From an optimization exercise on the open Yosys and OpenROAD flow, aimed at small area; shortcuts taken in it are not production practice. The RTL was checked by simulation tests, not by an equivalence proof against the original design. Not every run is shown, and edits may drop behaviour that the tests do not exercise. No activity file was given, so power comes from the tool's default toggle rates.

## config.mk

```make
export PLATFORM = sky130hd
export DESIGN_NAME = ALUG13
export DESIGN_NICKNAME = ALUG13
export VERILOG_FILES = /design/flow/design.v
export SDC_FILE = /design/flow/constraint.sdc
export NUM_CORES = 4
export LEC_CHECK = 0
export CAP_MARGIN = 20
export CORE_MARGIN = 2
export CORE_UTILIZATION = 30
export SLEW_MARGIN = 20
```

## constraint.sdc

```tcl
create_clock -name core_clock -period 9.0 [get_ports {clk}]
set_input_delay 1.8000 -clock core_clock [delete_from_list [all_inputs] [get_ports {clk}]]
set_output_delay 1.8000 -clock core_clock [all_outputs]
set_load 0.01 [all_outputs]
```

## design.v

```verilog
`timescale 1ns/1ps
module ALUG13 (
    input               clk,
    input               rst_n,
    input      [63:0]   A,
    input      [63:0]   B,
    input      [3:0]    op_code,
    input      [5:0]    sub_start,  
    input      [5:0]    sub_len,   
    input      [5:0]    shift_amt,
    output reg [63:0]   O,
    output reg          overflow   
);
    reg [63:0] result;
    reg        carry;
    reg [63:0] A_shifted;
    reg [63:0] mask;
    always @(*) begin
        result = 64'b0;
        carry  = 1'b0;
        mask      = 64'b0;
        A_shifted = 64'b0;
        if (op_code == 4'b0000) begin
            {carry, result} = A + B;
        end
        else if (op_code == 4'b0001) begin
            {carry, result} = A - B;
        end
        else if (op_code == 4'b0010) begin
            result = A & B;
        end
        else if (op_code == 4'b0011) begin
            result = A | B;
        end
        else if (op_code == 4'b0100) begin
            result = ~(A ^ B);
        end
        else if (op_code == 4'b0101) begin
            if (A > B)
				result = 64'd1;
			else
				result = 64'd0;
            carry = 1'b0;
        end
        else if (op_code == 4'b0110) begin
            result = A << shift_amt;
        end
        else if (op_code == 4'b0111) begin
            result = A >> shift_amt;
        end
        else if (op_code == 4'b1000) begin
            if (sub_len == 0)
                mask = 64'b0;
            else
                mask = (64'h1 << sub_len) - 1;
            if ( ((A >> sub_start) & mask) == ((B >> sub_start) & mask) )
                result = 64'b1;
            else
                result = 64'b0;
        end
        else if (op_code == 4'b1001) begin
            A_shifted = A >> shift_amt;
            if (A_shifted > B)
                result = 64'b1;
            else
                result = 64'b0;
            carry = 1'b0;
        end
        else if (op_code == 4'b1010) begin
            A_shifted = A << shift_amt;
            if (A_shifted > B)
                result = 64'b1;
            else
                result = 64'b0;
            carry = 1'b0;
        end
    end
    always @(posedge clk or negedge rst_n) begin
        if (!rst_n) begin
            O <= 64'b0;
            overflow <= 1'b0;
        end 
        else begin
            O <= result;
            overflow <= carry;
        end
    end
endmodule
```

## run.sh

```bash
#!/bin/bash
# synth_recipe.tcl (not shown) runs the flow's synth.tcl, then flattens the netlist and writes it again
# the make line also repeats each setting of config.mk as NAME=value (left out here)
make -C /OpenROAD-flow-scripts/flow DESIGN_CONFIG=/design/flow/config.mk WORK_HOME=/design/flow/orfs CLKGATE_MAP_FILE= SYNTH_SCRIPT=/design/flow/synth_recipe.tcl finish
```

Fig. 1: run 1, met4 routing
Supply wires on this layer in grey.
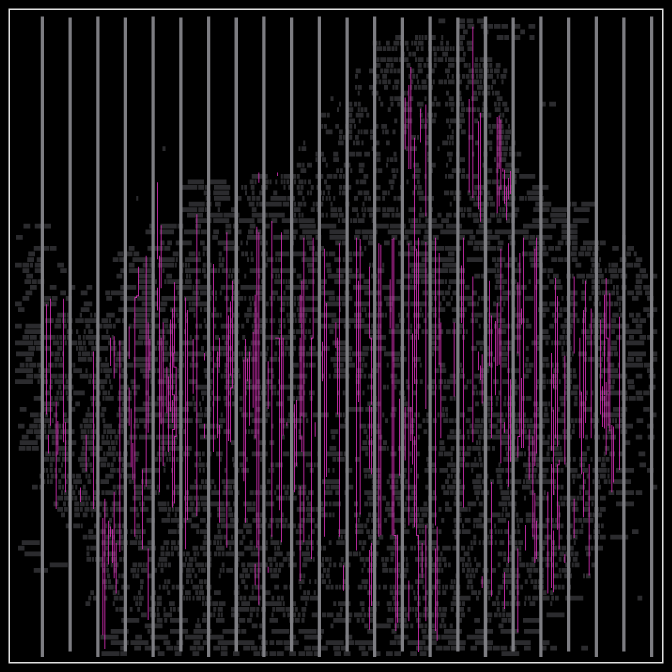
nets with wire on the layer	176
wire length on this layer	10900 um

Fig. 2: run 1, metal 2
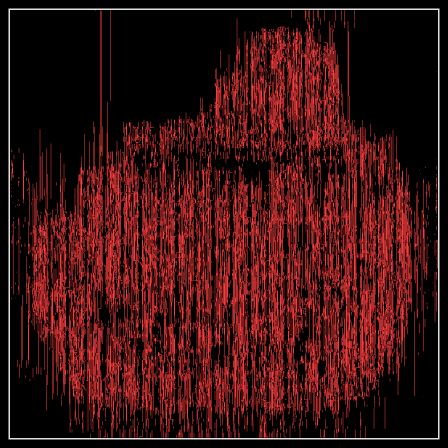
nets with wire on the layer	3641
main direction	vertical
wire length on this layer	68.6 mm
share of all routed wire	41%
longest straight run	114 um

Fig. 3: run 1, met1 routing
Supply wires on this layer in grey.
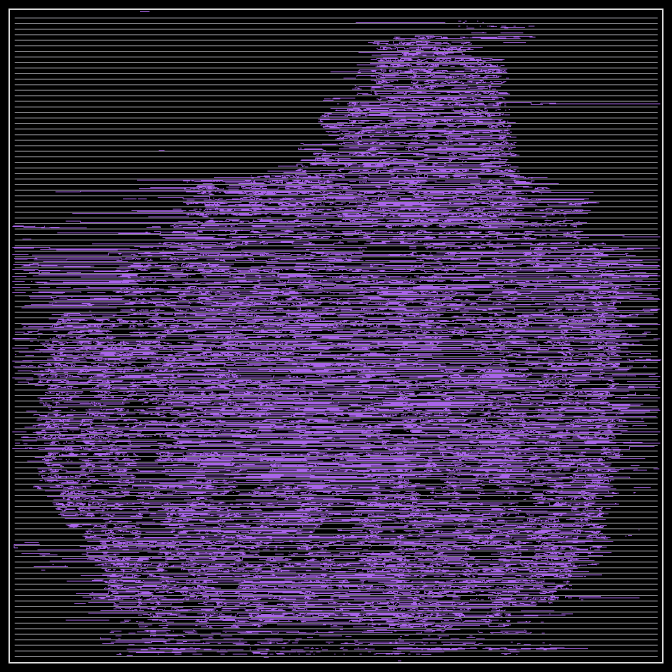
longest straight run	110 um
nets with wire on the layer	4121
main direction	horizontal
WL final: 168000 um
Vias: 35.2k
met1 usage: 0.435

Fig. 4: run 1, finished layout with every layer on
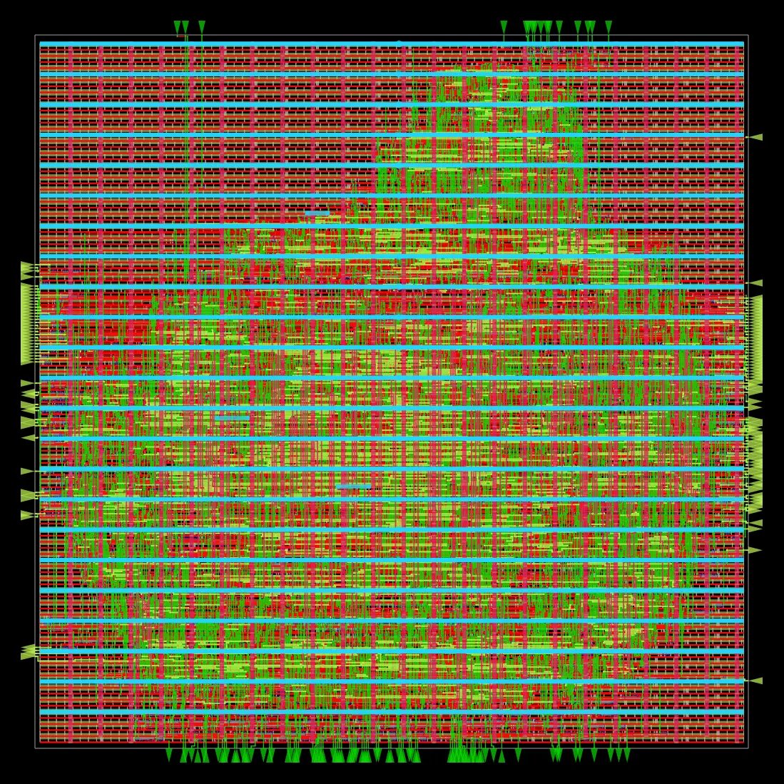
num ports: 217
die width: 319 um
Post-Route Utilization: 0.337
DIE AREA: 102000 um^2
final instance area: 33200 um^2

==> summary.md, run 1 <==
| Metric | Value |
|---|---|
| Worst rel slew slack | 0.183 |
| Number of DRC markers in iteration 0 | 5446 |
| CTS clock-pin slew for the worst setup and hold paths | about 0.070 ns |
| Critical Path Source | shift_amt[0] |
| P_leak | ~13 nW |
| FFs w/ async S/R, synth | 1.00 |
| Synth Flop Type | dfrtp_1 |
| Post-CTS sizing | 0 |
| Post-Syn Area | ~30000 um^2 |
| Final ANT Viol Nets | 0 |
| CTS tree | yes |
| H-tree level count | 3 |
| Starting density of the core | 0.303 |
| Peak VDD IR | about 0.099 mV |
| Post-CTS setup buffers | 0 |
| Final GP Congestion | about 1.1 |
| Ranking of synthesized cells by area | mux4_2, ha_1, a21oi_1 |
| Input/output buffers | roughly 220 |
| Period Utilization, post-route | 0.805 |
| Ys Warns | 1 |
| Hold-fix buffers, CTS | 0 |
| Final hold vios | 0 |
| Filler cell count | about 10k |
| First-pass GRT wire length | between 200000 and 250000 um |
| Status | finished clean |
| Placed insts | 5273 |
| Cts bufs inserted | 9 |
| Final Non-Filler Cells | approximately 5.3k |
| Area growth from synthesis to layout | 11.3% |
| Syn Nets | between 4k and 5k |
| Post-layout min period | ~7.2 ns |
| Initial antenna violation count | 4 |
| DR pass1 iterations | 7 |
| Worst-Margin Slew | between 1 and 1.5 ns |
| Worst hold slack | around 1.3 ns |
| FF+latch count, synth | 65 |
| WL per Instance | 31.7 um |
| Total GRT Usage | 0.315 |
| Crit path capture | O[0] |
| GR Overflow Total | 0 |
| Multi-input gate area | about 26000 um^2 |
| Kind of end point of the critical path | flip-flop |
| Kind of critical path | in -> reg |
| Yosys top cell by area | mux4_2 |
| Max-slew violation count | 0 |
| Highest fanout seen on the critical path | between 50 and 60 |
| Area after DPL | between 30000 and 40000 um^2 |
| Seq/Total Area, Yosys | 0.0545 |
| Crit path DAT | about 7.6 ns |
| Syn Inst Count | 4028 |
| Class of the worst hold path | in -> async |
| Pwr per Cell Area | roughly 95 nW/um^2 |
| Clock Sinks | 65 |
| Post-layout net count | about 4.5k |
| DR DRC count | 0 |
| Avg Synthesized Cell Area | between 7 and 8 um^2 |
| CTS root buffer | clkbuf_16 |
| Setup violations, final | 0 |
| Dpl hpwl | roughly 130000 um |
| Layout cells sized above 1 | 0.102 |
| Distinct cells, synth | 93 |
| Type of origin of the critical path | input pin |
| Post-place setup slack | around 1.6 ns |
| Setup TNS | 0 ns |
| Post-synth top area share | 0.144 |
| FP Rows | ~120 |
| Clock Tree Buf Depth | 2 |
run 1: power breakdown:
| group | internal (W) | switching, W | total [W] |
|---|---|---|---|
| logic | 0.000883 | 0.00158 | 0.00247 |
| registers | 0.000324 | 0.0000101 | 0.000334 |
| clock network | 0.000192 | 0.000167 | 0.000359 |
run 1: logic make-up after synthesis:
group	share of synthesized area
adders and majority gates	0.137
buffers and inverters	0.0764
DFF	0.0545
and+or+nand+nor	0.179
AOI/OAI and AO/OA	0.287
xor gates and xnor gates	0.0540
muxes	0.213
run 1: final cells by class:
type / instances / area share
sequential: 65 / 0.0489
clock inverter: 3 / 0.000527
timing repair buffer: 313 / 0.0871
multi-input combinational: 3386 / 0.782
clock buffer: 12 / 0.00742
tap: 1287 / 0.0484
inverter: 223 / 0.0253
antenna: 1 / 0.0000753
run 1: critical path, cell delays in order:
cell and delay (ns):
clkbuf_8 0.47, buf_12 0.45, mux4_2 0.58, mux2i_1 0.20
o22a_1 0.48, mux2i_1 0.34, a21oi_1 0.62, inv_1 0.11
ha_1 0.32, and4_1 0.28, nand3_1 0.17, nor3_1 0.47
nand2_1 0.11, nor4_1 0.46, o21ai_0 0.19, nand4_1 0.11
o21ai_0 0.09, nand2_1 0.06, o21ai_0 0.08, nand3_1 0.11
run 1: placed cells by master, fill, tap and decap left out, drive strengths merged, types with 106 or more instances in the layout:
cell type	n
mux4	191
nor2	458
xnor2	124
a21oi	423
mux2i	144
inv	219
nand2	235
clkdlybuf4s50	206
o21ai	286
ha	321
buf	106
run 1: synthesized netlist by cell type, types with 63 or more instances:
| cell | count |
|---|---|
| a21oi_1 | 423 |
| nor2_1 | 458 |
| ha_1 | 321 |
| o21ai_1 | 63 |
| xnor2_1 | 124 |
| o21ai_0 | 222 |
| inv_1 | 209 |
| mux2i_1 | 144 |
| clkbuf_1 | 250 |
| o22ai_1 | 81 |
| nand2_1 | 235 |
| mux4_2 | 191 |
| nor3_1 | 80 |
| a21o_1 | 71 |
| nand3_1 | 67 |
| dfrtp_1 | 65 |
run 1: per-layer routing:
layer,track usage,share of wire
met1,0.435,0.41
met2,0.455,0.41
met3,0.0720,0.11
met4,0.165,0.065
met5,0,0.00021
run 1: flip-flops by register name, indices dropped and copies added, names as in the netlist:
name,count
O,64
overflow,1
--- run 2 (diff from run 1) ---
==> design.v (replaced) <==
`timescale 1ns/1ps
module ALUG13 (
    input               clk,
    input               rst_n,
    input      [63:0]   A,
    input      [63:0]   B,
    input      [3:0]    op_code,
    input      [5:0]    sub_start,
    input      [5:0]    sub_len,
    input      [5:0]    shift_amt,
    output reg [63:0]   O,
    output reg          overflow
);
    wire op_add  = (op_code == 4'd0);
    wire op_sub  = (op_code == 4'd1);
    wire op_and  = (op_code == 4'd2);
    wire op_or   = (op_code == 4'd3);
    wire op_xnor = (op_code == 4'd4);
    wire op_gt   = (op_code == 4'd5);
    wire op_shl  = (op_code == 4'd6);
    wire op_shr  = (op_code == 4'd7);
    wire op_sub8 = (op_code == 4'd8);
    wire op_rgt  = (op_code == 4'd9);
    wire op_lgt  = (op_code == 4'd10);
    wire left    = op_shl | op_lgt;
    wire inv_b   = op_sub | op_gt | op_rgt | op_lgt;
    wire cin     = op_sub;
    reg  [63:0] sh_in, sh_out;
    integer k;
    always @(*) begin
        for (k = 0; k < 64; k = k + 1)
            sh_in[k] = left ? A[63-k] : A[k];
    end
    wire [63:0] sr = sh_in >> shift_amt;
    always @(*) begin
        for (k = 0; k < 64; k = k + 1)
            sh_out[k] = left ? sr[63-k] : sr[k];
    end
    wire [63:0] P = (op_rgt | op_lgt) ? sh_out : A;
    wire [63:0] Q = B ^ {64{inv_b}};
    wire [63:0] g = P & Q;
    wire [63:0] p = P ^ Q;
    reg [63:0] G, T;
    integer l, i;
    always @(*) begin
        G = g;
        T = p;
        G[0] = g[0] | (p[0] & cin);
        for (l = 0; l < 6; l = l + 1) begin
            for (i = (2 << l) - 1; i < 64; i = i + (2 << l)) begin
                G[i] = G[i] | (T[i] & G[i - (1 << l)]);
                T[i] = T[i] & T[i - (1 << l)];
            end
        end
        for (l = 4; l >= 0; l = l - 1) begin
            for (i = 3 * (1 << l) - 1; i < 64; i = i + (2 << l)) begin
                G[i] = G[i] | (T[i] & G[i - (1 << l)]);
                T[i] = T[i] & T[i - (1 << l)];
            end
        end
    end
    wire [63:0] c   = {G[62:0], cin};
    wire [63:0] sum = p ^ c;
    wire        co  = G[63];
    wire [6:0] s_end = {1'b0, sub_start} + {1'b0, sub_len};
    reg [63:0] win;
    always @(*) begin
        for (k = 0; k < 64; k = k + 1)
            win[k] = (k >= sub_start) && (k < s_end);
    end
    wire eq = ~|(p & win);
    reg [63:0] result;
    reg        carry;
    always @(*) begin
        result = ({64{op_add | op_sub}} & sum)
               | ({64{op_and}}  & g)
               | ({64{op_or}}   & (g | p))
               | ({64{op_xnor}} & ~p)
               | ({64{op_shl | op_shr}} & sh_out);
        result[0] = result[0] | ((op_gt | op_rgt | op_lgt) & co) | (op_sub8 & eq);
        carry = (op_add & co) | (op_sub & ~co);
    end
    always @(posedge clk or negedge rst_n) begin
        if (!rst_n) begin
            O <= 64'b0;
            overflow <= 1'b0;
        end
        else begin
            O <= result;
            overflow <= carry;
        end
    end
endmodule
--- a/config.mk
+++ b/config.mk
@@ -6,4 +6,5 @@
 export NUM_CORES = 4
 export LEC_CHECK = 0
+export ABC_AREA = 1
 export CAP_MARGIN = 20
 export CORE_MARGIN = 2
Fig. 5: run 2, M3 wires
The bar under the picture is 50 um long.
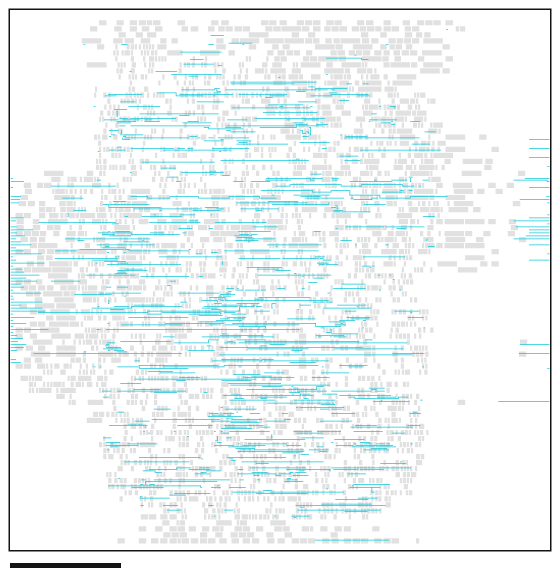
longest straight run	87.4 um
main direction	horizontal
wire length on this layer	7500 um
Vias: 21.8k
WL final: 88600 um
grt met3 use: 0.0375

Fig. 6: run 2, finished layout with every layer on
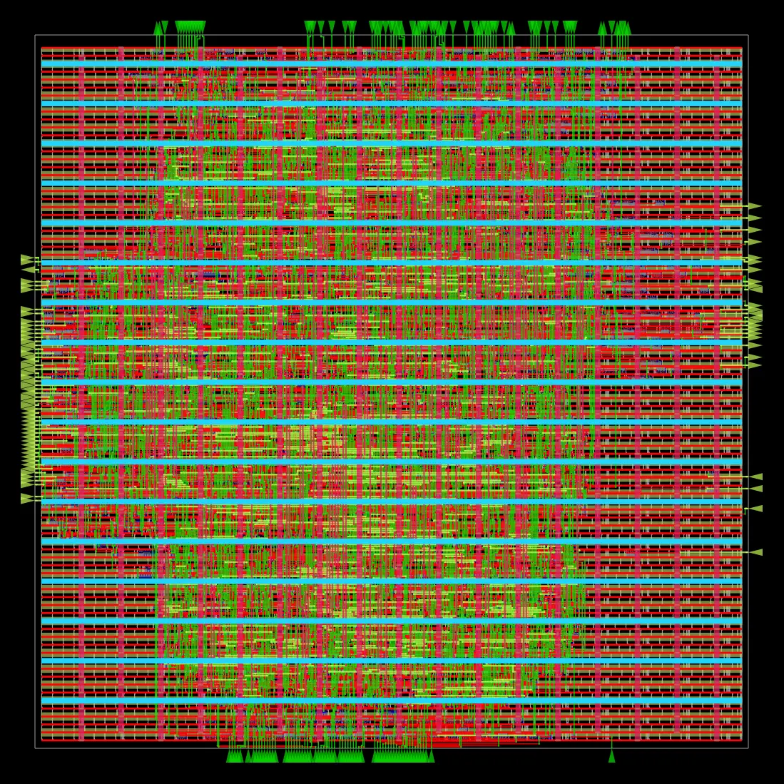
Post-Route Utilization: 0.357
final instance area: 20200 um^2
die width: 244 um

==> run 2 against run 1 <==
Utilization is 2.0 points higher. Combinational power fell by 35%. Sequential power grew 5%. Critical endpoint is now O[57]. Sequential cell count unchanged. Setup slack worse by 0.72 ns. Die area decreased by 42%. Design area is 39% lower. Critical path depth increased by 20. Global-route usage down 2.6 points. Sequential share of layout area up 3.2 points. Non-clock buffer count fell by 54. Routed wire length decreased by 47%.
==> summary.md, run 2 <==
| Metric | Value |
|---|---|
| Status | finished clean |
| Post-synthesis mux area share | 0 (-0.213) |
| Avg Synthesized Cell Area | 5.65 um^2 (-24%) |
| Fraction of the mapped netlist area in adder cells | 0.137 (-0.000165) |
| CTS tree | yes |
| Power share of the sequential group | 0.148 (+0.042) |
| Clock Sinks | 65 (unchanged) |
| Commonest non-fill, non-tap cell in the layout | nand2_1 |
| H-tree level count | 3 (unchanged) |
| Pwr per Cell Area | 117 nW/um^2 (+24%) |
| Clk network pwr share | 0.179 (+0.065) |
| Crit-path max cell delay | 0.63 ns (about the same) |
| Class of the worst hold path | in -> async |
| WL per Instance | 22.7 um (-28%) |
| First-pass GRT wire length | 130000 um (-46%) |
| Input/output buffers | 216 (unchanged) |
| Synth Area in Compound Gates | 0.129 (-0.158) |
| Period Utilization, post-route | 0.885 (+0.0799) |
| CTS clock-pin slew for the worst setup and hold paths | 0.07 ns (about the same) |
| Most frequent cells in the layout | nand2_1, nand3_1, inv_1, clkdlybuf4s50_1, nor2_1 |
| Area growth from synthesis to layout | 17.2% |
| Final hold vios | 0 (unchanged) |
| WP depth | 40 (+100%) |
| Post-synthesis simple-gate area fraction | 0.493 (+0.314) |
| Setup violations, final | 0 (unchanged) |
| Final GP Congestion | 1.01 (-7.9%) |
| Ranking of synthesized cells by area | nand2_1, nand3_1, ha_1 |
| DR DRC count | 0 (unchanged) |
| EDFF count, synth | 0 |
| Largest register FFs | 64 (unchanged) |
| P_leak | 10.2 nW (-25%) |
| Post-layout min period | 7.96 ns (+0.719 ns) |
| Post-CTS setup buffers | 0 (unchanged) |
| DIE AREA | 59400 um^2 (-42%) |
| Yosys top cell by area | nand2_1 |
| Kind of critical path | in -> reg |
| Total GRT Usage | 0.290 (-0.0256) |
| Setup TNS | 0 ns (unchanged) |
| Multi-input gate area | 13700 um^2 (-47%) |
| Max-slew violation count | 0 (unchanged) |
| Kind of end point of the critical path | flip-flop |
| Distinct cells, synth | 57 (-39%) |
| Peak VDD IR | 0.0895 mV (-9.3%) |
| Register area | roughly 1600 um^2 |
| Number of DRC markers in iteration 0 | 3291 (-40%) |
| Final Non-Filler Cells | 3909 (-26%) |
| Initial antenna violation count | 0 (-4) |
| GR Overflow Total | 0 (unchanged) |
| Biggest register | O |
| Internal power | 0.00114 W (-19%) |
| FFs w/ async S/R, synth | 1.00 (unchanged) |
| Hold-fix buffers, CTS | 0 (unchanged) |
| Synth Flop Type | dfrtp_1 |
| Final ANT Viol Nets | 0 (unchanged) |
| Num ports | 217 (unchanged) |
| Post-CTS sizing | 0 (unchanged) |
| Post-layout net count | 3467 (-22%) |
| Post-synth top area share | 0.216 (+0.0721) |
| Cts bufs inserted | 9 (unchanged) |
| Highest fanout seen on the critical path | 27 (-53%) |
| Ys Warns | 1 (unchanged) |
| Slowest stage cell, crit path | a2111oi_0 |
| Layout cells sized above 1 | 0.0638 (-0.0387) |
| Comb pwr share | 0.673 (-0.108) |
| Placed insts | 3892 (-26%) |
| Largest registers | O (64), overflow (1) |
| Switching share of total power | 0.521 (-0.0363) |
| Filler cell count | 6348 (-39%) |
| CTS root buffer | clkbuf_16 |
| Syn Inst Count | 3054 (-24%) |
| Dpl hpwl | 70400 um (-48%) |
| Top post-synthesis cells by count | nand2_1, nand3_1, inv_1 |
| FP Rows | 87 (-24%) |
| Syn Nets | 3374 (-25%) |
Fig. 7: run 2, met1 routing
Supply wires on this layer in grey.
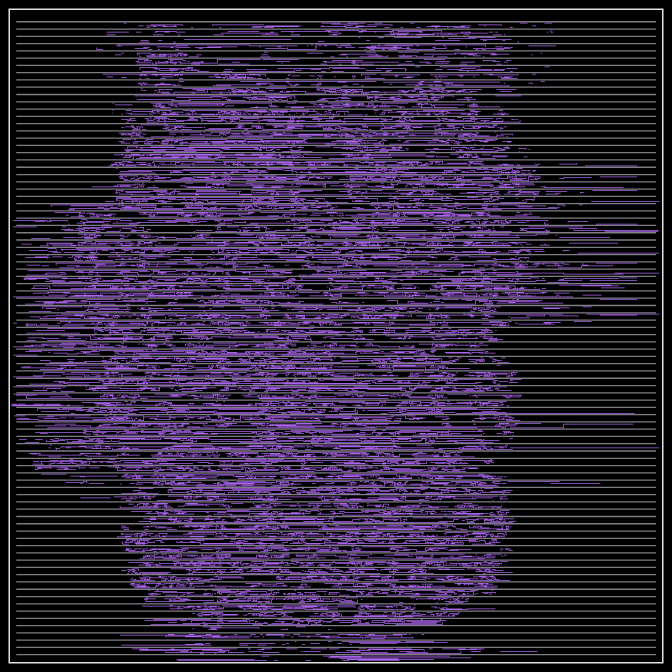
share of all routed wire	41%
wire length on this layer	36.4 mm
nets with wire on the layer	3227
longest straight run	77.3 um
met1 usage: 0.384

## run 2: cell type report
class                           instances  share of cell area
Antenna cell                            1            0.000124
Tap cell                              756              0.0468
Timing Repair Buffer                  259               0.125
Inverter                              294              0.0546
Clock inverter                          5             0.00421
Multi-Input combinational cell       2518               0.677
Clock buffer                           11              0.0125
Sequential cell                        65              0.0805
## run 2: per-layer routing
metal / vias to the layer above / track usage / part of all wire
met3: 246 / 0.0375 / 0.085
li1: 10300 / - / -
met1: 9940 / 0.384 / 0.41
met2: 1287 / 0.442 / 0.43
met4: 0 / 0.185 / 0.077
met5: - / 0 / 0
## run 2: stage by stage
stage / util / setup slack [ns] / hold slack [ns] / area [um^2]
5_1_grt: 0.357 / 0.471 / 1.74 / 20200
6_report: 0.357 / 1.04 / 1.66 / 20200
3_5_place_dp: 0.351 / 0.827 / 2.07 / 19900
3_3_place_gp: 0.351 / 0.895 / 2.06 / 19900
4_1_cts: 0.357 / 1.20 / 1.68 / 20200
2_1_floorplan: - / 2.75 / 1.50 / 17200
## run 2: power by group through the flow
stage | clock (W) | combinational [W] | sequential [W]
after floorplan | 0 | 0.000947 | 0.000373
after global placement | 0 | 0.00156 | 0.000358
after detailed placement | 0 | 0.00155 | 0.000356
after CTS | 0.000429 | 0.00156 | 0.000353
after global routing | 0.000440 | 0.00175 | 0.000356
final | 0.000425 | 0.00160 | 0.000352
## run 2: logic make-up after synthesis
family	Yosys count
buf+inv	471
xor+xnor	64
compound gates	352
fa+ha+maj	168
flops	65
simple gates	1934
## run 2: final timing paths
kind | start | endpoint | slack, ns
setup / recovery | op_code[3] | O[57] | 1.04
hold / removal | rst_n | O[40] | 1.66
max in group asynchronous | rst_n | O[1] | 6.73
min in group core_clock | shift_amt[3] | O[34] | 2.16
## Run 3: files that changed since run 2, shown whole
removed: run.sh
==> design.v <==
`timescale 1ns/1ps
module ALUG13 (
    input               clk,
    input               rst_n,
    input      [63:0]   A,
    input      [63:0]   B,
    input      [3:0]    op_code,
    input      [5:0]    sub_start,
    input      [5:0]    sub_len,
    input      [5:0]    shift_amt,
    output reg [63:0]   O,
    output reg          overflow
);
    wire [3:0] o = op_code;
    wire op_add  = (o == 4'd0);
    wire op_sub  = (o == 4'd1);
    wire op_and  = (o == 4'd2);
    wire op_or   = (o == 4'd3);
    wire op_xnor = (o == 4'd4);
    wire op_gt   = (o == 4'd5);
    wire op_shl  = (o == 4'd6);
    wire op_shr  = (o == 4'd7);
    wire op_sub8 = (o == 4'd8);
    wire op_rgt  = (o == 4'd9);
    wire op_lgt  = (o == 4'd10);
    wire left    = o[1] & ~o[0];         
    wire msk_in  = ~(o[1] | o[0]);       
    wire rev     = ~o[0];                
    wire inv_b   = o[0] & ~o[1];         
    wire cin     = o[0] & ~o[2];         
    integer k;
    reg  [63:0] lmask;
    always @(*) begin
        for (k = 0; k < 64; k = k + 1)
            lmask[k] = (k < sub_len);
    end
    reg  [63:0] sh_in, X;
    always @(*) begin
        for (k = 0; k < 64; k = k + 1)
            sh_in[k] = msk_in ? lmask[63-k] : (left ? A[63-k] : A[k]);
    end
    wire [5:0]  amt = msk_in ? sub_start : shift_amt;
    wire [63:0] sr  = sh_in >> amt;
    always @(*) begin
        for (k = 0; k < 64; k = k + 1)
            X[k] = rev ? sr[63-k] : sr[k];
    end
    wire [63:0] Q = B ^ {64{inv_b}};
    wire [63:0] g = A & Q;
    wire [63:0] p = A ^ Q;
    reg [63:0] G, T;
    integer l, i;
    always @(*) begin
        G = g;
        T = p;
        G[0] = g[0] | (p[0] & cin);
        for (l = 0; l < 6; l = l + 1) begin
            for (i = (2 << l) - 1; i < 64; i = i + (2 << l)) begin
                G[i] = G[i] | (T[i] & G[i - (1 << l)]);
                T[i] = T[i] & T[i - (1 << l)];
            end
        end
        for (l = 4; l >= 0; l = l - 1) begin
            for (i = 3 * (1 << l) - 1; i < 64; i = i + (2 << l)) begin
                G[i] = G[i] | (T[i] & G[i - (1 << l)]);
                T[i] = T[i] & T[i - (1 << l)];
            end
        end
    end
    wire [63:0] c   = {G[62:0], cin};
    wire [63:0] sum = p ^ c;
    wire        co  = G[63];
    reg [63:0] CG, CP;
    integer w;
    always @(*) begin
        CG = X & ~B;
        CP = X | ~B;
        for (w = 1; w < 64; w = w * 2)
            for (i = 0; i < 64; i = i + 2 * w) begin
                CG[i] = CG[i + w] | (CP[i + w] & CG[i]);
                CP[i] = CP[i + w] & CP[i];
            end
    end
    wire xgt = CG[0];
    wire eq = ~|(p & X);
    reg [63:0] result;
    reg        carry;
    always @(*) begin
        result = ({64{op_add | op_sub}} & sum)
               | ({64{op_and}}  & g)
               | ({64{op_or}}   & (g | p))
               | ({64{op_xnor}} & ~p)
               | ({64{op_shl | op_shr}} & X);
        result[0] = result[0] | (op_gt & co) | ((op_rgt | op_lgt) & xgt) | (op_sub8 & eq);
        carry = (op_add & co) | (op_sub & ~co);
    end
    always @(posedge clk or negedge rst_n) begin
        if (!rst_n) begin
            O <= 64'b0;
            overflow <= 1'b0;
        end
        else begin
            O <= result;
            overflow <= carry;
        end
    end
endmodule
==> flow/run.sh <==
#!/bin/bash
# The standard ORFS layout (standard.sh) with two changes:
#  - synthesis maps the logic with an area-first ABC script
#    (flow/abc_area.script: area mapping, then buffering and sizing against a
#    6 ns target) instead of the default delay-first one, and without the
#    separate full/half adder extraction; the Yosys front end, register
#    mapping, flatten and renaming are the standard ones (synth_recipe.tcl);
#  - port buffers use sky130_fd_sc_hd__buf_1.
# Each tool's output goes to its own log here and under orfs/logs.
set -euo pipefail
W=$(pwd)
cp flow/abc_area.script "$W/abc_area.script"
sed "s|^source \$::env(SCRIPTS_DIR)/synth_preamble.tcl|&\nset abc_args [list -script $W/abc_area.script {*}\$lib_args {*}\$lib_dont_use_args -constr \$::env(OBJECTS_DIR)/abc.constr -D 6000]|" \
    "$FLOW_HOME/scripts/synth.tcl" > "$W/synth_core.tcl"
grep -q "abc_area.script {\*}" "$W/synth_core.tcl"
sed "s|\$::env(SCRIPTS_DIR)/synth.tcl|$W/synth_core.tcl|" synth_recipe.tcl > "$W/my_synth.tcl"
grep -q "synth_core.tcl" "$W/my_synth.tcl"
ARGS=(SYNTH_SCRIPT="$W/my_synth.tcl" ADDER_MAP_FILE= "BUFFER_PORTS_ARGS=-buffer_cell sky130_fd_sc_hd__buf_1")
bash standard.sh "${ARGS[@]}" synth > "$W/synth.log" 2>&1
grep -q "abc_area.script" orfs/logs/*/ALUG13/base/1_2_yosys.log
bash standard.sh "${ARGS[@]}" finish > "$W/layout.log" 2>&1
==> flow/abc_area.script <==
strash
dch
amap
topo
buffer -c
upsize -c
dnsize -c
==> standard.sh <==
#!/bin/bash
# synth_recipe.tcl (not shown) runs the flow's synth.tcl, then flattens the netlist and writes it again
# the make line also repeats each setting of config.mk as NAME=value (left out here)
make -C /OpenROAD-flow-scripts/flow DESIGN_CONFIG=/design/flow/config.mk WORK_HOME=/design/flow/orfs CLKGATE_MAP_FILE= SYNTH_SCRIPT=/design/flow/synth_recipe.tcl "${@:-finish}"
==> config.mk <==
export PLATFORM = sky130hd
export DESIGN_NAME = ALUG13
export DESIGN_NICKNAME = ALUG13
export VERILOG_FILES = /design/flow/design.v
export SDC_FILE = /design/flow/constraint.sdc
export NUM_CORES = 4
export LEC_CHECK = 0
export CAP_MARGIN = 20
export CORE_MARGIN = 2
export CORE_UTILIZATION = 30
export SLEW_MARGIN = 20
Fig. 8: run 3, M3 wires
The bar under the picture is 50 um long.
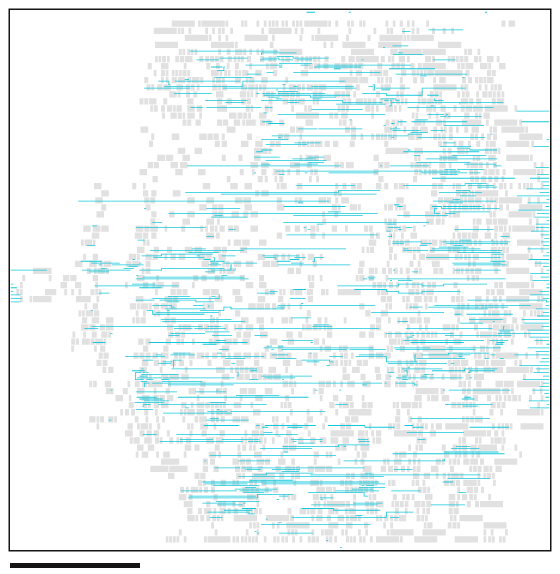
wire length on this layer	7200 um
main direction	horizontal
share of all routed wire	10%
WL final: 70900 um
grt met3 use: 0.0637

Fig. 9: run 3, finished layout with every layer on
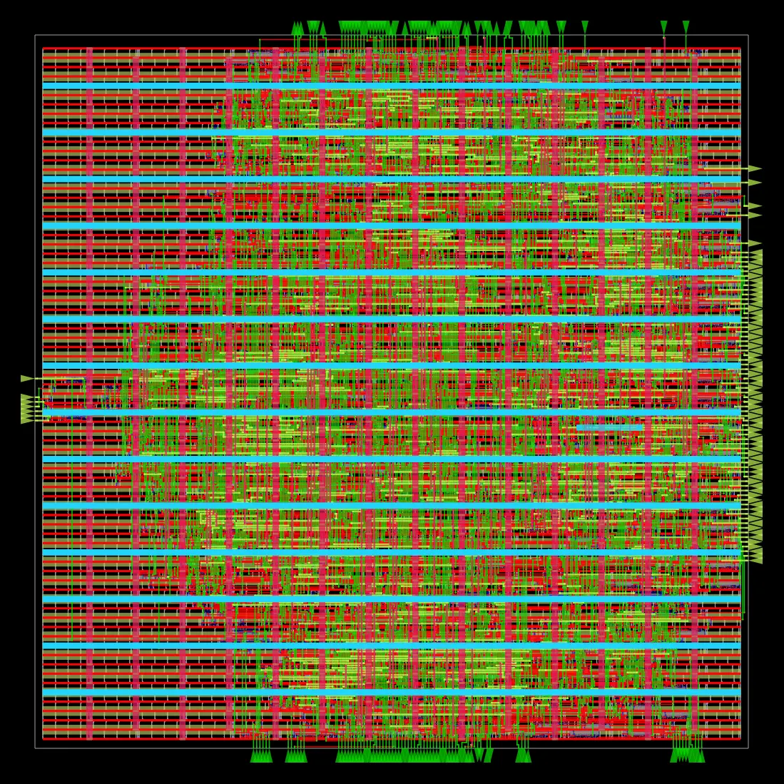
chip height: 208 um
Post-Route Utilization: 0.344
final instance area: 14100 um^2

==> run 3 against run 2 <==
Still clean on timing, DRC and antenna. Via count shrank 18%. Sequential share of layout area grew 3.5 points. Synthesized cell count shrank 33%. Sequential power shrank 5%. Largest cell class unchanged.
==> summary.md, run 3 <==
| Metric | Value |
|---|---|
| Status | finished clean |
| Top cell by count, worst path | o22a_1 |
| H-tree level count | 3 (unchanged) |
| Synth Flop Type | dfrtp_1 |
| GR Overflow Total | 0 (unchanged) |
| Setup violations, final | 0 (unchanged) |
| Kind of end point of the critical path | flip-flop |
| Die width | 208 um (-15%) |
| Kind of critical path | in -> reg |
| Highest fanout seen on the critical path | 64 (+140%) |
| Slowest stage cell, crit path | o32ai_1 |
| Crit-path max cell delay | 0.92 ns (+0.29 ns) |
| Total GRT Usage | 0.312 (+0.0223) |
| EDFF count, synth | 0 (unchanged) |
| Internal power | 0.000939 W (-17%) |
| Hold-fix buffers, CTS | 0 (unchanged) |
| Ranking of synthesized cells by area | o22ai_1, dfrtp_1, nor2_1 |
| Vias | 17.9k (-18%) |
| Pwr per Cell Area | 137 nW/um^2 (+16%) |
| DR DRC count | 0 (unchanged) |
| Syn Inst Count | 2052 (-33%) |
| FP Rows | 74 (-15%) |
| Clk network pwr share | 0.213 (+0.034) |
| Initial antenna violation count | 3 (+3) |
| Switching share of total power | 0.512 (-0.00898) |
| P_leak | 5.14 nW (-49%) |
| Post-layout net count | 2316 (-33%) |
| Final GP Congestion | 1.03 (+2.0%) |
| WL per Instance | 26.2 um (+16%) |
| Fraction of the mapped netlist area in adder cells | 0 (-0.137) |
| Clock Sinks | 65 (unchanged) |
| Biggest register | O |
| First-pass GRT wire length | 104000 um (-20%) |
| Largest register FFs | 64 (unchanged) |
| Most frequent cells in the layout | nor2_1, o22ai_1, o21ai_0, buf_1, nand2_1 |
| CTS tree | yes |
| Syn Nets | 2204 (-35%) |
| Post-synthesis mux area share | 0 (unchanged) |
| Peak VDD IR | 0.0901 mV (+0.71%) |
| Number of DRC markers in iteration 0 | 2236 (-32%) |
| Power share of the sequential group | 0.173 (+0.025) |
| Top post-synthesis cells by count | nor2_1, o22ai_1, o21ai_0 |
| Area growth from synthesis to layout | 13.0% |
| Post-CTS sizing | 0 (unchanged) |
| Commonest non-fill, non-tap cell in the layout | nor2_1 |
| Post-synth top area share | 0.133 (-0.0833) |
| Post-layout min period | 8.37 ns (+0.406 ns) |
| Period Utilization, post-route | 0.930 (+0.0451) |
| Cts bufs inserted | 9 (unchanged) |
| Class of the worst hold path | in -> async |
| DIE AREA | 43200 um^2 (-27%) |
| Max-slew violation count | 0 (unchanged) |
| FFs w/ async S/R, synth | 1.00 (unchanged) |
| Input/output buffers | 216 (unchanged) |
| Comb pwr share | 0.614 (-0.059) |
| Yosys top cell by area | o22ai_1 |
| Num ports | 217 (unchanged) |
| Layout cells sized above 1 | 0.0526 (-0.0112) |
| CTS clock-pin slew for the worst setup and hold paths | 0.06 ns (about the same) |
| Final hold vios | 0 (unchanged) |
| Distinct cells, synth | 67 (+18%) |
| Post-CTS setup buffers | 0 (unchanged) |
| Synth Area in Compound Gates | 0.550 (+0.420) |
| Dpl hpwl | 55300 um (-21%) |
| Final ANT Viol Nets | 0 (unchanged) |
| Post-synthesis simple-gate area fraction | 0.228 (-0.265) |
Fig. 10: run 3, metal 2
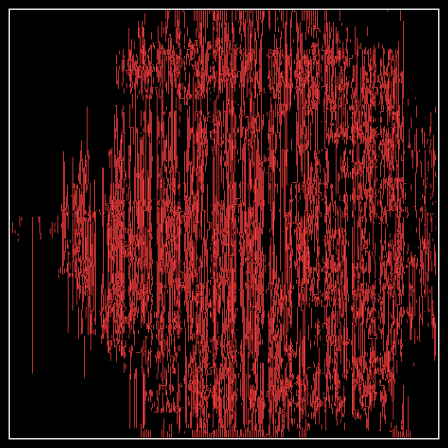
share of all routed wire	43%
nets with wire on the layer	2004
main direction	vertical
longest straight run	105 um

==> run 3: changes by cell type after synthesis, moves of 46 or more <==
cell / previous run / this run
nor2_1: 139 / 347
nand2_1: 993 / 172
inv_1: 249 / 139
a21oi_1: 75 / 142
o221ai_1: 0 / 57
ha_1: 134 / 0
xnor2_1: 64 / 2
buf_2: 59 / 13
o22a_1: 0 / 141
o22ai_1: 25 / 265
o21ai_0: 73 / 221
nand3_1: 671 / 12
==> run 3: cell families after synthesis <==
group	count (synthesis)
flops	65
simple gates	664
compound gates	1024
xor+xnor	2
buf+inv	297
==> run 3: power by group through the flow <==
stage               clock network (W)  logic [W]  registers (W)
finish                       0.000410    0.00118       0.000333
global route                 0.000428    0.00126       0.000336
CTS                          0.000416    0.00114       0.000333
detailed placement                  0    0.00114       0.000339
global placement                    0    0.00114       0.000338
floorplan                           0   0.000722       0.000354
==> run 3: worst paths after layout <==
kind / startpoint / depth (start not counted) / end / slack, ns
max: op_code[1] / 25 / O[0] / 0.63
max in group asynchronous: rst_n / 2 / O[1] / 6.72
min in group core_clock: op_code[3] / 3 / O[0] / 1.78
min: rst_n / 2 / O[30] / 1.65
==> run 3: routing by layer <==
layer | global-route usage | part of all wire | up-vias
met3 | 0.0637 | 0.10 | 193
met4 | 0.143 | 0.049 | 2
met2 | 0.487 | 0.43 | 1083
met1 | 0.414 | 0.41 | 8533
met5 | 0 | 0.00024 | -
li1 | - | - | 8093
==> run 3: cell type report <==
cell class | count | area (um^2)
Inverter | 149 | 561
Timing Repair Buffer | 249 | 1070
Antenna cell | 6 | 15.0
Fill cell | 4616 | 26800
Clock buffer | 10 | 239
Clock inverter | 6 | 91.3
Multi-Input combinational cell | 1690 | 9820
Tap cell | 532 | 666
Sequential cell | 65 | 1630
==> run 3: through the flow <==
step / hold WS [ns] / cell area [um^2] / worst slack (ns) / std cells
6_report: 1.65 / 14100 / 0.630 / 2707
2_1_floorplan: 1.50 / 12500 / 3.18 / 2052
3_3_place_gp: 2.05 / 13700 / 0.105 / 2685
4_1_cts: 1.67 / 14100 / 0.568 / 2701
5_1_grt: 1.73 / 14100 / 0.279 / 2703
3_5_place_dp: 2.07 / 13700 / 0.206 / 2685
--- run 4 (diff from run 3) ---
--- a/flow/run.sh
+++ b/flow/run.sh
@@ -6,5 +6,6 @@
 #    separate full/half adder extraction; the Yosys front end, register
 #    mapping, flatten and renaming are the standard ones (synth_recipe.tcl);
-#  - port buffers use sky130_fd_sc_hd__buf_1.
+#  - port buffers use sky130_fd_sc_hd__buf_1;
+#  - clock tree synthesis uses sky130_fd_sc_hd__clkbuf_8 and no dummy loads.
 # Each tool's output goes to its own log here and under orfs/logs.
 set -euo pipefail
@@ -16,5 +17,6 @@
 sed "s|\$::env(SCRIPTS_DIR)/synth.tcl|$W/synth_core.tcl|" synth_recipe.tcl > "$W/my_synth.tcl"
 grep -q "synth_core.tcl" "$W/my_synth.tcl"
-ARGS=(SYNTH_SCRIPT="$W/my_synth.tcl" ADDER_MAP_FILE= "BUFFER_PORTS_ARGS=-buffer_cell sky130_fd_sc_hd__buf_1")
+ARGS=(SYNTH_SCRIPT="$W/my_synth.tcl" ADDER_MAP_FILE= "BUFFER_PORTS_ARGS=-buffer_cell sky130_fd_sc_hd__buf_1"
+      "CTS_ARGS=-sink_clustering_enable -repair_clock_nets -buf_list sky130_fd_sc_hd__clkbuf_8 -root_buf sky130_fd_sc_hd__clkbuf_8 -dont_use_dummy_load")
 bash standard.sh "${ARGS[@]}" synth > "$W/synth.log" 2>&1
 grep -q "abc_area.script" orfs/logs/*/ALUG13/base/1_2_yosys.log
--- a/config.mk
+++ b/config.mk
@@ -8,4 +8,4 @@
 export CAP_MARGIN = 20
 export CORE_MARGIN = 2
-export CORE_UTILIZATION = 30
+export CORE_UTILIZATION = 60
 export SLEW_MARGIN = 20
Fig. 11: run 4, M3 wires
The bar under the picture is 50 um long.
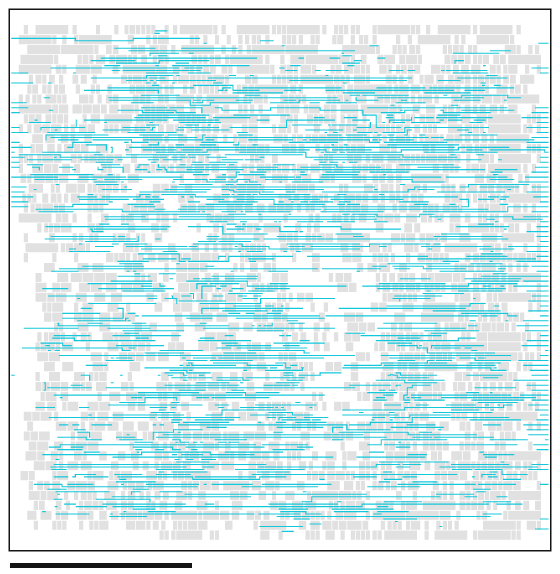
main direction	horizontal
nets with wire on the layer	619
longest straight run	89.0 um

Fig. 12: run 4, met4 routing
Supply wires on this layer in grey.
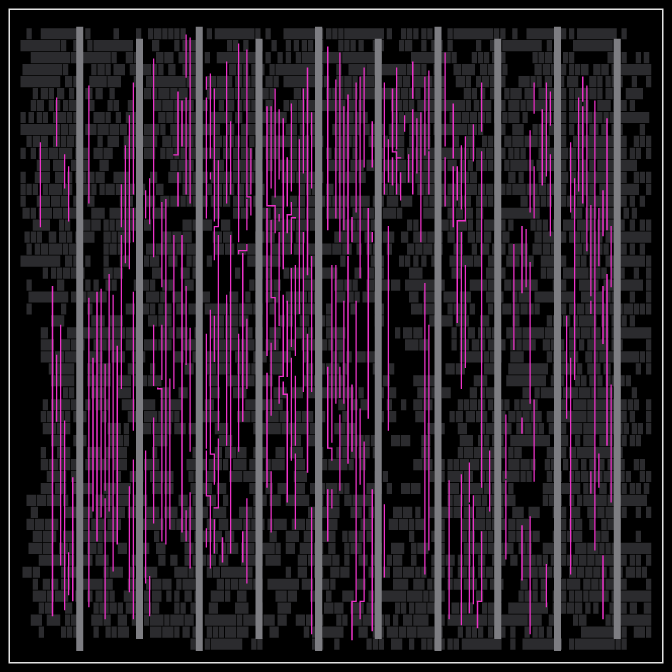
longest straight run	102 um
share of all routed wire	8.8%
main direction	vertical

==> run 4 against run 3 <==
Synthesized area unchanged. Fmax rose by 5.2%. Critical endpoint unchanged. Total power fell by 11%. Design area shrank 4.1%.
==> summary.md, run 4 <==
| Metric | Value |
|---|---|
| DIE AREA | 22000 um^2 (-49%) |
| Post-layout net count | 2314 (-0.086%) |
| Post-layout min period | 7.96 ns (-0.413 ns) |
| Syn Inst Count | 2052 (unchanged) |
| Synth Flop Type | dfrtp_1 |
| Seq/Total Area, Yosys | 0.130 |
| Kind of critical path | in -> reg |
| Comb pwr share | 0.674 (+0.060) |
| Syn Nets | 2204 (unchanged) |
| Critical Path Source | op_code[0] |
| Layout cells sized above 1 | 0.0472 (-0.00534) |
| Final GP Congestion | 1.18 (+15%) |
| EDFF count, synth | 0 (unchanged) |
| Initial antenna violation count | 2 (-1) |
| Final Non-Filler Cells | 2433 (-10%) |
| Setup violations, final | 0 (unchanged) |
| Filler cell count | 1898 (-59%) |
| Area growth from synthesis to layout | 8.35% |
| Peak VDD IR | 0.0810 mV (-10%) |
| RSZ-0062 raised after global routing | false |
| Clock Tree Buf Depth | 2 |
| CTS root buffer | clkbuf_8 |
| Chip height | 148 um (-29%) |
| Worst hold slack | 1.60 ns (-0.0455 ns) |
| Highest fanout seen on the critical path | 68 (+6.3%) |
| Cts bufs inserted | 9 (unchanged) |
| Vias per inst | between 7 and 8 |
| Final ANT Viol Nets | 0 (unchanged) |
| Biggest register | O |
| Dpl hpwl | 44900 um (-19%) |
| WL per Instance | 24.5 um (-6.2%) |
| GR Overflow Total | 0 (unchanged) |
| Kind of end point of the critical path | flip-flop |
| Internal power | 0.000775 W (-18%) |
| Number of DRC markers in iteration 0 | 3481 (+56%) |
| Status | finished clean |
| Post-synth top area share | 0.133 (unchanged) |
| CTS clock-pin slew for the worst setup and hold paths | 0.09 ns (+0.03 ns) |
| Post-Syn Area | 12500 um^2 |
| Placed insts | 2421 (-9.8%) |
| Commonest non-fill, non-tap cell in the layout | nor2_1 |
| First-pass GRT wire length | 89900 um (-13%) |
| Avg Synthesized Cell Area | between 6 and 7 um^2 |
| Vias | 18.4k (+2.7%) |
| P_leak | 5.02 nW (-2.3%) |
| Hold-fix buffers, CTS | 0 (unchanged) |
| Yosys top cell by area | o22ai_1 |
| Setup TNS | 0 ns |
| Power share of the sequential group | 0.195 (+0.022) |
| WL final | 59700 um (-16%) |
| Period Utilization, post-route | 0.884 (-0.0458) |
| Worst rel slew slack | 0.268 |
| Ys Warns | 1 |
| FFs w/ async S/R, synth | 1.00 (unchanged) |
| Final hold vios | 0 (unchanged) |
| Class of the worst hold path | in -> async |
| Area after DPL | 13400 um^2 (-2.5%) |
| Die width | 148 um (-29%) |
| CTS tree | yes |
| DR DRC count | 0 (unchanged) |
| Max-slew violation count | 0 (unchanged) |
| Clock Sinks | 65 (unchanged) |
| Num ports | 217 (unchanged) |
| Net Switching | between 0.0009 and 0.001 W |
| DR pass1 iterations | 14 |
| Most numerous cell in the Yosys netlist | nor2_1 |
| Fmax | around 130 MHz |
| Pwr per Cell Area | 126 nW/um^2 (-7.6%) |
| Crit path DAT | between 8 and 9 ns |
| Largest register FFs | 64 (unchanged) |
| Distinct cells, synth | 67 (unchanged) |
| Total GRT Usage | 0.522 (+0.210) |
| Core Area | 20300 um^2 |
| Post-CTS setup buffers | 0 (unchanged) |
| Most frequent cells in the layout | nor2_1, o22ai_1, o21ai_0, buf_1, nand2_1 |
| Input/output buffers | 216 (unchanged) |
| Worst-Margin Slew | between 1 and 1.5 ns |
| Largest registers | O (64), overflow (1) |
| FP Rows | 52 (-30%) |
| Type of origin of the critical path | input pin |
| Top post-synthesis cells by count | nor2_1, o22ai_1, o21ai_0 |
| Switching share of total power | 0.546 (+0.0339) |
| Final instance area | 13500 um^2 (-4.1%) |
| Starting density of the core | 0.615 |
| Clk network pwr share | 0.131 (-0.082) |
| Post-CTS sizing | 0 (unchanged) |
| CP Data Required Time | 9.29 ns |
| FF+latch count, synth | between 60 and 70 |
| Ranking of synthesized cells by area | o22ai_1, dfrtp_1, nor2_1 |
| H-tree level count | 3 (unchanged) |
Fig. 13: run 4, metal 2
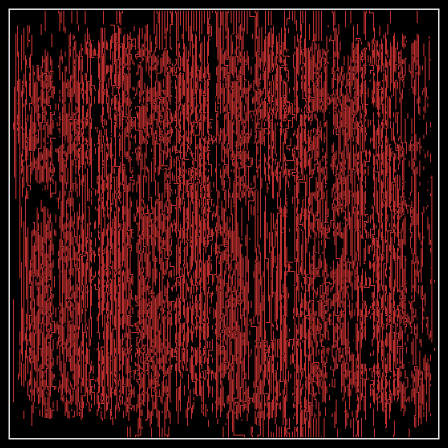
nets with wire on the layer	2038
wire length on this layer	23.9 mm
main direction	vertical
longest straight run	68.8 um

run 4: cell counts after synthesis:
No cell type changed its count.
run 4: routing by layer:
metal  track usage  wire [um]  vias to the layer above
met5             0         17                        -
met4         0.322       5280                        2
met3         0.198      10600                      471
met2         0.767      23900                     1752
met1         0.644      19900                     8064
li1              -          -                     8104
run 4: power groups by stage:
stage	Combinational, W	Sequential, W	Clock [W]
after detailed placement	0.00108	0.000337	0
after global routing	0.00121	0.000335	0.000229
final	0.00115	0.000332	0.000224
after global placement	0.00106	0.000337	0
after CTS	0.00108	0.000332	0.000216
after floorplan	0.000722	0.000354	0
run 4: final cells by class:
class	instances	area, um^2	share of cell area
Multi-Input combinational cell	1690	9800	0.725
Sequential cell	65	1630	0.120
Timing Repair Buffer	247	1060	0.0783
Inverter	149	561	0.0415
Tap cell	270	338	0.0250
Clock buffer	9	124	0.00916
Antenna cell	3	7.51	0.000555
run 4: critical path, stage by stage:
cell       delay [ns]
clkbuf_2         0.11
buf_4            0.58
nor2_1           0.17
inv_2            0.63
buf_4            0.32
nor2_1           0.06
nor4_1           0.60
o22a_1           0.27
o22a_1           0.16
o22a_1           0.18
nor2_1           0.05
a21oi_1          0.26
o22ai_1          0.18
o22ai_1          0.49
o22ai_1          0.23
nor2b_1          0.22
a21o_1           0.17
a211o_1          0.26
nand3b_1         0.22
a2111oi_0        0.58
inv_1            0.11
o221ai_1         0.18
a31oi_1          0.06
a211oi_1         0.20
nor3_1           0.07
o31ai_1          0.09
run 4: stage by stage:
step / util / worst slack (ns) / power, W
global route: 0.666 / 0.711 / 0.00178
detailed placement: 0.659 / 1.02 / 0.00141
floorplan: - / 3.18 / 0.00108
global placement: 0.659 / 1.05 / 0.00140
CTS: 0.666 / 1.38 / 0.00163
finish: 0.666 / 1.04 / 0.00171
run 4: cells by family (layout without fill, tap and decap cells):
kind of cell | Yosys count | after routing | synth area share
AOI/OAI and AO/OA | 1024 | 1024 | 0.550
and+or+nand+nor | 664 | 664 | 0.228
buffers and inverters | 297 | 405 | 0.0907
DFF | 65 | 65 | 0.130
xor gates and xnor gates | 2 | 2 | 0.00140
other | 0 | 3 | 0
run 4: worst max path at each step:
stage                       end  depth (start not counted)  slack, ns
after floorplan           O[63]                         34       3.18
after global placement     O[0]                         21       1.05
after detailed placement   O[0]                         24       1.02
after CTS                  O[0]                         23       1.38
after global routing       O[0]                         25       0.71
final                      O[0]                         26       1.04
--- run 5 (diff from run 4) ---
--- a/design.v
+++ b/design.v
@@ -27,6 +27,10 @@
     wire msk_in  = ~(o[1] | o[0]);       
     wire rev     = ~o[0];                
-    wire inv_b   = o[0] & ~o[1];         
-    wire cin     = o[0] & ~o[2];         
+    wire s0      = ~o[2] & (o[1] ? o[0] : ~o[0]);       
+    wire s1      = o[2] | (o[0] & ~o[1]);               
+    wire s2      = ~s0;                                 
+    wire s3      = ~o[2] & ~o[1] & ~o[0];               
+    wire cin     = o[0] & ~o[2];                        
+    wire arith   = ~o[3] & ~o[2] & ~o[1];               
     integer k;
     reg  [63:0] lmask;
@@ -46,7 +50,9 @@
             X[k] = rev ? sr[63-k] : sr[k];
     end
-    wire [63:0] Q = B ^ {64{inv_b}};
-    wire [63:0] g = A & Q;
-    wire [63:0] p = A ^ Q;
+    wire [63:0] pp = A | (B & {64{s0}}) | (~B & {64{s1}});
+    wire [63:0] gg = A & ((~B & {64{s2}}) | (B & {64{s3}}));
+    wire [63:0] hh = pp ^ gg;
+    wire [63:0] g = gg;
+    wire [63:0] p = pp;
     reg [63:0] G, T;
     integer l, i;
@@ -69,5 +75,5 @@
     end
     wire [63:0] c   = {G[62:0], cin};
-    wire [63:0] sum = p ^ c;
+    wire [63:0] F   = hh ^ (c & {64{arith}});
     wire        co  = G[63];
     reg [63:0] CG, CP;
@@ -83,12 +89,9 @@
     end
     wire xgt = CG[0];
-    wire eq = ~|(p & X);
+    wire eq = ~|(hh & X);
     reg [63:0] result;
     reg        carry;
     always @(*) begin
-        result = ({64{op_add | op_sub}} & sum)
-               | ({64{op_and}}  & g)
-               | ({64{op_or}}   & (g | p))
-               | ({64{op_xnor}} & ~p)
+        result = ({64{op_add | op_sub | op_and | op_or | op_xnor}} & F)
                | ({64{op_shl | op_shr}} & X);
         result[0] = result[0] | (op_gt & co) | ((op_rgt | op_lgt) & xgt) | (op_sub8 & eq);
--- a/flow/run.sh
+++ b/flow/run.sh
@@ -1,4 +1,4 @@
 #!/bin/bash
-# The standard ORFS layout (standard.sh) with two changes:
+# The standard ORFS layout (standard.sh) with these changes:
 #  - synthesis maps the logic with an area-first ABC script
 #    (flow/abc_area.script: area mapping, then buffering and sizing against a
Fig. 14: run 5, M3 wires
The bar under the picture is 50 um long.
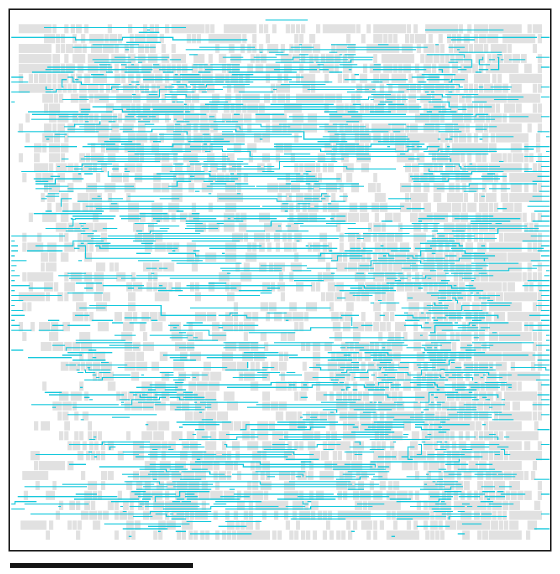
nets with wire on the layer	665
share of all routed wire	18%
main direction	horizontal
longest straight run	91.8 um

Fig. 15: run 5, metal 2
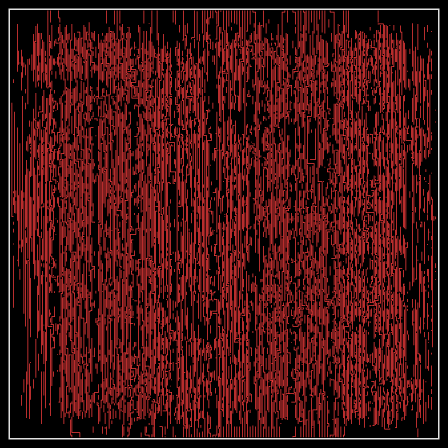
main direction	vertical
wire length on this layer	24.8 mm
nets with wire on the layer	1968
share of all routed wire	40%
longest straight run	67.1 um

==> run 5 against run 4 <==
Critical endpoint unchanged. Combinational power about the same. Highest routed layer unchanged. Still clean on timing, DRC and antenna. Synthesized cell count is 6.9% lower. Largest cell class unchanged. Routed wire length grew 4.4%. Total power fell by 0.87%.
==> summary.md, run 5 <==
| Metric | Value |
|---|---|
| Vias in the first global route | between 15k and 20k |
| Post-layout min period | 8.41 ns (+0.457 ns) |
| Clock Sinks | 65 (unchanged) |
| Avg Synthesized Cell Area | 6.50 um^2 (+7.0%) |
| Top post-synthesis cells by count | nor2_1, o22ai_1, inv_1 |
| Type of origin of the critical path | input pin |
| Synth Flop Type | dfrtp_1 |
| CP Data Required Time | 9.31 ns (+0.02 ns) |
| XOR/XNOR Fraction of Synth Area | 0 (-0.00140) |
| Largest net degree at the start of global routing | 74 |
| Synth Area in Compound Gates | 0.536 (-0.0134) |
| Post-CTS sizing | 0 (unchanged) |
| Syn Inst Count | 1911 (-6.9%) |
| Yosys top cell by area | dfrtp_1 |
| CTS tree | yes |
| RSZ-0062 raised after global routing | false |
| H-tree level count | 3 (unchanged) |
| Class of the worst hold path | in -> async |
| P_leak | 5.17 nW (+3.0%) |
| Ranking of synthesized cells by area | dfrtp_1, o22ai_1, nor2_1 |
| Final ANT Viol Nets | 0 (unchanged) |
| Worst-Margin Slew | 1.17 ns (+0.0701 ns) |
| Ys Warns | 1 (unchanged) |
| Setup violations, final | 0 (unchanged) |
| WL per Instance | 27.3 um (+11%) |
| CTS clock-pin slew for the worst setup and hold paths | 0.08 ns (about the same) |
| Total GRT Usage | 0.546 (+0.0240) |
| Placed insts | 2269 (-6.3%) |
| Kind of critical path | in -> reg |
| Post-layout net count | 2162 (-6.6%) |
| Final hold vios | 0 (unchanged) |
| Input/output buffers | 216 (unchanged) |
| Die width | 148 um (-0.19%) |
| Most numerous cell in the Yosys netlist | nor2_1 |
| Post-Route Utilization | 0.659 (-0.00684) |
| First-pass GRT wire length | 92700 um (+3.1%) |
| CTS root buffer | clkbuf_8 |
| Commonest non-fill, non-tap cell in the layout | nor2_1 |
| Dpl hpwl | 47100 um (+4.8%) |
| FFs w/ async S/R, synth | 1.00 (unchanged) |
| Clock Tree Buf Depth | 2 (unchanged) |
| Buf/Inv on CP | 6 (+1) |
| Area growth from synthesis to layout | 7.65% |
| Vias per inst | 7.98 (+5.6%) |
| Post-Syn Area | 12400 um^2 (-0.38%) |
| Max-slew violation count | 0 (unchanged) |
| Multi-input gate area | 9380 um^2 (-4.3%) |
| Post-place setup slack | 0.548 ns (-0.476 ns) |
| Max Cap Viol | 0 |
| Post-synthesis mux area share | 0 (unchanged) |
| Layout cells sized above 1 | 0.0627 (+0.0155) |
| Peak VDD IR | 0.0826 mV (+2.0%) |
| Final GP Congestion | 1.16 (-2.0%) |
| Post-synth top area share | 0.131 (-0.00201) |
| WL final | 62400 um (+4.4%) |
| Syn Nets | 2063 (-6.4%) |
| Top cell by count, worst path | o22ai_1 |
| EDFF count, synth | 0 (unchanged) |
| Chip height | 148 um (-0.19%) |
| Largest register FFs | 64 (unchanged) |
| Worst rel slew slack | 0.220 (-0.0481) |
| FF+latch count, synth | 65 (unchanged) |
| GR Overflow Total | 0 (unchanged) |
| Crit-path max cell delay | 0.75 ns (+0.12 ns) |
| Area after DPL | 13200 um^2 (-1.0%) |
| Distinct cells, synth | 71 (+6.0%) |
| Status | finished clean |
| DIE AREA | 21900 um^2 (-0.37%) |
| Num ports | 217 (unchanged) |
| Delay-heaviest family, CP | compound AO/OA/AOI/OAI gates |
| Core Area | 20300 um^2 (unchanged) |
| Fmax | 119 MHz (-5.4%) |
| Filler cell count | 1850 (-2.5%) |
| Most frequent cells in the layout | nor2_1, o22ai_1, inv_1, buf_1, o22a_1 |
| Fraction of the mapped netlist area in adder cells | 0 (unchanged) |
| Seq/Total Area, Yosys | 0.131 (+0.000499) |
| Post-synthesis simple-gate area fraction | 0.210 (-0.0178) |
| Setup TNS | 0 ns (unchanged) |
| Period Utilization, post-route | 0.935 (+0.0508) |
| Register area | 1630 um^2 (unchanged) |
| Worst setup margin | 0.585 ns (-0.457 ns) |
| Slowest stage cell, crit path | o311ai_0 |
| Final Non-Filler Cells | 2281 (-6.2%) |
| Hold-fix buffers, CTS | 0 (unchanged) |
| DR DRC count | 0 (unchanged) |
| Starting density of the core | 0.612 (-0.00234) |
| Crit path DAT | 8.73 ns (+0.48 ns) |
| Post-CTS setup buffers | 0 (unchanged) |
| Highest fanout seen on the critical path | 29 (-57%) |
| FP Rows | 52 (unchanged) |
| Initial antenna violation count | 4 (+2) |
| Main combinational cell family by area after synthesis | compound AO/OA/AOI/OAI gates |
| Cts bufs inserted | 9 (unchanged) |
| Pwr per Cell Area | 126 nW/um^2 (+0.16%) |
| Biggest register | O |
| Kind of end point of the critical path | flip-flop |
| Final instance area | 13400 um^2 (-1.0%) |
| DR pass1 iterations | 12 (-2) |
| Number of DRC markers in iteration 0 | 3988 (+15%) |
| Largest registers | O (64), overflow (1) |
Fig. 16: run 5, met1 routing
Supply wires on this layer in grey.
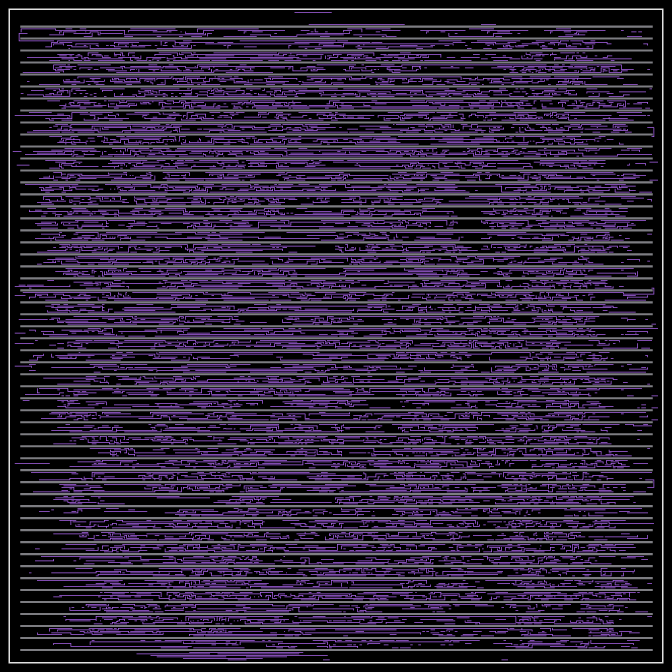
main direction	horizontal
wire length on this layer	21.0 mm
met1 usage: 0.670
Vias: 18.2k

## run 5: changes by cell type in the layout (fill, tap and decap cells not counted), moves of 42 or more
cell and change:
o21ai_0 -137, o32ai_1 +61, nand2_1 -113, inv_1 +82, a21oi_1 -79, nor2_1 -42
## run 5: metrics by stage
step	total power, W	hold WS, ns
finish	0.00169	1.63
global route	0.00175	1.72
floorplan	0.00107	1.50
global placement	0.00138	2.01
CTS	0.00161	1.66
detailed placement	0.00140	2.05
## run 5: layout make-up
| type | count | area share |
|---|---|---|
| tap | 270 | 0.0253 |
| inverter | 240 | 0.0675 |
| timing repair buffer | 239 | 0.0746 |
| clock buffer | 9 | 0.00926 |
| multi-input combinational | 1455 | 0.701 |
| sequential | 65 | 0.122 |
| antenna | 3 | 0.000561 |
## run 5: power by group
part / internal (W) / switching, W / leakage, nW
clock: 0.0000896 / 0.000127 / 0.0647
sequential: 0.000320 / 0.00000838 / 0.849
combinational: 0.000368 / 0.000779 / 4.26
total: 0.000777 / 0.000914 / 5.17
## run 5: worst paths after layout
check	startpoint	endpoint	slack [ns]	cells after the start
setup / recovery	op_code[0]	O[0]	0.59	28
hold / removal	rst_n	O[29]	1.63	2
max in group asynchronous	rst_n	O[8]	6.76	2
min in group core_clock	op_code[3]	O[0]	1.75	2
## run 5: cells by family after synthesis
kind of cell    after synthesis
buf+inv                     391
simple gates                565
flops                        65
compound gates              890
## run 5: layer usage
metal | wire length (um) | global-route usage | vias up
met5 | 13 | 0 | -
met4 | 5200 | 0.350 | 2
met3 | 11300 | 0.232 | 491
met2 | 24800 | 0.781 | 1939
met1 | 21000 | 0.670 | 8123
li1 | - | - | 7651

## Gallery

Met4 routing.
Supply wires on this layer in grey.
picture 1
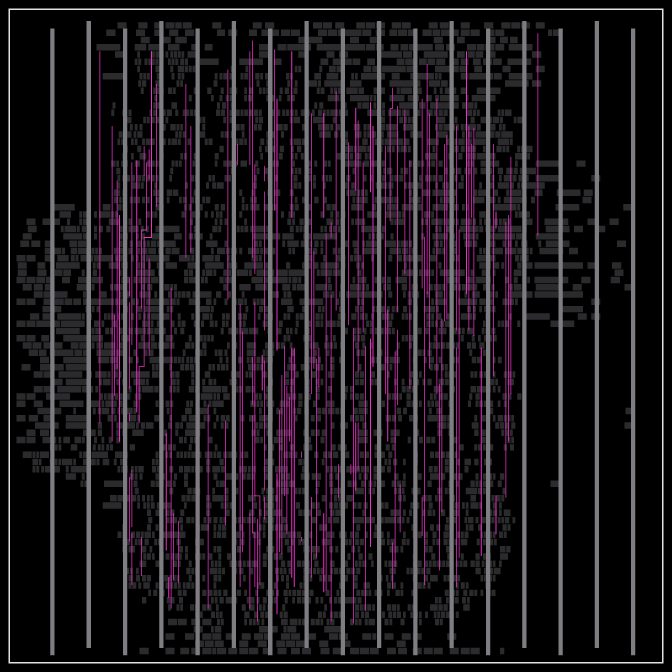
picture 2
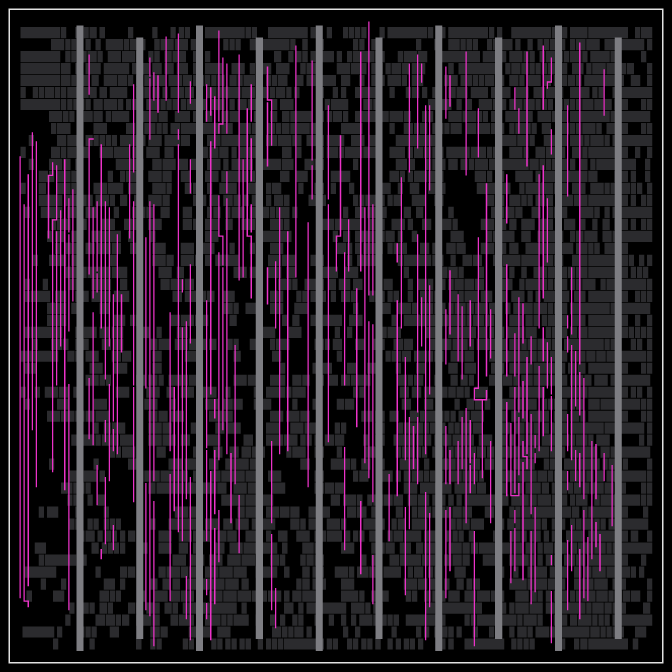
picture 3
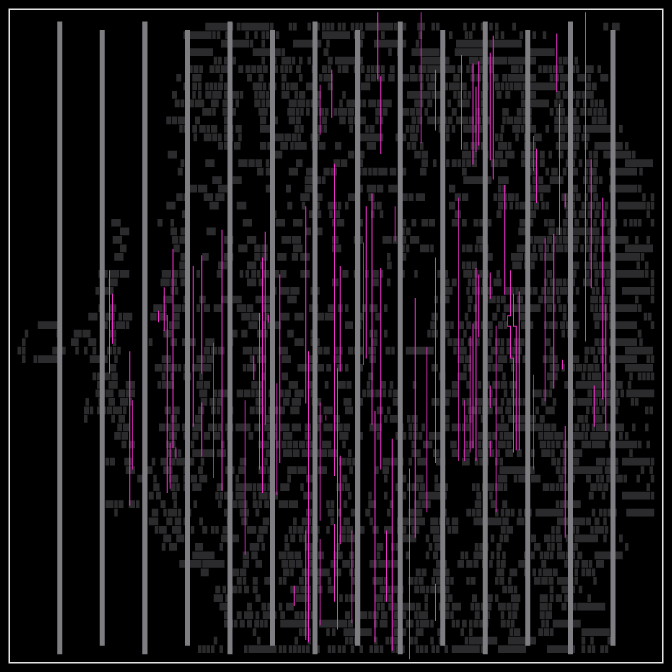
run 2 -> picture 1
run 5 -> picture 2
run 3 -> picture 3

## afterwards: timing with drivers on the ports
No port has a modelled driver above. Below, the same layouts with a new extraction and two added sets of constraints.
Step 1 assumes that a clkbuf_16 drives the clock port and a buf_2 every other input.
Step 2 moves the port delays by t, midway between the first and last clock arrival at a register: inputs arrive t later, outputs are due t later. That takes back most of the time a late clock gives input paths.
Slacks: ideal / step 1 / step 2; pairs: ideal / step 1.
run	shift t [ns]	setup WS [ns]	worst setup path after step 2	worst slew at a driven data input, ns	pins driven straight from the clock port
run 1	0.446	1.755 / 1.719 / 1.274	input to register	0.09	1
run 2	0.411	1.035 / 1.067 / 0.656	input to register	0.07	1
run 3	0.420	0.630 / 0.663 / 0.243	input to register	0.11	1
run 4	0.408	1.042 / 1.061 / 0.652	input to register	0.09	1
run 5	0.411	0.585 / 0.599 / 0.187	input to register	0.09	1
After both steps every run listed still meets setup and hold. For run 1, which loses most, drivers alone change the setup slack by -0.036 ns; drivers and shift together by -0.481 ns.
